Source: an optimization exercise on an open RTL-to-GDS flow (aim: small area). Production flows keep margins and buffers that such runs may drop. Not every run is shown, and edits may drop behaviour that the tests do not exercise. Function was not checked in any run shown here: the RTL went through the layout flow alone.

==> flow/design.v <==
module PE_MAC(
  input [7:0] a,
  input [7:0] b,
  input [15:0] acc,
  output [15:0] sum
);
  wire w1, w2, w3, w4, w5, w6, w7, w8, w9, w10, w11, w12, w13, w14, w15, w16, w17, w18, w19, w20, w21, w22, w23, w24, w25, w26, w27, w28, w29, w30, w31, w32, w33, w34, w35, w36, w37, w38, w39, w40, w41, w42, w43, w44, w45, w46, w47, w48, w49, w50, w51, w52, w53, w54, w55, w56, w57, w58, w59, w60, w61, w62, w63, w64, w65, w66, w67, w68, w69, w70, w71, w72, w73, w74, w75, w76, w77, w78, w79, w80, w81, w82, w83, w84, w85, w86, w87, w88, w89, w90, w91, w92, w93, w94, w95, w96, w97, w98, w99, w100, w101, w102, w103, w104, w105, w106, w107, w108, w109, w110, w111, w112, w113, w114, w115, w116, w117, w118, w119, w120, w121, w122, w123, w124, w125, w126, w127, w128, w129, w130, w131, w132, w133, w134, w135, w136, w137, w138, w139, w140, w141, w142, w143, w144, w145, w146, w147, w148, w149, w150, w151, w152, w153, w154, w155, w156, w157, w158, w159, w160, w161, w162, w163, w164, w165, w166, w167, w168, w169, w170, w171, w172, w173, w174, w175, w176, w177, w178, w179, w180, w181, w182, w183, w184, w185, w186, w187, w188, w189, w190, w191, w192, w193, w194, w195, w196, w197, w198, w199, w200, w201, w202, w203, w204, w205, w206, w207, w208, w209, w210, w211, w212, w213, w214, w215, w216, w217, w218, w219, w220, w221, w222, w223, w224, w225, w226, w227, w228, w229, w230, w231, w232, w233, w234, w235, w236, w237, w238, w239, w240, w241, w242, w243, w244, w245, w246, w247, w248, w249, w250, w251, w252, w253, w254, w255, w256, w257, w258, w259, w260, w261, w262, w263;
  assign w1 = a[0] & b[0];
  assign w2 = a[0] & b[1];
  assign w3 = a[0] & b[2];
  assign w4 = a[0] & b[3];
  assign w5 = a[0] & b[4];
  assign w6 = a[0] & b[5];
  assign w7 = a[0] & b[6];
  assign w8 = ~(a[0] & b[7]);
  assign w9 = a[1] & b[0];
  assign w10 = a[1] & b[1];
  assign w11 = a[1] & b[2];
  assign w12 = a[1] & b[3];
  assign w13 = a[1] & b[4];
  assign w14 = a[1] & b[5];
  assign w15 = a[1] & b[6];
  assign w16 = ~(a[1] & b[7]);
  assign w17 = a[2] & b[0];
  assign w18 = a[2] & b[1];
  assign w19 = a[2] & b[2];
  assign w20 = a[2] & b[3];
  assign w21 = a[2] & b[4];
  assign w22 = a[2] & b[5];
  assign w23 = a[2] & b[6];
  assign w24 = ~(a[2] & b[7]);
  assign w25 = a[3] & b[0];
  assign w26 = a[3] & b[1];
  assign w27 = a[3] & b[2];
  assign w28 = a[3] & b[3];
  assign w29 = a[3] & b[4];
  assign w30 = a[3] & b[5];
  assign w31 = a[3] & b[6];
  assign w32 = ~(a[3] & b[7]);
  assign w33 = a[4] & b[0];
  assign w34 = a[4] & b[1];
  assign w35 = a[4] & b[2];
  assign w36 = a[4] & b[3];
  assign w37 = a[4] & b[4];
  assign w38 = a[4] & b[5];
  assign w39 = a[4] & b[6];
  assign w40 = ~(a[4] & b[7]);
  assign w41 = a[5] & b[0];
  assign w42 = a[5] & b[1];
  assign w43 = a[5] & b[2];
  assign w44 = a[5] & b[3];
  assign w45 = a[5] & b[4];
  assign w46 = a[5] & b[5];
  assign w47 = a[5] & b[6];
  assign w48 = ~(a[5] & b[7]);
  assign w49 = a[6] & b[0];
  assign w50 = a[6] & b[1];
  assign w51 = a[6] & b[2];
  assign w52 = a[6] & b[3];
  assign w53 = a[6] & b[4];
  assign w54 = a[6] & b[5];
  assign w55 = a[6] & b[6];
  assign w56 = ~(a[6] & b[7]);
  assign w57 = ~(a[7] & b[0]);
  assign w58 = ~(a[7] & b[1]);
  assign w59 = ~(a[7] & b[2]);
  assign w60 = ~(a[7] & b[3]);
  assign w61 = ~(a[7] & b[4]);
  assign w62 = ~(a[7] & b[5]);
  assign w63 = ~(a[7] & b[6]);
  assign w64 = a[7] & b[7];
  assign w65 = ~w58;
  assign w66 = acc[1] ^ w2;
  assign w67 = acc[1] & w2;
  assign w68 = acc[2] ^ w3 ^ w10;
  assign w69 = (acc[2] & w3) | (acc[2] & w10) | (w3 & w10);
  assign w70 = w17 ^ w67;
  assign w71 = w17 & w67;
  assign w72 = acc[3] ^ w4 ^ w11;
  assign w73 = (acc[3] & w4) | (acc[3] & w11) | (w4 & w11);
  assign w74 = w18 ^ w25 ^ w69;
  assign w75 = (w18 & w25) | (w18 & w69) | (w25 & w69);
  assign w76 = w72 ^ w71;
  assign w77 = w72 & w71;
  assign w78 = acc[4] ^ w5 ^ w12;
  assign w79 = (acc[4] & w5) | (acc[4] & w12) | (w5 & w12);
  assign w80 = w19 ^ w26 ^ w33;
  assign w81 = (w19 & w26) | (w19 & w33) | (w26 & w33);
  assign w82 = w73 ^ w78 ^ w80;
  assign w83 = (w73 & w78) | (w73 & w80) | (w78 & w80);
  assign w84 = w77 ^ w75;
  assign w85 = w77 & w75;
  assign w86 = acc[5] ^ w6 ^ w13;
  assign w87 = (acc[5] & w6) | (acc[5] & w13) | (w6 & w13);
  assign w88 = w20 ^ w27 ^ w34;
  assign w89 = (w20 & w27) | (w20 & w34) | (w27 & w34);
  assign w90 = w41 ^ w79 ^ w81;
  assign w91 = (w41 & w79) | (w41 & w81) | (w79 & w81);
  assign w92 = w86 ^ w88 ^ w83;
  assign w93 = (w86 & w88) | (w86 & w83) | (w88 & w83);
  assign w94 = w90 ^ w85;
  assign w95 = w90 & w85;
  assign w96 = acc[6] ^ w7 ^ w14;
  assign w97 = (acc[6] & w7) | (acc[6] & w14) | (w7 & w14);
  assign w98 = w21 ^ w28 ^ w35;
  assign w99 = (w21 & w28) | (w21 & w35) | (w28 & w35);
  assign w100 = w42 ^ w49 ^ w87;
  assign w101 = (w42 & w49) | (w42 & w87) | (w49 & w87);
  assign w102 = w89 ^ w96 ^ w98;
  assign w103 = (w89 & w96) | (w89 & w98) | (w96 & w98);
  assign w104 = w91 ^ w100 ^ w102;
  assign w105 = (w91 & w100) | (w91 & w102) | (w100 & w102);
  assign w106 = w93 ^ w95;
  assign w107 = w93 & w95;
  assign w108 = acc[7] ^ w8 ^ w15;
  assign w109 = (acc[7] & w8) | (acc[7] & w15) | (w8 & w15);
  assign w110 = w22 ^ w29 ^ w36;
  assign w111 = (w22 & w29) | (w22 & w36) | (w29 & w36);
  assign w112 = w43 ^ w50 ^ w57;
  assign w113 = (w43 & w50) | (w43 & w57) | (w50 & w57);
  assign w114 = w97 ^ w99 ^ w108;
  assign w115 = (w97 & w99) | (w97 & w108) | (w99 & w108);
  assign w116 = w110 ^ w112 ^ w101;
  assign w117 = (w110 & w112) | (w110 & w101) | (w112 & w101);
  assign w118 = w103 ^ w114 ^ w116;
  assign w119 = (w103 & w114) | (w103 & w116) | (w114 & w116);
  assign w120 = w105 ^ w107;
  assign w121 = w105 & w107;
  assign w122 = acc[8] ^ w16 ^ w23;
  assign w123 = (acc[8] & w16) | (acc[8] & w23) | (w16 & w23);
  assign w124 = w30 ^ w37 ^ w44;
  assign w125 = (w30 & w37) | (w30 & w44) | (w37 & w44);
  assign w126 = w51 ^ w65 ^ w109;
  assign w127 = (w51 & w65) | (w51 & w109) | (w65 & w109);
  assign w128 = w111 ^ w113 ^ w122;
  assign w129 = (w111 & w113) | (w111 & w122) | (w113 & w122);
  assign w130 = w124 ^ w115 ^ w126;
  assign w131 = (w124 & w115) | (w124 & w126) | (w115 & w126);
  assign w132 = w128 ^ w117 ^ w130;
  assign w133 = (w128 & w117) | (w128 & w130) | (w117 & w130);
  assign w134 = w119 ^ w132;
  assign w135 = w119 & w132;
  assign w136 = acc[9] ^ w24 ^ w31;
  assign w137 = (acc[9] & w24) | (acc[9] & w31) | (w24 & w31);
  assign w138 = w38 ^ w45 ^ w52;
  assign w139 = (w38 & w45) | (w38 & w52) | (w45 & w52);
  assign w140 = w59 ^ w58 ^ w123;
  assign w141 = (w59 & w58) | (w59 & w123) | (w58 & w123);
  assign w142 = w125 ^ w136 ^ w138;
  assign w143 = (w125 & w136) | (w125 & w138) | (w136 & w138);
  assign w144 = w127 ^ w129 ^ w140;
  assign w145 = (w127 & w129) | (w127 & w140) | (w129 & w140);
  assign w146 = w142 ^ w131 ^ w144;
  assign w147 = (w142 & w131) | (w142 & w144) | (w131 & w144);
  assign w148 = w133 ^ w146;
  assign w149 = w133 & w146;
  assign w150 = acc[10] ^ w32 ^ w39;
  assign w151 = (acc[10] & w32) | (acc[10] & w39) | (w32 & w39);
  assign w152 = w46 ^ w53 ^ w60;
  assign w153 = (w46 & w53) | (w46 & w60) | (w53 & w60);
  assign w154 = w137 ^ w139 ^ w150;
  assign w155 = (w137 & w139) | (w137 & w150) | (w139 & w150);
  assign w156 = w152 ^ w141 ^ w143;
  assign w157 = (w152 & w141) | (w152 & w143) | (w141 & w143);
  assign w158 = w154 ^ w145 ^ w156;
  assign w159 = (w154 & w145) | (w154 & w156) | (w145 & w156);
  assign w160 = w147 ^ w158;
  assign w161 = w147 & w158;
  assign w162 = acc[11] ^ w40 ^ w47;
  assign w163 = (acc[11] & w40) | (acc[11] & w47) | (w40 & w47);
  assign w164 = w54 ^ w61 ^ w151;
  assign w165 = (w54 & w61) | (w54 & w151) | (w61 & w151);
  assign w166 = w153 ^ w162 ^ w155;
  assign w167 = (w153 & w162) | (w153 & w155) | (w162 & w155);
  assign w168 = w164 ^ w157 ^ w166;
  assign w169 = (w164 & w157) | (w164 & w166) | (w157 & w166);
  assign w170 = w159 ^ w168;
  assign w171 = w159 & w168;
  assign w172 = acc[12] ^ w48 ^ w55;
  assign w173 = (acc[12] & w48) | (acc[12] & w55) | (w48 & w55);
  assign w174 = w62 ^ w163 ^ w172;
  assign w175 = (w62 & w163) | (w62 & w172) | (w163 & w172);
  assign w176 = w165 ^ w174 ^ w167;
  assign w177 = (w165 & w174) | (w165 & w167) | (w174 & w167);
  assign w178 = w176 ^ w169;
  assign w179 = w176 & w169;
  assign w180 = acc[13] ^ w56 ^ w63;
  assign w181 = (acc[13] & w56) | (acc[13] & w63) | (w56 & w63);
  assign w182 = w173 ^ w180 ^ w175;
  assign w183 = (w173 & w180) | (w173 & w175) | (w180 & w175);
  assign w184 = w182 ^ w177;
  assign w185 = w182 & w177;
  assign w186 = acc[14] ^ w64 ^ w181;
  assign w187 = (acc[14] & w64) | (acc[14] & w181) | (w64 & w181);
  assign w188 = w186 ^ w183;
  assign w189 = w186 & w183;
  assign w190 = acc[15] ^ w187;
  assign w191 = acc[0] ^ w1;
  assign w192 = acc[0] & w1;
  assign w193 = w9 ^ w66 ^ w192;
  assign w194 = (w9 & w66) | (w9 & w192) | (w66 & w192);
  assign w195 = w68 ^ w70 ^ w194;
  assign w196 = (w68 & w70) | (w68 & w194) | (w70 & w194);
  assign w197 = w76 ^ w74 ^ w196;
  assign w198 = (w76 & w74) | (w76 & w196) | (w74 & w196);
  assign w199 = w82 ^ w84 ^ w198;
  assign w200 = (w82 & w84) | (w82 & w198) | (w84 & w198);
  assign w201 = w92 ^ w94 ^ w200;
  assign w202 = (w92 & w94) | (w92 & w200) | (w94 & w200);
  assign w203 = w104 & w106;
  assign w204 = w104 ^ w106;
  assign w205 = w118 & w120;
  assign w206 = w118 ^ w120;
  assign w207 = w121 & w134;
  assign w208 = w121 ^ w134;
  assign w209 = w135 & w148;
  assign w210 = w135 ^ w148;
  assign w211 = w149 & w160;
  assign w212 = w149 ^ w160;
  assign w213 = w161 & w170;
  assign w214 = w161 ^ w170;
  assign w215 = w171 & w178;
  assign w216 = w171 ^ w178;
  assign w217 = w184 & w179;
  assign w218 = w184 ^ w179;
  assign w219 = w188 & w185;
  assign w220 = w188 ^ w185;
  assign w221 = w190 & w189;
  assign w222 = w190 ^ w189;
  assign w223 = w203 | (w204 & w202);
  assign w224 = w205 | (w206 & w223);
  assign w225 = w206 & w204;
  assign w226 = w209 | (w210 & w207);
  assign w227 = w210 & w208;
  assign w228 = w213 | (w214 & w211);
  assign w229 = w214 & w212;
  assign w230 = w217 | (w218 & w215);
  assign w231 = w218 & w216;
  assign w232 = w221 | (w222 & w219);
  assign w233 = w222 & w220;
  assign w234 = w207 | (w208 & w224);
  assign w235 = w208 & w225;
  assign w236 = w226 | (w227 & w224);
  assign w237 = w227 & w225;
  assign w238 = w215 | (w216 & w228);
  assign w239 = w216 & w229;
  assign w240 = w230 | (w231 & w228);
  assign w241 = w231 & w229;
  assign w242 = w211 | (w212 & w236);
  assign w243 = w212 & w237;
  assign w244 = w228 | (w229 & w236);
  assign w245 = w229 & w237;
  assign w246 = w238 | (w239 & w236);
  assign w247 = w239 & w237;
  assign w248 = w240 | (w241 & w236);
  assign w249 = w241 & w237;
  assign w250 = w219 | (w220 & w248);
  assign w251 = w220 & w249;
  assign w252 = w232 | (w233 & w248);
  assign w253 = w233 & w249;
  assign w254 = w204 ^ w202;
  assign w255 = w206 ^ w223;
  assign w256 = w208 ^ w224;
  assign w257 = w210 ^ w234;
  assign w258 = w212 ^ w236;
  assign w259 = w214 ^ w242;
  assign w260 = w216 ^ w244;
  assign w261 = w218 ^ w246;
  assign w262 = w220 ^ w248;
  assign w263 = w222 ^ w250;
  assign sum[0] = w191;
  assign sum[1] = w193;
  assign sum[2] = w195;
  assign sum[3] = w197;
  assign sum[4] = w199;
  assign sum[5] = w201;
  assign sum[6] = w254;
  assign sum[7] = w255;
  assign sum[8] = w256;
  assign sum[9] = w257;
  assign sum[10] = w258;
  assign sum[11] = w259;
  assign sum[12] = w260;
  assign sum[13] = w261;
  assign sum[14] = w262;
  assign sum[15] = ~w263;
endmodule
module PE_16(
  input         clock,
  input  [7:0]  a,
  input  [7:0]  b,
  input  [15:0] d,
  input         p,
  input         p_next,
  output [15:0] c_out
);
  reg  [15:0] acc;
  reg  [15:0] sh;
  wire [15:0] sum;
  wire        keep = (p == p_next);
  PE_MAC mac (.a(a), .b(b), .acc(acc), .sum(sum));
  always @(posedge clock) begin
    acc <= keep ? sum : d;
    sh  <= keep ? d : sum;
  end
  assign c_out = sh;
endmodule
module Mesh(
  input         clock,
  input  [7:0]  io_in_a_0_0,
  input  [7:0]  io_in_a_1_0,
  input  [7:0]  io_in_a_2_0,
  input  [7:0]  io_in_a_3_0,
  input  [7:0]  io_in_d_0_0,
  input  [7:0]  io_in_d_1_0,
  input  [7:0]  io_in_d_2_0,
  input  [7:0]  io_in_d_3_0,
  input  [15:0] io_in_b_0_0,
  input  [15:0] io_in_b_1_0,
  input  [15:0] io_in_b_2_0,
  input  [15:0] io_in_b_3_0,
  input         io_in_control_0_0_propagate,
  input         io_in_control_1_0_propagate,
  input         io_in_control_2_0_propagate,
  input         io_in_control_3_0_propagate,
  output [15:0] io_out_c_0_0,
  output [15:0] io_out_c_1_0,
  output [15:0] io_out_c_2_0,
  output [15:0] io_out_c_3_0
);
  wire [7:0]  in_a [0:3];
  wire [7:0]  in_b [0:3];
  wire [15:0] in_d [0:3];
  wire        in_p [0:3];
  assign in_a[0] = io_in_a_0_0; assign in_a[1] = io_in_a_1_0;
  assign in_a[2] = io_in_a_2_0; assign in_a[3] = io_in_a_3_0;
  assign in_b[0] = io_in_d_0_0; assign in_b[1] = io_in_d_1_0;
  assign in_b[2] = io_in_d_2_0; assign in_b[3] = io_in_d_3_0;
  assign in_d[0] = io_in_b_0_0; assign in_d[1] = io_in_b_1_0;
  assign in_d[2] = io_in_b_2_0; assign in_d[3] = io_in_b_3_0;
  assign in_p[0] = io_in_control_0_0_propagate;
  assign in_p[1] = io_in_control_1_0_propagate;
  assign in_p[2] = io_in_control_2_0_propagate;
  assign in_p[3] = io_in_control_3_0_propagate;
  genvar i, j;
  generate
    for (i = 0; i < 4; i = i + 1) begin : row
      for (j = 0; j < 4; j = j + 1) begin : col
        reg  [7:0]  a_r;
        reg  [7:0]  b_r;
        reg  [15:0] d_r;
        reg         p_r;
        wire [15:0] c_out;
        wire        p_next;
        if (j == 0) begin : ain
          always @(posedge clock) a_r <= in_a[i];
        end else begin : ain
          always @(posedge clock) a_r <= row[i].col[j-1].a_r;
        end
        if (i == 0) begin : top
          always @(posedge clock) begin
            b_r <= in_b[j];
            d_r <= in_d[j];
            p_r <= in_p[j];
          end
          assign p_next = in_p[j];
        end else begin : top
          always @(posedge clock) begin
            b_r <= row[i-1].col[j].b_r;
            d_r <= row[i-1].col[j].c_out;
            p_r <= row[i-1].col[j].p_r;
          end
          assign p_next = row[i-1].col[j].p_r;
        end
        PE_16 pe (
          .clock(clock),
          .a(a_r),
          .b(b_r),
          .d(d_r),
          .p(p_r),
          .p_next(p_next),
          .c_out(c_out)
        );
      end
    end
  endgenerate
  reg [15:0] out_0, out_1, out_2, out_3;
  always @(posedge clock) begin
    out_0 <= row[3].col[0].c_out;
    out_1 <= row[3].col[1].c_out;
    out_2 <= row[3].col[2].c_out;
    out_3 <= row[3].col[3].c_out;
  end
  assign io_out_c_0_0 = out_0;
  assign io_out_c_1_0 = out_1;
  assign io_out_c_2_0 = out_2;
  assign io_out_c_3_0 = out_3;
endmodule
==> flow/run.sh <==
#!/bin/bash
# synth_recipe.tcl (not shown) runs the flow's synth.tcl, then flattens the netlist and writes it again
# the make line also repeats each setting of config.mk as NAME=value (left out here)
make -C /OpenROAD-flow-scripts/flow DESIGN_CONFIG=/design/flow/config.mk WORK_HOME=/design/flow/orfs CLKGATE_MAP_FILE= SYNTH_SCRIPT=/design/flow/synth_recipe.tcl finish
==> flow/config.mk <==
export PLATFORM = sky130hd
export DESIGN_NAME = Mesh
export DESIGN_NICKNAME = Mesh
export VERILOG_FILES = /design/flow/design.v
export SDC_FILE = /design/flow/constraint.sdc
export NUM_CORES = 4
export LEC_CHECK = 0
export CAP_MARGIN = 20
export CORE_MARGIN = 2
export CORE_UTILIZATION = 40
export PLACE_DENSITY = 0.6
export SLEW_MARGIN = 20
==> flow/constraint.sdc <==
create_clock -name core_clock -period 5.2 [get_ports {clock}]
set_input_delay 1.0400 -clock core_clock [delete_from_list [all_inputs] [get_ports {clock}]]
set_output_delay 1.0400 -clock core_clock [all_outputs]
set_load 0.01 [all_outputs]
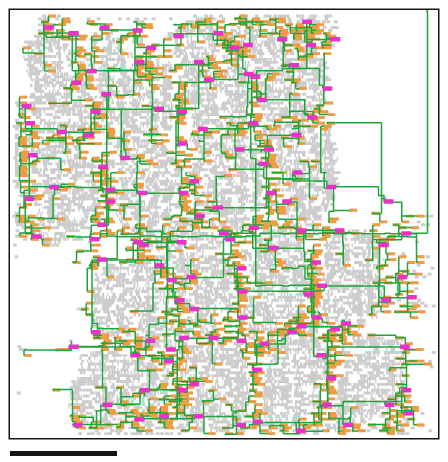
Fig. 1. Clock network drawn from the DEF (run 1).
Scale bar: 100 µm.
[clock wires] green | length: 14900 µm
[flip-flops] orange | count: 1104
[clock-net drivers] magenta | count: 120
routed clock nets: 121

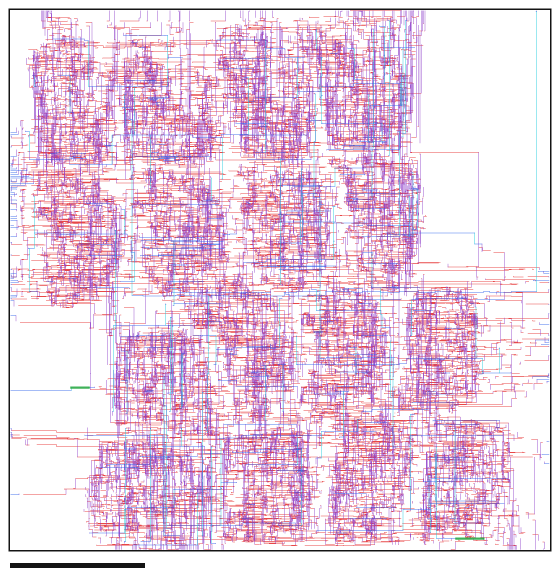
Fig. 2. Wiring by layer (run 1).
Scale bar: 100 µm.
[M2] purple | wire length: 64.3 mm
[M1] red | wire length: 67.0 mm
[M3] blue | wire length: 6350 µm
[M4] cyan | wire length: 4250 µm
[M5] green | wire length: 33.1 µm

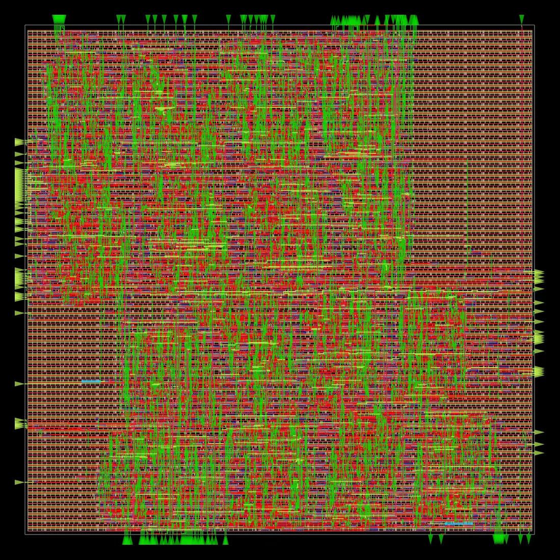
Fig. 3. The routed nets (run 1).
WL met2: 64.3 mm
final wirelength: 142 mm
met3 WL: 6.35 mm
WL per Instance: 15.8 µm

==> impl_metrics.toml, run 1 <==
[setup_path]
endpoint = "row[1].col[0].pe.sh[15]"
path_max_fanout = 3
arrival_ns = 5.64
start_kind = "register"
path_cells = "and2_1 -> ha_1 -> fa_2 -> fa_2 -> fa_2 -> fa_2 -> fa_2 -> fa_2 -> fa_2 -> a211oi_2 -> o21ai_2 -> and4_1 -> nor2_2 -> fa_2 -> xnor2_2 -> xnor2_1 -> a21oi_1"
r2r_cells = 17
crit_path_end_kind = "register"
crit_type = "reg -> reg"
r2r-end = "row[1].col[0].pe.sh[15]"
cp_common_cell = "fa_2"
worstSetupStartpoint = "row[1].col[0].a_r[0]"
reg2reg_slack_ns = 0.16
path_depth = 17
cp.required_ns = 5.80
r2r-start = "row[1].col[0].a_r[0]"

[logic_synthesis]
synth_area_leaders = "dfxtp_1 (35%), fa_1 (29%), nand2_1 (8.7%)"
yosys.area_share.simple_pct = 15.4
yosys.area.top_type = "dfxtp_1"
synthesis.area_mm2 = 0.0632
yosysMostFrequentCell = "nand2_1"
synth_ff_type = "dfxtp_1"
synth_xor_area_share_pct = 1.66
synth-compound-area-share_pct = 4.15
ys_seq_elements = 1104
ys_seq_area_share_pct = 35.0
synth_nets = 7733
synth_cells = 6336
yosysUniqueCellTypes = 30
synth_top_family_by_area = "adder cells"
syn_avg_cell_area_um2 = 9.97
yosys_warnings = 2

[timing]
max_slew_margin_pct = 33.2
setup_viol_count_final = 0
worstMarginPinSlew_ns = 1.00
clock-skew-final_ns = 0.0550
fin_ws_ns = 0.164
hold_violations = 0

[global_route]
antenna_found_initial = 3
use_met1_pct = 25.6
grt_pass1_vias = 43700
gr-usage-met2_pct = 28.7
use_met3_pct = 2.75
grt_pass1_wl_mm = 234

[cts]
clock_latency_ns = 0.74
clockRootBuffer = "clkbuf_16"
clk_pin_slew_ns = 0.06
cts_setup_buffers = 3
cts_buffer_depth = 3
cts-buffers-inserted = 120
cts_sinks = 1104

[run_status]
outcome = "finished clean"

[routing]
drt.antenna.violating_nets = 0
vias = 41200
top_layer = "met5"
firstDrtPassIters = 5

[placement]
dp_cells = 8748
place_congestion = 0.865
port_buffers = 196

[hold_path]
min_path_type = "reg -> reg"
min_from = "row[1].col[2].pe.sh[4]"
min_to = "row[2].col[2].d_r[4]"
whs_path_depth = 0

[finish]
final_common_cell = "nand2_1"
multiInputGateArea_mm2 = 0.0372
synthToLayoutAreaGrowth_pct = 17.7
nNonClkBuffers = 479
nets = 8222
stdcell_count = 8979
sh_seq_area_pct = 29.8

[floorplanning]
die_y_um = 401
start_util_pct = 40.3
num_rows = 145
Fig. 4: run 1, placed cells, one colour a class
Scale bar: 100 µm. Fill, decap, tap and diode cells in grey.
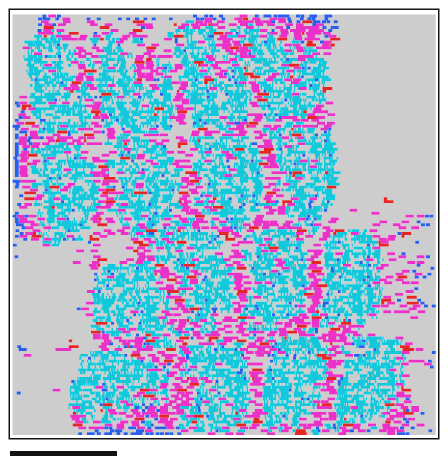

--- run 2 (changed files replaced; the others as in run 1) ---
==> flow/design.v <==
module FA(input x, input y, input z, output s, output c);
  assign s = x ^ y ^ z;
  assign c = (x & y) | (x & z) | (y & z);
endmodule
module HA(input x, input y, output s, output c);
  assign s = x ^ y;
  assign c = x & y;
endmodule
module PE_MAC(
  input [7:0] a,
  input [7:0] b,
  input [15:0] acc,
  output [15:0] sum
);
  wire w1, w2, w3, w4, w5, w6, w7, w8, w9, w10, w11, w12, w13, w14, w15, w16, w17, w18, w19, w20, w21, w22, w23, w24, w25, w26, w27, w28, w29, w30, w31, w32, w33, w34, w35, w36, w37, w38, w39, w40, w41, w42, w43, w44, w45, w46, w47, w48, w49, w50, w51, w52, w53, w54, w55, w56, w57, w58, w59, w60, w61, w62, w63, w64, w65, w66, w67, w68, w69, w70, w71, w72, w73, w74, w75, w76, w77, w78, w79, w80, w81, w82, w83, w84, w85, w86, w87, w88, w89, w90, w91, w92, w93, w94, w95, w96, w97, w98, w99, w100, w101, w102, w103, w104, w105, w106, w107, w108, w109, w110, w111, w112, w113, w114, w115, w116, w117, w118, w119, w120, w121, w122, w123, w124, w125, w126, w127, w128, w129, w130, w131, w132, w133, w134, w135, w136, w137, w138, w139, w140, w141, w142, w143, w144, w145, w146, w147, w148, w149, w150, w151, w152, w153, w154, w155, w156, w157, w158, w159, w160, w161, w162, w163, w164, w165, w166, w167, w168, w169, w170, w171, w172, w173, w174, w175, w176, w177, w178, w179, w180, w181, w182, w183, w184, w185, w186, w187, w188, w189, w190, w191, w192, w193, w194, w195, w196, w197, w198, w199, w200, w201, w202, w203, w204, w205, w206, w207, w208, w209, w210, w211, w212, w213, w214, w215, w216, w217, w218, w219, w220, w221, w222, w223, w224, w225, w226, w227, w228, w229, w230, w231, w232, w233, w234, w235, w236, w237, w238, w239, w240, w241, w242, w243, w244, w245, w246, w247, w248, w249, w250, w251, w252, w253, w254, w255, w256, w257, w258, w259, w260, w261, w262, w263;
  assign w1 = a[0] & b[0];
  assign w2 = a[0] & b[1];
  assign w3 = a[0] & b[2];
  assign w4 = a[0] & b[3];
  assign w5 = a[0] & b[4];
  assign w6 = a[0] & b[5];
  assign w7 = a[0] & b[6];
  assign w8 = ~(a[0] & b[7]);
  assign w9 = a[1] & b[0];
  assign w10 = a[1] & b[1];
  assign w11 = a[1] & b[2];
  assign w12 = a[1] & b[3];
  assign w13 = a[1] & b[4];
  assign w14 = a[1] & b[5];
  assign w15 = a[1] & b[6];
  assign w16 = ~(a[1] & b[7]);
  assign w17 = a[2] & b[0];
  assign w18 = a[2] & b[1];
  assign w19 = a[2] & b[2];
  assign w20 = a[2] & b[3];
  assign w21 = a[2] & b[4];
  assign w22 = a[2] & b[5];
  assign w23 = a[2] & b[6];
  assign w24 = ~(a[2] & b[7]);
  assign w25 = a[3] & b[0];
  assign w26 = a[3] & b[1];
  assign w27 = a[3] & b[2];
  assign w28 = a[3] & b[3];
  assign w29 = a[3] & b[4];
  assign w30 = a[3] & b[5];
  assign w31 = a[3] & b[6];
  assign w32 = ~(a[3] & b[7]);
  assign w33 = a[4] & b[0];
  assign w34 = a[4] & b[1];
  assign w35 = a[4] & b[2];
  assign w36 = a[4] & b[3];
  assign w37 = a[4] & b[4];
  assign w38 = a[4] & b[5];
  assign w39 = a[4] & b[6];
  assign w40 = ~(a[4] & b[7]);
  assign w41 = a[5] & b[0];
  assign w42 = a[5] & b[1];
  assign w43 = a[5] & b[2];
  assign w44 = a[5] & b[3];
  assign w45 = a[5] & b[4];
  assign w46 = a[5] & b[5];
  assign w47 = a[5] & b[6];
  assign w48 = ~(a[5] & b[7]);
  assign w49 = a[6] & b[0];
  assign w50 = a[6] & b[1];
  assign w51 = a[6] & b[2];
  assign w52 = a[6] & b[3];
  assign w53 = a[6] & b[4];
  assign w54 = a[6] & b[5];
  assign w55 = a[6] & b[6];
  assign w56 = ~(a[6] & b[7]);
  assign w57 = ~(a[7] & b[0]);
  assign w58 = ~(a[7] & b[1]);
  assign w59 = ~(a[7] & b[2]);
  assign w60 = ~(a[7] & b[3]);
  assign w61 = ~(a[7] & b[4]);
  assign w62 = ~(a[7] & b[5]);
  assign w63 = ~(a[7] & b[6]);
  assign w64 = a[7] & b[7];
  assign w65 = ~w58;
  HA uw66 (.x(acc[1]), .y(w2), .s(w66), .c(w67));
  FA uw68 (.x(acc[2]), .y(w3), .z(w10), .s(w68), .c(w69));
  HA uw70 (.x(w17), .y(w67), .s(w70), .c(w71));
  FA uw72 (.x(acc[3]), .y(w4), .z(w11), .s(w72), .c(w73));
  FA uw74 (.x(w18), .y(w25), .z(w69), .s(w74), .c(w75));
  HA uw76 (.x(w72), .y(w71), .s(w76), .c(w77));
  FA uw78 (.x(acc[4]), .y(w5), .z(w12), .s(w78), .c(w79));
  FA uw80 (.x(w19), .y(w26), .z(w33), .s(w80), .c(w81));
  FA uw82 (.x(w73), .y(w78), .z(w80), .s(w82), .c(w83));
  HA uw84 (.x(w77), .y(w75), .s(w84), .c(w85));
  FA uw86 (.x(acc[5]), .y(w6), .z(w13), .s(w86), .c(w87));
  FA uw88 (.x(w20), .y(w27), .z(w34), .s(w88), .c(w89));
  FA uw90 (.x(w41), .y(w79), .z(w81), .s(w90), .c(w91));
  FA uw92 (.x(w86), .y(w88), .z(w83), .s(w92), .c(w93));
  HA uw94 (.x(w90), .y(w85), .s(w94), .c(w95));
  FA uw96 (.x(acc[6]), .y(w7), .z(w14), .s(w96), .c(w97));
  FA uw98 (.x(w21), .y(w28), .z(w35), .s(w98), .c(w99));
  FA uw100 (.x(w42), .y(w49), .z(w87), .s(w100), .c(w101));
  FA uw102 (.x(w89), .y(w96), .z(w98), .s(w102), .c(w103));
  FA uw104 (.x(w91), .y(w100), .z(w102), .s(w104), .c(w105));
  HA uw106 (.x(w93), .y(w95), .s(w106), .c(w107));
  FA uw108 (.x(acc[7]), .y(w8), .z(w15), .s(w108), .c(w109));
  FA uw110 (.x(w22), .y(w29), .z(w36), .s(w110), .c(w111));
  FA uw112 (.x(w43), .y(w50), .z(w57), .s(w112), .c(w113));
  FA uw114 (.x(w97), .y(w99), .z(w108), .s(w114), .c(w115));
  FA uw116 (.x(w110), .y(w112), .z(w101), .s(w116), .c(w117));
  FA uw118 (.x(w103), .y(w114), .z(w116), .s(w118), .c(w119));
  HA uw120 (.x(w105), .y(w107), .s(w120), .c(w121));
  FA uw122 (.x(acc[8]), .y(w16), .z(w23), .s(w122), .c(w123));
  FA uw124 (.x(w30), .y(w37), .z(w44), .s(w124), .c(w125));
  FA uw126 (.x(w51), .y(w65), .z(w109), .s(w126), .c(w127));
  FA uw128 (.x(w111), .y(w113), .z(w122), .s(w128), .c(w129));
  FA uw130 (.x(w124), .y(w115), .z(w126), .s(w130), .c(w131));
  FA uw132 (.x(w128), .y(w117), .z(w130), .s(w132), .c(w133));
  HA uw134 (.x(w119), .y(w132), .s(w134), .c(w135));
  FA uw136 (.x(acc[9]), .y(w24), .z(w31), .s(w136), .c(w137));
  FA uw138 (.x(w38), .y(w45), .z(w52), .s(w138), .c(w139));
  FA uw140 (.x(w59), .y(w58), .z(w123), .s(w140), .c(w141));
  FA uw142 (.x(w125), .y(w136), .z(w138), .s(w142), .c(w143));
  FA uw144 (.x(w127), .y(w129), .z(w140), .s(w144), .c(w145));
  FA uw146 (.x(w142), .y(w131), .z(w144), .s(w146), .c(w147));
  HA uw148 (.x(w133), .y(w146), .s(w148), .c(w149));
  FA uw150 (.x(acc[10]), .y(w32), .z(w39), .s(w150), .c(w151));
  FA uw152 (.x(w46), .y(w53), .z(w60), .s(w152), .c(w153));
  FA uw154 (.x(w137), .y(w139), .z(w150), .s(w154), .c(w155));
  FA uw156 (.x(w152), .y(w141), .z(w143), .s(w156), .c(w157));
  FA uw158 (.x(w154), .y(w145), .z(w156), .s(w158), .c(w159));
  HA uw160 (.x(w147), .y(w158), .s(w160), .c(w161));
  FA uw162 (.x(acc[11]), .y(w40), .z(w47), .s(w162), .c(w163));
  FA uw164 (.x(w54), .y(w61), .z(w151), .s(w164), .c(w165));
  FA uw166 (.x(w153), .y(w162), .z(w155), .s(w166), .c(w167));
  FA uw168 (.x(w164), .y(w157), .z(w166), .s(w168), .c(w169));
  HA uw170 (.x(w159), .y(w168), .s(w170), .c(w171));
  FA uw172 (.x(acc[12]), .y(w48), .z(w55), .s(w172), .c(w173));
  FA uw174 (.x(w62), .y(w163), .z(w172), .s(w174), .c(w175));
  FA uw176 (.x(w165), .y(w174), .z(w167), .s(w176), .c(w177));
  HA uw178 (.x(w176), .y(w169), .s(w178), .c(w179));
  FA uw180 (.x(acc[13]), .y(w56), .z(w63), .s(w180), .c(w181));
  FA uw182 (.x(w173), .y(w180), .z(w175), .s(w182), .c(w183));
  HA uw184 (.x(w182), .y(w177), .s(w184), .c(w185));
  FA uw186 (.x(acc[14]), .y(w64), .z(w181), .s(w186), .c(w187));
  HA uw188 (.x(w186), .y(w183), .s(w188), .c(w189));
  assign w190 = acc[15] ^ w187;
  HA uw191 (.x(acc[0]), .y(w1), .s(w191), .c(w192));
  FA uw193 (.x(w9), .y(w66), .z(w192), .s(w193), .c(w194));
  FA uw195 (.x(w68), .y(w70), .z(w194), .s(w195), .c(w196));
  FA uw197 (.x(w76), .y(w74), .z(w196), .s(w197), .c(w198));
  FA uw199 (.x(w82), .y(w84), .z(w198), .s(w199), .c(w200));
  FA uw201 (.x(w92), .y(w94), .z(w200), .s(w201), .c(w202));
  assign w203 = w104 & w106;
  assign w204 = w104 ^ w106;
  assign w205 = w118 & w120;
  assign w206 = w118 ^ w120;
  assign w207 = w121 & w134;
  assign w208 = w121 ^ w134;
  assign w209 = w135 & w148;
  assign w210 = w135 ^ w148;
  assign w211 = w149 & w160;
  assign w212 = w149 ^ w160;
  assign w213 = w161 & w170;
  assign w214 = w161 ^ w170;
  assign w215 = w171 & w178;
  assign w216 = w171 ^ w178;
  assign w217 = w184 & w179;
  assign w218 = w184 ^ w179;
  assign w219 = w188 & w185;
  assign w220 = w188 ^ w185;
  assign w221 = w190 & w189;
  assign w222 = w190 ^ w189;
  assign w223 = w203 | (w204 & w202);
  assign w224 = w205 | (w206 & w223);
  assign w225 = w206 & w204;
  assign w226 = w209 | (w210 & w207);
  assign w227 = w210 & w208;
  assign w228 = w213 | (w214 & w211);
  assign w229 = w214 & w212;
  assign w230 = w217 | (w218 & w215);
  assign w231 = w218 & w216;
  assign w232 = w221 | (w222 & w219);
  assign w233 = w222 & w220;
  assign w234 = w207 | (w208 & w224);
  assign w235 = w208 & w225;
  assign w236 = w226 | (w227 & w224);
  assign w237 = w227 & w225;
  assign w238 = w215 | (w216 & w228);
  assign w239 = w216 & w229;
  assign w240 = w230 | (w231 & w228);
  assign w241 = w231 & w229;
  assign w242 = w211 | (w212 & w236);
  assign w243 = w212 & w237;
  assign w244 = w228 | (w229 & w236);
  assign w245 = w229 & w237;
  assign w246 = w238 | (w239 & w236);
  assign w247 = w239 & w237;
  assign w248 = w240 | (w241 & w236);
  assign w249 = w241 & w237;
  assign w250 = w219 | (w220 & w248);
  assign w251 = w220 & w249;
  assign w252 = w232 | (w233 & w248);
  assign w253 = w233 & w249;
  assign w254 = w204 ^ w202;
  assign w255 = w206 ^ w223;
  assign w256 = w208 ^ w224;
  assign w257 = w210 ^ w234;
  assign w258 = w212 ^ w236;
  assign w259 = w214 ^ w242;
  assign w260 = w216 ^ w244;
  assign w261 = w218 ^ w246;
  assign w262 = w220 ^ w248;
  assign w263 = w222 ^ w250;
  assign sum[0] = w191;
  assign sum[1] = w193;
  assign sum[2] = w195;
  assign sum[3] = w197;
  assign sum[4] = w199;
  assign sum[5] = w201;
  assign sum[6] = w254;
  assign sum[7] = w255;
  assign sum[8] = w256;
  assign sum[9] = w257;
  assign sum[10] = w258;
  assign sum[11] = w259;
  assign sum[12] = w260;
  assign sum[13] = w261;
  assign sum[14] = w262;
  assign sum[15] = ~w263;
endmodule
module PE_16(
  input         clock,
  input  [7:0]  a,
  input  [7:0]  b,
  input  [15:0] d,
  input         p,
  input         p_next,
  output [15:0] c_out
);
  reg  [15:0] acc;
  reg  [15:0] sh;
  wire [15:0] sum;
  wire        keep = (p == p_next);
  PE_MAC mac (.a(a), .b(b), .acc(acc), .sum(sum));
  always @(posedge clock) begin
    acc <= keep ? sum : d;
    sh  <= keep ? d : sum;
  end
  assign c_out = sh;
endmodule
module Mesh(
  input         clock,
  input  [7:0]  io_in_a_0_0,
  input  [7:0]  io_in_a_1_0,
  input  [7:0]  io_in_a_2_0,
  input  [7:0]  io_in_a_3_0,
  input  [7:0]  io_in_d_0_0,
  input  [7:0]  io_in_d_1_0,
  input  [7:0]  io_in_d_2_0,
  input  [7:0]  io_in_d_3_0,
  input  [15:0] io_in_b_0_0,
  input  [15:0] io_in_b_1_0,
  input  [15:0] io_in_b_2_0,
  input  [15:0] io_in_b_3_0,
  input         io_in_control_0_0_propagate,
  input         io_in_control_1_0_propagate,
  input         io_in_control_2_0_propagate,
  input         io_in_control_3_0_propagate,
  output [15:0] io_out_c_0_0,
  output [15:0] io_out_c_1_0,
  output [15:0] io_out_c_2_0,
  output [15:0] io_out_c_3_0
);
  wire [7:0]  in_a [0:3];
  wire [7:0]  in_b [0:3];
  wire [15:0] in_d [0:3];
  wire        in_p [0:3];
  assign in_a[0] = io_in_a_0_0; assign in_a[1] = io_in_a_1_0;
  assign in_a[2] = io_in_a_2_0; assign in_a[3] = io_in_a_3_0;
  assign in_b[0] = io_in_d_0_0; assign in_b[1] = io_in_d_1_0;
  assign in_b[2] = io_in_d_2_0; assign in_b[3] = io_in_d_3_0;
  assign in_d[0] = io_in_b_0_0; assign in_d[1] = io_in_b_1_0;
  assign in_d[2] = io_in_b_2_0; assign in_d[3] = io_in_b_3_0;
  assign in_p[0] = io_in_control_0_0_propagate;
  assign in_p[1] = io_in_control_1_0_propagate;
  assign in_p[2] = io_in_control_2_0_propagate;
  assign in_p[3] = io_in_control_3_0_propagate;
  genvar i, j;
  generate
    for (i = 0; i < 4; i = i + 1) begin : row
      for (j = 0; j < 4; j = j + 1) begin : col
        reg  [7:0]  a_r;
        reg  [7:0]  b_r;
        reg  [15:0] d_r;
        reg         p_r;
        wire [15:0] c_out;
        wire        p_next;
        if (j == 0) begin : ain
          always @(posedge clock) a_r <= in_a[i];
        end else begin : ain
          always @(posedge clock) a_r <= row[i].col[j-1].a_r;
        end
        if (i == 0) begin : top
          always @(posedge clock) begin
            b_r <= in_b[j];
            d_r <= in_d[j];
            p_r <= in_p[j];
          end
          assign p_next = in_p[j];
        end else begin : top
          always @(posedge clock) begin
            b_r <= row[i-1].col[j].b_r;
            d_r <= row[i-1].col[j].c_out;
            p_r <= row[i-1].col[j].p_r;
          end
          assign p_next = row[i-1].col[j].p_r;
        end
        PE_16 pe (
          .clock(clock),
          .a(a_r),
          .b(b_r),
          .d(d_r),
          .p(p_r),
          .p_next(p_next),
          .c_out(c_out)
        );
      end
    end
  endgenerate
  reg [15:0] out_0, out_1, out_2, out_3;
  always @(posedge clock) begin
    out_0 <= row[3].col[0].c_out;
    out_1 <= row[3].col[1].c_out;
    out_2 <= row[3].col[2].c_out;
    out_3 <= row[3].col[3].c_out;
  end
  assign io_out_c_0_0 = out_0;
  assign io_out_c_1_0 = out_1;
  assign io_out_c_2_0 = out_2;
  assign io_out_c_3_0 = out_3;
endmodule
==> flow/config.mk <==
export PLATFORM = sky130hd
export DESIGN_NAME = Mesh
export DESIGN_NICKNAME = Mesh
export VERILOG_FILES = /design/flow/design.v
export SDC_FILE = /design/flow/constraint.sdc
export NUM_CORES = 4
export LEC_CHECK = 0
export CAP_MARGIN = 20
export CORE_MARGIN = 2
export CORE_UTILIZATION = 40
export PLACE_DENSITY = 0.6
export SLEW_MARGIN = 20
export SYNTH_HIERARCHICAL = 1
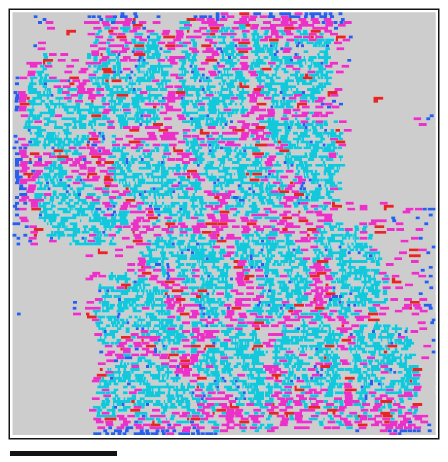
Fig. 5. Placed cells, one colour a class (run 2).
Scale bar: 100 µm. Fill, decap, tap and diode cells in grey.
[remaining buffers and delay cells] blue | cells: 433 | share of their area: 5.4%
[remaining logic cells] cyan | cells: 3344 | share of their area: 56%
[registers] magenta | cells: 1104 | share of their area: 32%
[clock drivers and dummy loads] red | cells: 229 | share of their area: 6.2%

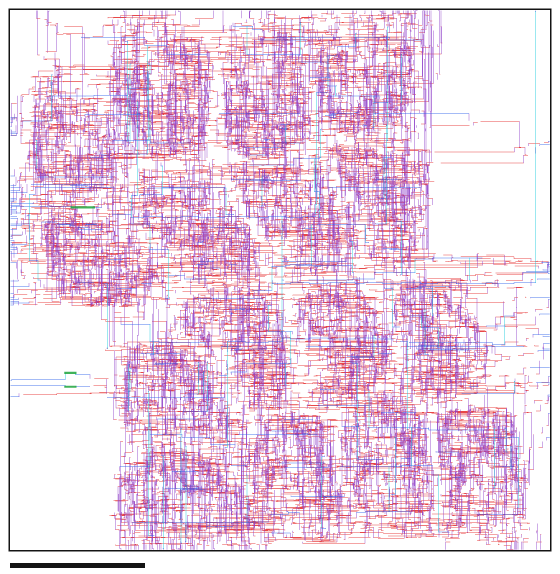
Fig. 6. Wiring by layer (run 2).
Scale bar: 100 µm.
[M5] green | wire length: 31.3 µm
[M2] purple | wire length: 66.1 mm
[M4] cyan | wire length: 2900 µm
[M3] blue | wire length: 5060 µm
[M1] red | wire length: 61.8 mm

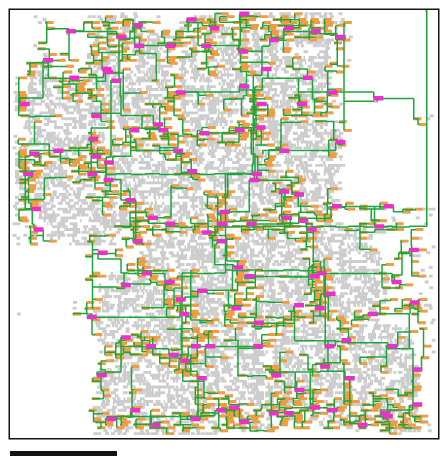
Fig. 7. Clock network drawn from the DEF (run 2).
Scale bar: 100 µm.
[flip-flops] orange | count: 1104
[clock-net drivers] magenta | count: 121
[clock wires] green | length: 14600 µm
routed clock nets: 122
flops lie: widely spread

==> impl_metrics.toml, run 2 <==
[logic_synthesis]
yosysUniqueCellTypes = 27
yosys.area_share.simple_pct = 10.1
synth_ff_type = "dfxtp_1"
yosys.area.top_type = "dfxtp_1"
synth_xor_area_share_pct = 2.18
synthAdderAreaFrac_pct = 36.5
yosys_warnings = 8
syn_avg_cell_area_um2 = 13.2
synth_common_cells = "dfxtp_1 (1104), fa_1 (928), and2_1 (800), mux2_2 (512), ha_1 (336)"
synth_area_leaders = "dfxtp_1 (35%), fa_1 (30%), mux2_2 (9.2%)"
synth_edf_count = 0
synth_cells = 4736
synthMuxAreaShare_pct = 9.23
synth-compound-area-share_pct = 2.02
synth_top_cell_area_share_pct = 35.4
ys_seq_elements = 1104
synth_top_family_by_area = "adder cells"
ys_seq_area_share_pct = 35.4
synthesis.area_mm2 = 0.0625
synth_nets = 6133
yosysMostFrequentCell = "dfxtp_1"

[setup_path]
crit_type = "reg -> reg"
worstSetupStartpoint = "row[1].col[2].a_r[1]"
endpoint = "row[1].col[2].pe.sh[13]"
path_cells = "buf_4 -> and2_1 -> fa_1 -> fa_1 -> fa_1 -> fa_1 -> ha_1 -> ha_1 -> a211oi_2 -> buf_4 -> buf_4 -> buf_4 -> buf_4 -> buf_4 -> o2111a_1 -> or3_1 -> mux2_2"
path_max_fanout = 5
critPathTopFamily = "adder cells"
crit_path_end_kind = "register"
cp.buffers_inverters = 6
cp.required_ns = 5.77
cp_common_cell = "buf_4"
arrival_ns = 5.61
cpPeakStageDelay_ns = 0.57
r2r-end = "row[1].col[2].pe.sh[13]"
reg2reg_slack_ns = 0.16
r2r_cells = 17
start_kind = "register"
slowest_stage = "fa_1"
path_depth = 17
r2r-start = "row[1].col[2].a_r[1]"

[placement]
place_congestion = 0.832
dp_cells = 6909
port_buffers = 196
dp_hpwl_mm = 107
pre_cts_ws_ns = -0.267

[finish]
nets = 6401
final_layout_size_suffix_gt1_share_pct = 23.3
clk_share_pct = 5.97
clock_buffers = 150
buffer_area_share_pct = 5.23
multi_input_area_share_pct = 53.3
stdcell_count = 7171
design_area_mm2 = 0.0715
nNonClkBuffers = 433
fin_util_pct = 45.9
largest_class = "multi-input combinational cells"
nMultiInputCombCells = 3168
nNonClkInverters = 176
sh_seq_area_pct = 30.9
final_common_cell = "dfxtp_1"
multiInputGateArea_mm2 = 0.0381
seq_cell_count = 1104
nFillCells = 14000
seqCellArea_mm2 = 0.0221
insertedDiodeCount = 3
synthToLayoutAreaGrowth_pct = 14.4
most-common-layout-cells = "dfxtp_1 (1092), fa_1 (828), and2_1 (800), mux2_2 (512), ha_1 (334)"

[hold_path]
min_path_type = "reg -> reg"
whs_path_depth = 0
min_to = "row[2].col[2].d_r[1]"
min_from = "row[1].col[2].pe.sh[1]"

[routing]
wirelength_mm = 136
met2_length_mm = 66.1
firstDrtPassIters = 5
wl_met3_mm = 5.06
top_layer = "met5"
vias_per_cell = 4.69
vias = 33600
drc_errors = 0
drt.antenna.violating_nets = 0
wl_per_cell_um = 18.9

[floorplanning]
num_rows = 145
dieArea_mm2 = 0.159
start_util_pct = 40.1
die_y_um = 399

[timing]
hold_violations = 0
clock-skew-final_ns = 0.0833
fin_ws_ns = 0.162
setup_tns_ns = 0
max_slew_margin_pct = 25.2
worstMarginPinSlew_ns = 1.12
whs_ns = 0.246
setup_viol_count_final = 0
timing.final.crit_period_ns = 5.04
slew_viol_final = 0
fin_crit_sh_pct = 96.9

[run_status]
outcome = "finished clean"

[global_route]
gr-total-overflow = 0
grt_pass1_wl_mm = 218
gr-usage-met2_pct = 29.3
grt_use_total_pct = 17.6
top_usage_layer = "met2"
use_met1_pct = 23.9
grt_max_degree = 20
antenna_found_initial = 9
use_met3_pct = 2.89
grt_pass1_vias = 38300

[cts]
cts_buffer_depth = 3
clk_pin_slew_ns = 0.06
holdBufCountCts = 0
cts-buffers-inserted = 121
cts_sinks = 1104
ctsResizeCount = 61
clockRootBuffer = "clkbuf_16"
cts_setup_buffers = 16
cts_tree = "done"
clock_latency_ns = 0.78

[flow_run]
drv_cap = 0
Fig. 8: run 2, power grid
Pins as bars on the die edge. Tap cells in grey.
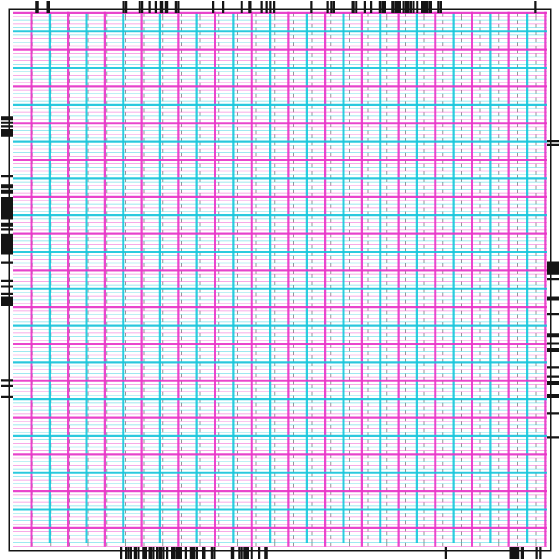

## Run 3: files that changed since run 2, shown whole
==> flow/design.v <==
module PE_16( 
  input         clock, 
  input  [7:0]  io_in_a, 
  input  [7:0] io_in_b, 
  input  [15:0] io_in_d, 
  output [7:0]  io_out_a,
  output [7:0] io_out_b, 
  output [15:0] io_out_c,
  input         io_in_control_propagate, 
  output        io_out_control_propagate 
);
  wire [7:0] _T_36;    
  wire [7:0] _T_37;    
  wire [15:0] _T_38;   
  wire [15:0] _T_39;   
  wire [15:0] _GEN_20; 
  wire [15:0] _T_40; 
  wire [15:0] _T_41; 
  wire [15:0] _T_78; 
  wire [15:0] _T_79; 
  wire [15:0] _GEN_1; 
  wire [15:0] _GEN_13; 
  wire  _T_99; 
  wire [18:0] _GEN_25; 
  assign _T_36 = io_in_b;  
  assign _T_37 = $signed(_T_36);
  assign _T_38 = $signed(_T_37) * $signed(io_in_a); 
  assign _GEN_20 = _T_38; 
  assign _T_40 = $signed(_GEN_20) + $signed(_T_39); 
  assign _T_41 = $signed(_T_40); 
  assign io_out_a = io_in_a; 											
  assign io_out_b = io_in_b; 											
  assign io_out_control_propagate = io_in_control_propagate;			
double_buffer uutDB(.clock(clock),.io_in_control_propagate(io_in_control_propagate),.io_in_d(io_in_d),.io_in_c(_T_41),.c_fb(_T_39),.c_out(io_out_c)
    );
endmodule
module double_buffer(
input clock,
input io_in_control_propagate, 
input [15:0]io_in_d, 
input [15:0]io_in_c, 
output [15:0] c_fb,  
output [15:0] c_out 
    );
reg [15:0] c1_s; 
reg [15:0] c2_s;
always @(posedge clock) 
begin
 if (io_in_control_propagate)
	  begin
        c1_s <= io_in_d;
      end 
 else 
      begin
        c1_s <= io_in_c;
      end
if (!io_in_control_propagate) 
	  begin
        c2_s <= io_in_d;
      end 
 else 
	  begin
        c2_s <= io_in_c;
	  end
end
assign c_fb =io_in_control_propagate?c2_s:c1_s;
assign c_out=!io_in_control_propagate?c2_s:c1_s;
endmodule
module Tile( 
  input         clock, 
  input  [7:0]  io_in_a_0, 
  input  [7:0] io_in_b_0, 
  input  [15:0] io_in_d_0, 
  input         io_in_control_0_propagate, 
  output [7:0]  io_out_a_0, 
  output [15:0] io_out_c_0, 
  output [7:0] io_out_b_0, 
  output        io_out_control_0_propagate
);
  wire  tile_0_0_clock; 
  wire [7:0] tile_0_0_io_in_a; 
  wire [7:0] tile_0_0_io_in_b;
  wire [15:0] tile_0_0_io_in_d;
  wire [7:0] tile_0_0_io_out_a;
  wire [7:0] tile_0_0_io_out_b; 
  wire [15:0] tile_0_0_io_out_c; 
  wire  tile_0_0_io_in_control_propagate; 
  wire  tile_0_0_io_out_control_propagate;
  PE_16 tile_0_0 ( 
    .clock(tile_0_0_clock),
    .io_in_a(tile_0_0_io_in_a),
    .io_in_b(tile_0_0_io_in_b),
    .io_in_d(tile_0_0_io_in_d),
    .io_out_a(tile_0_0_io_out_a),
    .io_out_b(tile_0_0_io_out_b),
    .io_out_c(tile_0_0_io_out_c),
    .io_in_control_propagate(tile_0_0_io_in_control_propagate),
    .io_out_control_propagate(tile_0_0_io_out_control_propagate)
  );
  assign io_out_a_0 = tile_0_0_io_out_a; 
  assign io_out_c_0 = tile_0_0_io_out_c; 
  assign io_out_b_0 = tile_0_0_io_out_b; 
  assign io_out_control_0_propagate = tile_0_0_io_out_control_propagate;
  assign tile_0_0_clock = clock;
  assign tile_0_0_io_in_a = io_in_a_0; 
  assign tile_0_0_io_in_b = io_in_b_0; 
  assign tile_0_0_io_in_d = io_in_d_0; 
  assign tile_0_0_io_in_control_propagate = io_in_control_0_propagate; 
 endmodule
module Mesh( 
  input         clock, 
  input  [7:0]  io_in_a_0_0, 
  input  [7:0]  io_in_a_1_0, 
  input  [7:0]  io_in_a_2_0, 
  input  [7:0]  io_in_a_3_0, 
  input  [7:0]  io_in_d_0_0, 
  input  [7:0]  io_in_d_1_0, 
  input  [7:0]  io_in_d_2_0, 
  input  [7:0]  io_in_d_3_0, 
  input  [15:0]  io_in_b_0_0, 
  input  [15:0]  io_in_b_1_0, 
  input  [15:0]  io_in_b_2_0, 
  input  [15:0]  io_in_b_3_0, 
  input         io_in_control_0_0_propagate, 
  input         io_in_control_1_0_propagate, 
  input         io_in_control_2_0_propagate, 
  input         io_in_control_3_0_propagate, 
  output reg [15:0] io_out_c_0_0, 
  output reg [15:0] io_out_c_1_0, 
  output reg [15:0] io_out_c_2_0, 
  output reg [15:0] io_out_c_3_0
 );
  wire  mesh_0_0_clock; 		  			
  wire [7:0] mesh_0_0_io_in_a_0;  			
  wire [7:0] mesh_0_0_io_in_b_0; 			
  wire [15:0] mesh_0_0_io_in_d_0; 			
  wire  mesh_0_0_io_in_control_0_propagate; 
  wire [7:0] mesh_0_0_io_out_a_0; 			
  wire [15:0] mesh_0_0_io_out_c_0;			
  wire [7:0] mesh_0_0_io_out_b_0;			
  wire  mesh_0_0_io_out_control_0_propagate;
  wire  mesh_0_1_clock; 
  wire [7:0] mesh_0_1_io_in_a_0; 
  wire [7:0] mesh_0_1_io_in_b_0;
  wire [15:0] mesh_0_1_io_in_d_0;
  wire  mesh_0_1_io_in_control_0_propagate; 
  wire [7:0] mesh_0_1_io_out_a_0; 
  wire [15:0] mesh_0_1_io_out_c_0;
  wire [7:0] mesh_0_1_io_out_b_0;
  wire  mesh_0_1_io_out_control_0_propagate; 
  wire  mesh_0_2_clock; 			
  wire [7:0] mesh_0_2_io_in_a_0; 	
  wire [7:0] mesh_0_2_io_in_b_0; 	
  wire [15:0] mesh_0_2_io_in_d_0; 	
  wire  mesh_0_2_io_in_control_0_propagate; 
  wire [7:0] mesh_0_2_io_out_a_0; 
  wire [15:0] mesh_0_2_io_out_c_0;
  wire [7:0] mesh_0_2_io_out_b_0;
  wire  mesh_0_2_io_out_control_0_propagate; 
  wire  mesh_0_3_clock; 		 
  wire [7:0] mesh_0_3_io_in_a_0; 
  wire [7:0] mesh_0_3_io_in_b_0;
  wire [15:0] mesh_0_3_io_in_d_0;
  wire  mesh_0_3_io_in_control_0_propagate; 
  wire [7:0] mesh_0_3_io_out_a_0; 
  wire [15:0] mesh_0_3_io_out_c_0;
  wire [7:0] mesh_0_3_io_out_b_0;
  wire  mesh_0_3_io_out_control_0_propagate; 
  wire  mesh_1_0_clock;
  wire [7:0] mesh_1_0_io_in_a_0; 
  wire [7:0] mesh_1_0_io_in_b_0;
  wire [15:0] mesh_1_0_io_in_d_0;
  wire  mesh_1_0_io_in_control_0_propagate; 
  wire [7:0] mesh_1_0_io_out_a_0; 
  wire [15:0] mesh_1_0_io_out_c_0;
  wire [7:0] mesh_1_0_io_out_b_0;
  wire  mesh_1_0_io_out_control_0_propagate;
  wire  mesh_1_1_clock; 		 
  wire [7:0] mesh_1_1_io_in_a_0; 
  wire [7:0] mesh_1_1_io_in_b_0;
  wire [15:0] mesh_1_1_io_in_d_0;
  wire  mesh_1_1_io_in_control_0_propagate; 
  wire [7:0] mesh_1_1_io_out_a_0; 			
  wire [15:0] mesh_1_1_io_out_c_0;			
  wire [7:0] mesh_1_1_io_out_b_0;			
  wire  mesh_1_1_io_out_control_0_propagate;
  wire  mesh_1_2_clock; 
  wire [7:0] mesh_1_2_io_in_a_0; 
  wire [7:0] mesh_1_2_io_in_b_0;
  wire [15:0] mesh_1_2_io_in_d_0;
  wire  mesh_1_2_io_in_control_0_propagate; 
  wire [7:0] mesh_1_2_io_out_a_0; 
  wire [15:0] mesh_1_2_io_out_c_0;
  wire [7:0] mesh_1_2_io_out_b_0;
  wire  mesh_1_2_io_out_control_0_propagate;
  wire  mesh_1_3_clock; 		 
  wire [7:0] mesh_1_3_io_in_a_0; 
  wire [7:0] mesh_1_3_io_in_b_0;
  wire [15:0] mesh_1_3_io_in_d_0;
  wire  mesh_1_3_io_in_control_0_propagate; 
  wire [7:0] mesh_1_3_io_out_a_0; 
  wire [15:0] mesh_1_3_io_out_c_0;
  wire [7:0] mesh_1_3_io_out_b_0;
  wire  mesh_1_3_io_out_control_0_propagate;
  wire  mesh_2_0_clock; 
  wire [7:0] mesh_2_0_io_in_a_0; 
  wire [7:0] mesh_2_0_io_in_b_0;
  wire [15:0] mesh_2_0_io_in_d_0;
  wire  mesh_2_0_io_in_control_0_propagate; 
  wire [7:0] mesh_2_0_io_out_a_0; 			
  wire [15:0] mesh_2_0_io_out_c_0;			
  wire [7:0] mesh_2_0_io_out_b_0;			
  wire  mesh_2_0_io_out_control_0_propagate;
  wire  mesh_2_1_clock;						
  wire [7:0] mesh_2_1_io_in_a_0; 			
  wire [7:0] mesh_2_1_io_in_b_0;			
  wire [15:0] mesh_2_1_io_in_d_0;			
  wire  mesh_2_1_io_in_control_0_propagate; 
  wire [7:0] mesh_2_1_io_out_a_0; 			
  wire [15:0] mesh_2_1_io_out_c_0;			
  wire [7:0] mesh_2_1_io_out_b_0;			
  wire  mesh_2_1_io_out_control_0_propagate;
  wire  mesh_2_2_clock; 		 			
  wire [7:0] mesh_2_2_io_in_a_0; 			
  wire [7:0] mesh_2_2_io_in_b_0;			
  wire [15:0] mesh_2_2_io_in_d_0;			
  wire  mesh_2_2_io_in_control_0_propagate; 
  wire [7:0] mesh_2_2_io_out_a_0; 			
  wire [15:0] mesh_2_2_io_out_c_0;			
  wire [7:0] mesh_2_2_io_out_b_0;			
  wire  mesh_2_2_io_out_control_0_propagate;
  wire  mesh_2_3_clock; 		 			
  wire [7:0] mesh_2_3_io_in_a_0; 			
  wire [7:0] mesh_2_3_io_in_b_0;			
  wire [15:0] mesh_2_3_io_in_d_0;			
  wire  mesh_2_3_io_in_control_0_propagate; 
  wire [7:0] mesh_2_3_io_out_a_0; 			
  wire [15:0] mesh_2_3_io_out_c_0;			
  wire [7:0] mesh_2_3_io_out_b_0;			
  wire  mesh_2_3_io_out_control_0_propagate;
  wire  mesh_3_0_clock;			 
  wire [7:0] mesh_3_0_io_in_a_0; 
  wire [7:0] mesh_3_0_io_in_b_0;
  wire [15:0] mesh_3_0_io_in_d_0;
  wire  mesh_3_0_io_in_control_0_propagate; 
  wire [7:0] mesh_3_0_io_out_a_0; 
  wire [15:0] mesh_3_0_io_out_c_0;
  wire [7:0] mesh_3_0_io_out_b_0;
  wire  mesh_3_0_io_out_control_0_propagate;
  wire  mesh_3_1_clock; 		 
  wire [7:0] mesh_3_1_io_in_a_0; 
  wire [7:0] mesh_3_1_io_in_b_0;
  wire [15:0] mesh_3_1_io_in_d_0;
  wire  mesh_3_1_io_in_control_0_propagate; 
  wire [7:0] mesh_3_1_io_out_a_0; 
  wire [15:0] mesh_3_1_io_out_c_0;
  wire [7:0] mesh_3_1_io_out_b_0;
  wire  mesh_3_1_io_out_control_0_propagate;
  wire  mesh_3_2_clock; 
  wire [7:0] mesh_3_2_io_in_a_0; 
  wire [7:0] mesh_3_2_io_in_b_0;
  wire [15:0] mesh_3_2_io_in_d_0;
  wire  mesh_3_2_io_in_control_0_propagate; 
  wire [7:0] mesh_3_2_io_out_a_0; 
  wire [15:0] mesh_3_2_io_out_c_0;
  wire [7:0] mesh_3_2_io_out_b_0;
  wire  mesh_3_2_io_out_control_0_propagate;
  wire  mesh_3_3_clock;
  wire [7:0] mesh_3_3_io_in_a_0; 
  wire [7:0] mesh_3_3_io_in_b_0;
  wire [15:0] mesh_3_3_io_in_d_0;
  wire  mesh_3_3_io_in_control_0_propagate; 
  wire [7:0] mesh_3_3_io_out_a_0; 
  wire [15:0] mesh_3_3_io_out_c_0;
  wire [7:0] mesh_3_3_io_out_b_0;
  wire  mesh_3_3_io_out_control_0_propagate;
  reg [7:0] _T_1_0; 
  reg [7:0] _T_2_0; 
  reg [7:0] _T_3_0; 
  reg [7:0] _T_4_0; 
  reg [7:0] _T_10_0;
  reg [7:0] _T_11_0;
  reg [7:0] _T_12_0; 
  reg [7:0] _T_13_0; 
  reg [7:0] _T_19_0; 
  reg [7:0] _T_20_0; 
  reg [7:0] _T_21_0; 
  reg [7:0] _T_22_0; 
  reg [7:0] _T_28_0;  
  reg [7:0] _T_29_0;  
  reg [7:0] _T_30_0;  
  reg [7:0] _T_31_0;  
  reg [7:0]  _T_74_0;
  reg [7:0]  _T_75_0; 
  reg [7:0]  _T_76_0; 
  reg [7:0]  _T_77_0; 
  reg [7:0]  _T_84_0;
  reg [7:0]  _T_85_0; 
  reg [7:0]  _T_86_0; 
  reg [7:0]  _T_87_0; 
  reg [7:0]  _T_94_0; 
  reg [7:0]  _T_95_0; 
  reg [7:0]  _T_96_0; 
  reg [7:0]  _T_97_0; 
  reg [7:0]  _T_98_0; 
  reg [7:0]  _T_99_0; 
  reg [7:0]  _T_100_0;
  reg [7:0]  _T_101_0; 
  reg [7:0]  _T_104_0; 
  reg [7:0]  _T_105_0; 
  reg [7:0]  _T_106_0; 
  reg [7:0]  _T_107_0; 
  reg [15:0] _T_154_0;
  reg [15:0] _T_155_0; 
  reg [15:0] _T_156_0; 
  reg [15:0] _T_157_0; 
  reg [15:0] _T_164_0; 
  reg [15:0] _T_165_0;
  reg [15:0] _T_166_0;
  reg [15:0] _T_167_0;
  reg [15:0] _T_174_0; 
  reg [15:0] _T_175_0;
  reg [15:0] _T_176_0;
  reg [15:0] _T_177_0;
  reg [15:0] _T_184_0; 
  reg [15:0] _T_185_0;
  reg [15:0] _T_186_0;
  reg [15:0] _T_187_0;
  reg  _T_236; 
  reg  _T_239; 
  reg  _T_242; 
  reg  _T_245; 
  reg  _T_262; 
  reg  _T_265; 
  reg  _T_268; 
  reg  _T_271; 
  reg  _T_288; 
  reg  _T_291; 
  reg  _T_294; 
  reg  _T_297; 
  reg  _T_314; 
  reg  _T_317; 
  reg  _T_320; 
  reg  _T_323; 
  Tile mesh_0_0 ( 
    .clock(mesh_0_0_clock),
    .io_in_a_0(mesh_0_0_io_in_a_0),
    .io_in_b_0(mesh_0_0_io_in_b_0),
    .io_in_d_0(mesh_0_0_io_in_d_0),
    .io_in_control_0_propagate(mesh_0_0_io_in_control_0_propagate),
    .io_out_a_0(mesh_0_0_io_out_a_0),
    .io_out_c_0(mesh_0_0_io_out_c_0),
    .io_out_b_0(mesh_0_0_io_out_b_0),
    .io_out_control_0_propagate(mesh_0_0_io_out_control_0_propagate)
  );
  Tile mesh_0_1 ( 
    .clock(mesh_0_1_clock),
    .io_in_a_0(mesh_0_1_io_in_a_0),
    .io_in_b_0(mesh_0_1_io_in_b_0),
    .io_in_d_0(mesh_0_1_io_in_d_0),
    .io_in_control_0_propagate(mesh_0_1_io_in_control_0_propagate),
    .io_out_a_0(mesh_0_1_io_out_a_0),
    .io_out_c_0(mesh_0_1_io_out_c_0),
    .io_out_b_0(mesh_0_1_io_out_b_0),
    .io_out_control_0_propagate(mesh_0_1_io_out_control_0_propagate)
  );
  Tile mesh_0_2 ( 
    .clock(mesh_0_2_clock),
    .io_in_a_0(mesh_0_2_io_in_a_0),
    .io_in_b_0(mesh_0_2_io_in_b_0),
    .io_in_d_0(mesh_0_2_io_in_d_0),
    .io_in_control_0_propagate(mesh_0_2_io_in_control_0_propagate),
    .io_out_a_0(mesh_0_2_io_out_a_0),
    .io_out_c_0(mesh_0_2_io_out_c_0),
    .io_out_b_0(mesh_0_2_io_out_b_0),
    .io_out_control_0_propagate(mesh_0_2_io_out_control_0_propagate)
  );
  Tile mesh_0_3 (
    .clock(mesh_0_3_clock),
    .io_in_a_0(mesh_0_3_io_in_a_0),
    .io_in_b_0(mesh_0_3_io_in_b_0),
    .io_in_d_0(mesh_0_3_io_in_d_0),
    .io_in_control_0_propagate(mesh_0_3_io_in_control_0_propagate),
    .io_out_a_0(mesh_0_3_io_out_a_0),
    .io_out_c_0(mesh_0_3_io_out_c_0),
    .io_out_b_0(mesh_0_3_io_out_b_0),
    .io_out_control_0_propagate(mesh_0_3_io_out_control_0_propagate)
  );
   Tile mesh_1_0 ( 
    .clock(mesh_1_0_clock),
    .io_in_a_0(mesh_1_0_io_in_a_0),
    .io_in_b_0(mesh_1_0_io_in_b_0),
    .io_in_d_0(mesh_1_0_io_in_d_0),
    .io_in_control_0_propagate(mesh_1_0_io_in_control_0_propagate),
    .io_out_a_0(mesh_1_0_io_out_a_0),
    .io_out_c_0(mesh_1_0_io_out_c_0),
    .io_out_b_0(mesh_1_0_io_out_b_0),
    .io_out_control_0_propagate(mesh_1_0_io_out_control_0_propagate)
  );
  Tile mesh_1_1 ( 
    .clock(mesh_1_1_clock),
    .io_in_a_0(mesh_1_1_io_in_a_0),
    .io_in_b_0(mesh_1_1_io_in_b_0),
    .io_in_d_0(mesh_1_1_io_in_d_0),
    .io_in_control_0_propagate(mesh_1_1_io_in_control_0_propagate),
    .io_out_a_0(mesh_1_1_io_out_a_0),
    .io_out_c_0(mesh_1_1_io_out_c_0),
    .io_out_b_0(mesh_1_1_io_out_b_0),
    .io_out_control_0_propagate(mesh_1_1_io_out_control_0_propagate)
     );
  Tile mesh_1_2 ( 
    .clock(mesh_1_2_clock),
    .io_in_a_0(mesh_1_2_io_in_a_0),
    .io_in_b_0(mesh_1_2_io_in_b_0),
    .io_in_d_0(mesh_1_2_io_in_d_0),
    .io_in_control_0_propagate(mesh_1_2_io_in_control_0_propagate),
    .io_out_a_0(mesh_1_2_io_out_a_0),
    .io_out_c_0(mesh_1_2_io_out_c_0),
    .io_out_b_0(mesh_1_2_io_out_b_0),
    .io_out_control_0_propagate(mesh_1_2_io_out_control_0_propagate)
      );
  Tile mesh_1_3 ( 
    .clock(mesh_1_3_clock),
    .io_in_a_0(mesh_1_3_io_in_a_0),
    .io_in_b_0(mesh_1_3_io_in_b_0),
    .io_in_d_0(mesh_1_3_io_in_d_0),
    .io_in_control_0_propagate(mesh_1_3_io_in_control_0_propagate),
    .io_out_a_0(mesh_1_3_io_out_a_0),
    .io_out_c_0(mesh_1_3_io_out_c_0),
    .io_out_b_0(mesh_1_3_io_out_b_0),
    .io_out_control_0_propagate(mesh_1_3_io_out_control_0_propagate)
      );
   Tile mesh_2_0 ( 
    .clock(mesh_2_0_clock),
    .io_in_a_0(mesh_2_0_io_in_a_0),
    .io_in_b_0(mesh_2_0_io_in_b_0),
    .io_in_d_0(mesh_2_0_io_in_d_0),
    .io_in_control_0_propagate(mesh_2_0_io_in_control_0_propagate),
    .io_out_a_0(mesh_2_0_io_out_a_0),
    .io_out_c_0(mesh_2_0_io_out_c_0),
    .io_out_b_0(mesh_2_0_io_out_b_0),
    .io_out_control_0_propagate(mesh_2_0_io_out_control_0_propagate)
     );
  Tile mesh_2_1 ( 
    .clock(mesh_2_1_clock),
    .io_in_a_0(mesh_2_1_io_in_a_0),
    .io_in_b_0(mesh_2_1_io_in_b_0),
    .io_in_d_0(mesh_2_1_io_in_d_0),
    .io_in_control_0_propagate(mesh_2_1_io_in_control_0_propagate),
    .io_out_a_0(mesh_2_1_io_out_a_0),
    .io_out_c_0(mesh_2_1_io_out_c_0),
    .io_out_b_0(mesh_2_1_io_out_b_0),
    .io_out_control_0_propagate(mesh_2_1_io_out_control_0_propagate)
     );
  Tile mesh_2_2 (
    .clock(mesh_2_2_clock),
    .io_in_a_0(mesh_2_2_io_in_a_0),
    .io_in_b_0(mesh_2_2_io_in_b_0),
    .io_in_d_0(mesh_2_2_io_in_d_0),
    .io_in_control_0_propagate(mesh_2_2_io_in_control_0_propagate),
    .io_out_a_0(mesh_2_2_io_out_a_0),
    .io_out_c_0(mesh_2_2_io_out_c_0),
    .io_out_b_0(mesh_2_2_io_out_b_0),
    .io_out_control_0_propagate(mesh_2_2_io_out_control_0_propagate)
     );
  Tile mesh_2_3 ( 
    .clock(mesh_2_3_clock),
    .io_in_a_0(mesh_2_3_io_in_a_0),
    .io_in_b_0(mesh_2_3_io_in_b_0),
    .io_in_d_0(mesh_2_3_io_in_d_0),
    .io_in_control_0_propagate(mesh_2_3_io_in_control_0_propagate),
    .io_out_a_0(mesh_2_3_io_out_a_0),
    .io_out_c_0(mesh_2_3_io_out_c_0),
    .io_out_b_0(mesh_2_3_io_out_b_0),
    .io_out_control_0_propagate(mesh_2_3_io_out_control_0_propagate)
     );
    Tile mesh_3_0 ( 
    .clock(mesh_3_0_clock),
    .io_in_a_0(mesh_3_0_io_in_a_0),
    .io_in_b_0(mesh_3_0_io_in_b_0),
    .io_in_d_0(mesh_3_0_io_in_d_0),
    .io_in_control_0_propagate(mesh_3_0_io_in_control_0_propagate),
    .io_out_a_0(mesh_3_0_io_out_a_0),
    .io_out_c_0(mesh_3_0_io_out_c_0),
    .io_out_b_0(mesh_3_0_io_out_b_0),
    .io_out_control_0_propagate(mesh_3_0_io_out_control_0_propagate)
  );
  Tile mesh_3_1 ( 
    .clock(mesh_3_1_clock),
    .io_in_a_0(mesh_3_1_io_in_a_0),
    .io_in_b_0(mesh_3_1_io_in_b_0),
    .io_in_d_0(mesh_3_1_io_in_d_0),
    .io_in_control_0_propagate(mesh_3_1_io_in_control_0_propagate),
    .io_out_a_0(mesh_3_1_io_out_a_0),
    .io_out_c_0(mesh_3_1_io_out_c_0),
    .io_out_b_0(mesh_3_1_io_out_b_0),
    .io_out_control_0_propagate(mesh_3_1_io_out_control_0_propagate)
  );
  Tile mesh_3_2 ( 
    .clock(mesh_3_2_clock),
    .io_in_a_0(mesh_3_2_io_in_a_0),
    .io_in_b_0(mesh_3_2_io_in_b_0),
    .io_in_d_0(mesh_3_2_io_in_d_0),
    .io_in_control_0_propagate(mesh_3_2_io_in_control_0_propagate),
    .io_out_a_0(mesh_3_2_io_out_a_0),
    .io_out_c_0(mesh_3_2_io_out_c_0),
    .io_out_b_0(mesh_3_2_io_out_b_0),
    .io_out_control_0_propagate(mesh_3_2_io_out_control_0_propagate)
  );
  Tile mesh_3_3 ( 
    .clock(mesh_3_3_clock),
    .io_in_a_0(mesh_3_3_io_in_a_0),
    .io_in_b_0(mesh_3_3_io_in_b_0),
    .io_in_d_0(mesh_3_3_io_in_d_0),
    .io_in_control_0_propagate(mesh_3_3_io_in_control_0_propagate),
    .io_out_a_0(mesh_3_3_io_out_a_0),
    .io_out_c_0(mesh_3_3_io_out_c_0),
    .io_out_b_0(mesh_3_3_io_out_b_0),
    .io_out_control_0_propagate(mesh_3_3_io_out_control_0_propagate)
   );
always @(posedge clock) begin
  io_out_c_0_0 <= mesh_3_0_io_out_c_0; 
  io_out_c_1_0 <= mesh_3_1_io_out_c_0; 
  io_out_c_2_0 <= mesh_3_2_io_out_c_0; 
  io_out_c_3_0 <= mesh_3_3_io_out_c_0; 
end
  assign mesh_0_0_clock = clock; 	  
  assign mesh_0_0_io_in_a_0 = _T_1_0; 
  assign mesh_0_0_io_in_b_0 = _T_74_0;
  assign mesh_0_0_io_in_d_0 = _T_154_0; 
  assign mesh_0_0_io_in_control_0_propagate = _T_236; 
  assign mesh_0_1_clock = clock; 		
  assign mesh_0_1_io_in_a_0 = _T_2_0; 	
  assign mesh_0_1_io_in_b_0 = _T_84_0; 
  assign mesh_0_1_io_in_d_0 = _T_164_0;
  assign mesh_0_1_io_in_control_0_propagate = _T_262; 
  assign mesh_0_2_clock = clock; 		
  assign mesh_0_2_io_in_a_0 = _T_3_0; 	
  assign mesh_0_2_io_in_b_0 = _T_94_0; 
  assign mesh_0_2_io_in_d_0 = _T_174_0;
  assign mesh_0_2_io_in_control_0_propagate = _T_288; 
  assign mesh_0_3_clock = clock; 		
  assign mesh_0_3_io_in_a_0 = _T_4_0; 	
  assign mesh_0_3_io_in_b_0 = _T_104_0;
  assign mesh_0_3_io_in_d_0 = _T_184_0;
  assign mesh_0_3_io_in_control_0_propagate = _T_314; 
  assign mesh_1_0_clock = clock; 		
  assign mesh_1_0_io_in_a_0 = _T_10_0; 	
  assign mesh_1_0_io_in_b_0 = _T_75_0; 	
  assign mesh_1_0_io_in_d_0 = _T_155_0; 
  assign mesh_1_0_io_in_control_0_propagate = _T_239; 
  assign mesh_1_1_clock = clock; 		
  assign mesh_1_1_io_in_a_0 = _T_11_0; 
  assign mesh_1_1_io_in_b_0 = _T_85_0; 
  assign mesh_1_1_io_in_d_0 = _T_165_0;
  assign mesh_1_1_io_in_control_0_propagate = _T_265; 
  assign mesh_1_2_clock = clock; 		
  assign mesh_1_2_io_in_a_0 = _T_12_0; 
  assign mesh_1_2_io_in_b_0 = _T_95_0; 
  assign mesh_1_2_io_in_d_0 = _T_175_0;
  assign mesh_1_2_io_in_control_0_propagate = _T_291; 
  assign mesh_1_3_clock = clock; 		
  assign mesh_1_3_io_in_a_0 = _T_13_0; 
  assign mesh_1_3_io_in_b_0 = _T_105_0;
  assign mesh_1_3_io_in_d_0 = _T_185_0;
  assign mesh_1_3_io_in_control_0_propagate = _T_317; 
  assign mesh_2_0_clock = clock; 		
  assign mesh_2_0_io_in_a_0 = _T_19_0; 
  assign mesh_2_0_io_in_b_0 = _T_76_0; 
  assign mesh_2_0_io_in_d_0 = _T_156_0;
  assign mesh_2_0_io_in_control_0_propagate = _T_242; 
  assign mesh_2_1_clock = clock; 		
  assign mesh_2_1_io_in_a_0 = _T_20_0; 
  assign mesh_2_1_io_in_b_0 = _T_86_0; 
  assign mesh_2_1_io_in_d_0 = _T_166_0;
  assign mesh_2_1_io_in_control_0_propagate = _T_268; 
  assign mesh_2_2_clock = clock; 		
  assign mesh_2_2_io_in_a_0 = _T_21_0; 
  assign mesh_2_2_io_in_b_0 = _T_96_0; 
  assign mesh_2_2_io_in_d_0 = _T_176_0;
  assign mesh_2_2_io_in_control_0_propagate = _T_294; 
  assign mesh_2_3_clock = clock; 		
  assign mesh_2_3_io_in_a_0 = _T_22_0; 
  assign mesh_2_3_io_in_b_0 = _T_106_0;
  assign mesh_2_3_io_in_d_0 = _T_186_0;
  assign mesh_2_3_io_in_control_0_propagate = _T_320; 
  assign mesh_3_0_clock = clock; 		
  assign mesh_3_0_io_in_a_0 = _T_28_0; 
  assign mesh_3_0_io_in_b_0 = _T_77_0; 
  assign mesh_3_0_io_in_d_0 = _T_157_0;
  assign mesh_3_0_io_in_control_0_propagate = _T_245; 
  assign mesh_3_1_clock = clock; 		
  assign mesh_3_1_io_in_a_0 = _T_29_0; 
  assign mesh_3_1_io_in_b_0 = _T_87_0; 
  assign mesh_3_1_io_in_d_0 = _T_167_0;
  assign mesh_3_1_io_in_control_0_propagate = _T_271; 
  assign mesh_3_2_clock = clock; 		
  assign mesh_3_2_io_in_a_0 = _T_30_0; 
  assign mesh_3_2_io_in_b_0 = _T_97_0; 
  assign mesh_3_2_io_in_d_0 = _T_177_0;
  assign mesh_3_2_io_in_control_0_propagate = _T_297; 
  assign mesh_3_3_clock = clock; 		
  assign mesh_3_3_io_in_a_0 = _T_31_0; 
  assign mesh_3_3_io_in_b_0 = _T_107_0;
  assign mesh_3_3_io_in_d_0 = _T_187_0;
  assign mesh_3_3_io_in_control_0_propagate = _T_323; 
  always @(posedge clock) begin
    _T_1_0 <= io_in_a_0_0;
    _T_2_0 <= mesh_0_0_io_out_a_0;
    _T_3_0 <= mesh_0_1_io_out_a_0;
    _T_4_0 <= mesh_0_2_io_out_a_0;
    _T_10_0 <= io_in_a_1_0;
    _T_11_0 <= mesh_1_0_io_out_a_0;
    _T_12_0 <= mesh_1_1_io_out_a_0;
    _T_13_0 <= mesh_1_2_io_out_a_0;
    _T_19_0 <= io_in_a_2_0;
    _T_20_0 <= mesh_2_0_io_out_a_0;
    _T_21_0 <= mesh_2_1_io_out_a_0;
    _T_22_0 <= mesh_2_2_io_out_a_0;
    _T_28_0 <= io_in_a_3_0;;
    _T_29_0 <= mesh_3_0_io_out_a_0;
    _T_30_0 <= mesh_3_1_io_out_a_0;
    _T_31_0 <= mesh_3_2_io_out_a_0;
    _T_74_0 <= io_in_d_0_0;
    _T_75_0 <= mesh_0_0_io_out_b_0;
    _T_76_0 <= mesh_1_0_io_out_b_0;
    _T_77_0 <= mesh_2_0_io_out_b_0;
    _T_84_0 <= io_in_d_1_0;
    _T_85_0 <= mesh_0_1_io_out_b_0;
    _T_86_0 <= mesh_1_1_io_out_b_0;
    _T_87_0 <= mesh_2_1_io_out_b_0;
    _T_94_0 <=  io_in_d_2_0;
    _T_95_0 <= mesh_0_2_io_out_b_0;
    _T_96_0 <= mesh_1_2_io_out_b_0;
    _T_97_0 <= mesh_2_2_io_out_b_0;
    _T_104_0 <= io_in_d_3_0;
    _T_105_0 <= mesh_0_3_io_out_b_0;
    _T_106_0 <= mesh_1_3_io_out_b_0;
    _T_107_0 <= mesh_2_3_io_out_b_0;
    _T_154_0 <= io_in_b_0_0;
    _T_155_0 <= mesh_0_0_io_out_c_0;
    _T_156_0 <= mesh_1_0_io_out_c_0;
    _T_157_0 <= mesh_2_0_io_out_c_0;
    _T_164_0 <= io_in_b_1_0;
    _T_165_0 <= mesh_0_1_io_out_c_0;
    _T_166_0 <= mesh_1_1_io_out_c_0;
    _T_167_0 <= mesh_2_1_io_out_c_0;
    _T_174_0 <= io_in_b_2_0;
    _T_175_0 <= mesh_0_2_io_out_c_0;
    _T_176_0 <= mesh_1_2_io_out_c_0;
    _T_177_0 <= mesh_2_2_io_out_c_0;
    _T_184_0 <= io_in_b_3_0;
    _T_185_0 <= mesh_0_3_io_out_c_0;
    _T_186_0 <= mesh_1_3_io_out_c_0;
    _T_187_0 <= mesh_2_3_io_out_c_0;
    _T_236 <= io_in_control_0_0_propagate;
    _T_239 <= mesh_0_0_io_out_control_0_propagate;
    _T_242 <= mesh_1_0_io_out_control_0_propagate;
    _T_245 <= mesh_2_0_io_out_control_0_propagate;
	_T_262 <=io_in_control_1_0_propagate;
    _T_265 <= mesh_0_1_io_out_control_0_propagate;
    _T_268 <= mesh_1_1_io_out_control_0_propagate;
    _T_271 <= mesh_2_1_io_out_control_0_propagate;
    _T_288 <=  io_in_control_2_0_propagate;
    _T_291 <= mesh_0_2_io_out_control_0_propagate;
    _T_294 <= mesh_1_2_io_out_control_0_propagate;
    _T_297 <= mesh_2_2_io_out_control_0_propagate;
    _T_314 <= io_in_control_3_0_propagate;
    _T_317 <= mesh_0_3_io_out_control_0_propagate;
    _T_320 <= mesh_1_3_io_out_control_0_propagate;
    _T_323 <= mesh_2_3_io_out_control_0_propagate;
  end
endmodule
==> flow/config.mk <==
export PLATFORM = sky130hd
export DESIGN_NAME = Mesh
export DESIGN_NICKNAME = Mesh
export VERILOG_FILES = /design/flow/design.v
export SDC_FILE = /design/flow/constraint.sdc
export NUM_CORES = 4
export LEC_CHECK = 0
export CAP_MARGIN = 20
export CORE_MARGIN = 2
export CORE_UTILIZATION = 40
export PLACE_DENSITY = 0.6
export SLEW_MARGIN = 20
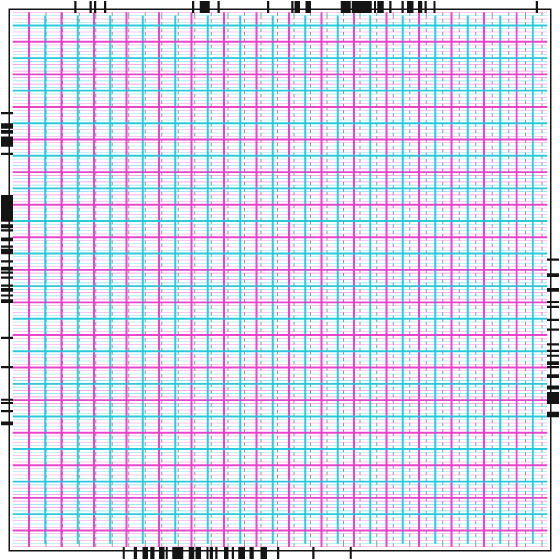
Fig. 9. Power grid (run 3).
Pins as bars on the die edge. Tap cells in grey.
[VDD] cyan
[VSS] magenta
met4 straps: 32
tap cells: 2656
met1 rails: 165

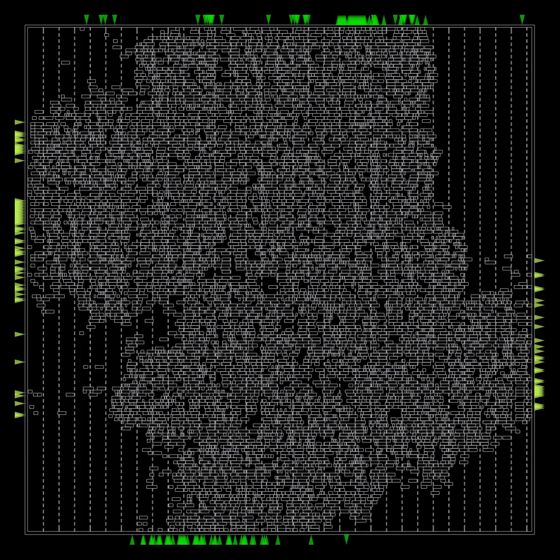
Fig. 10. Placed standard cells (run 3).
fillers: 18500
post-route core utilization: 45.5%
register share of the cell area: 24.4%

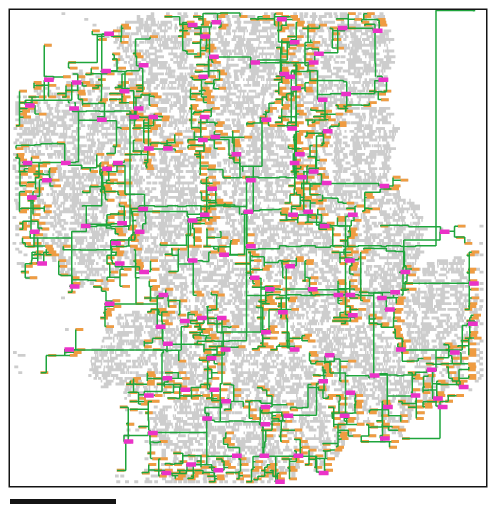
Fig. 11. Clock network drawn from the DEF (run 3).
Scale bar: 100 µm.
Clock Latency Late Sink: 0.79 ns
Setup Skew: 0.0301 ns

==> impl_metrics.toml, run 3 <==
[run_status]
outcome = "finished clean"

[setup_path]
cp.buffers_inverters = 3
arrival_ns = 5.63
reg2reg_slack_ns = 0.24
path_cells = "nand2_1 -> fa_1 -> inv_1 -> fa_1 -> ha_1 -> inv_1 -> fa_1 -> inv_1 -> ha_1 -> ha_1 -> fa_1 -> a21o_1 -> a21oi_2 -> o21ba_4 -> o211ai_2 -> and4b_1 -> a211o_1"
crit_path_end_kind = "register"
r2r-end = "mesh_2_2.tile_0_0.uutDB.c2_s[14]"
path_depth = 17
path_max_fanout = 9
r2r-start = "_T_96_0[4]"
crit_type = "reg -> reg"
cp_common_cell = "fa_1"
cpPeakStageDelay_ns = 0.63

[logic_synthesis]
yosys.area.top_type = "fa_1"
synth_ff_type = "dfxtp_1"
synth_edf_count = 0
synth_area_leaders = "fa_1 (28%), dfxtp_1 (28%), ha_1 (9.3%)"
synth_cells = 7270
yosys.area_share.simple_pct = 8.76
yosysUniqueCellTypes = 38
synth_xor_area_share_pct = 3.33
synthesis.area_mm2 = 0.0799
synth-compound-area-share_pct = 4.73
synth_nets = 9131
ys_seq_elements = 1104
synthMuxAreaShare_pct = 11.6
synth_common_cells = "inv_1 (1151), fa_1 (1136), dfxtp_1 (1104), mux2_2 (621)"
syn_avg_cell_area_um2 = 11.0
yosysMostFrequentCell = "inv_1"
synthAdderAreaFrac_pct = 37.7
synth_top_cell_area_share_pct = 28.5

[routing]
wirelength_mm = 173
top_layer = "met5"
drt.antenna.violating_nets = 0
drc_errors = 0
wl_per_cell_um = 16.6
met2_length_mm = 81.6
vias = 49600
wl_met3_mm = 5.90
vias_per_cell = 4.77

[finish]
nNonClkBuffers = 367
clock_buffers = 173
final_layout_size_suffix_gt1_share_pct = 14.4
nMultiInputCombCells = 4852
design_area_mm2 = 0.0906
seq_cell_count = 1104
synthToLayoutAreaGrowth_pct = 13.4
largest_class = "multi-input combinational cells"
buffer_area_share_pct = 3.64
multiInputGateArea_mm2 = 0.0529
multi_input_area_share_pct = 58.3
seqCellArea_mm2 = 0.0222
clk_share_pct = 5.05
final_common_cell = "inv_1"
stdcell_count = 10400

[floorplanning]
die_y_um = 451
dieArea_mm2 = 0.203
num_rows = 164
start_util_pct = 40.1

[hold_path]
whs_path_depth = 0
min_to = "_T_2_0[7]"
min_path_type = "reg -> reg"
min_from = "_T_1_0[7]"

[placement]
dp_hpwl_mm = 144
pre_cts_ws_ns = 0.0885
dp_cells = 10100

[timing]
slew_viol_final = 0
fin_ws_ns = 0.236
whs_ns = 0.408
setup_viol_count_final = 0
worstMarginPinSlew_ns = 0.593
timing.final.crit_period_ns = 4.96
setup_tns_ns = 0

[cts]
holdBufCountCts = 0
cts_setup_buffers = 0
cts-buffers-inserted = 134
cts_sinks = 1104
clk_pin_slew_ns = 0.06
ctsResizeCount = 0

[global_route]
antenna_found_initial = 9
use_met1_pct = 24.2
grt_max_degree = 33
top_usage_layer = "met2"
grt_use_total_pct = 17.6
gr-usage-met2_pct = 29.0
gr-total-overflow = 0
grt_pass1_vias = 53900

-- port drivers added, routing unchanged --
In the flow no input, the clock included, has a driving cell. The finished layouts below were timed again as built, in two steps.
Step 1 assumes that a clkbuf_16 drives the clock port and a buf_2 every other input.
Step 2 adds t to the input delays and takes it off the output delays; t is the mean of the earliest and latest rising clock arrival at the registers after step 1. Input paths then give back, and output paths get back, about the clock's delay inside the block.
a / b / c = ideal ports / drivers / drivers and shift; a / b = the first two.
run	t, ns	setup WS [ns]	latest minus earliest clock arrival (ns)
run 1	0.795	0.164 / 0.164 / 0.164	0.056 / 0.057
run 2	0.814	0.162 / 0.162 / 0.162	0.085 / 0.084
run 3	0.859	0.236 / 0.236 / 0.236	0.032 / 0.031
After both steps setup and hold are still met in every run listed.
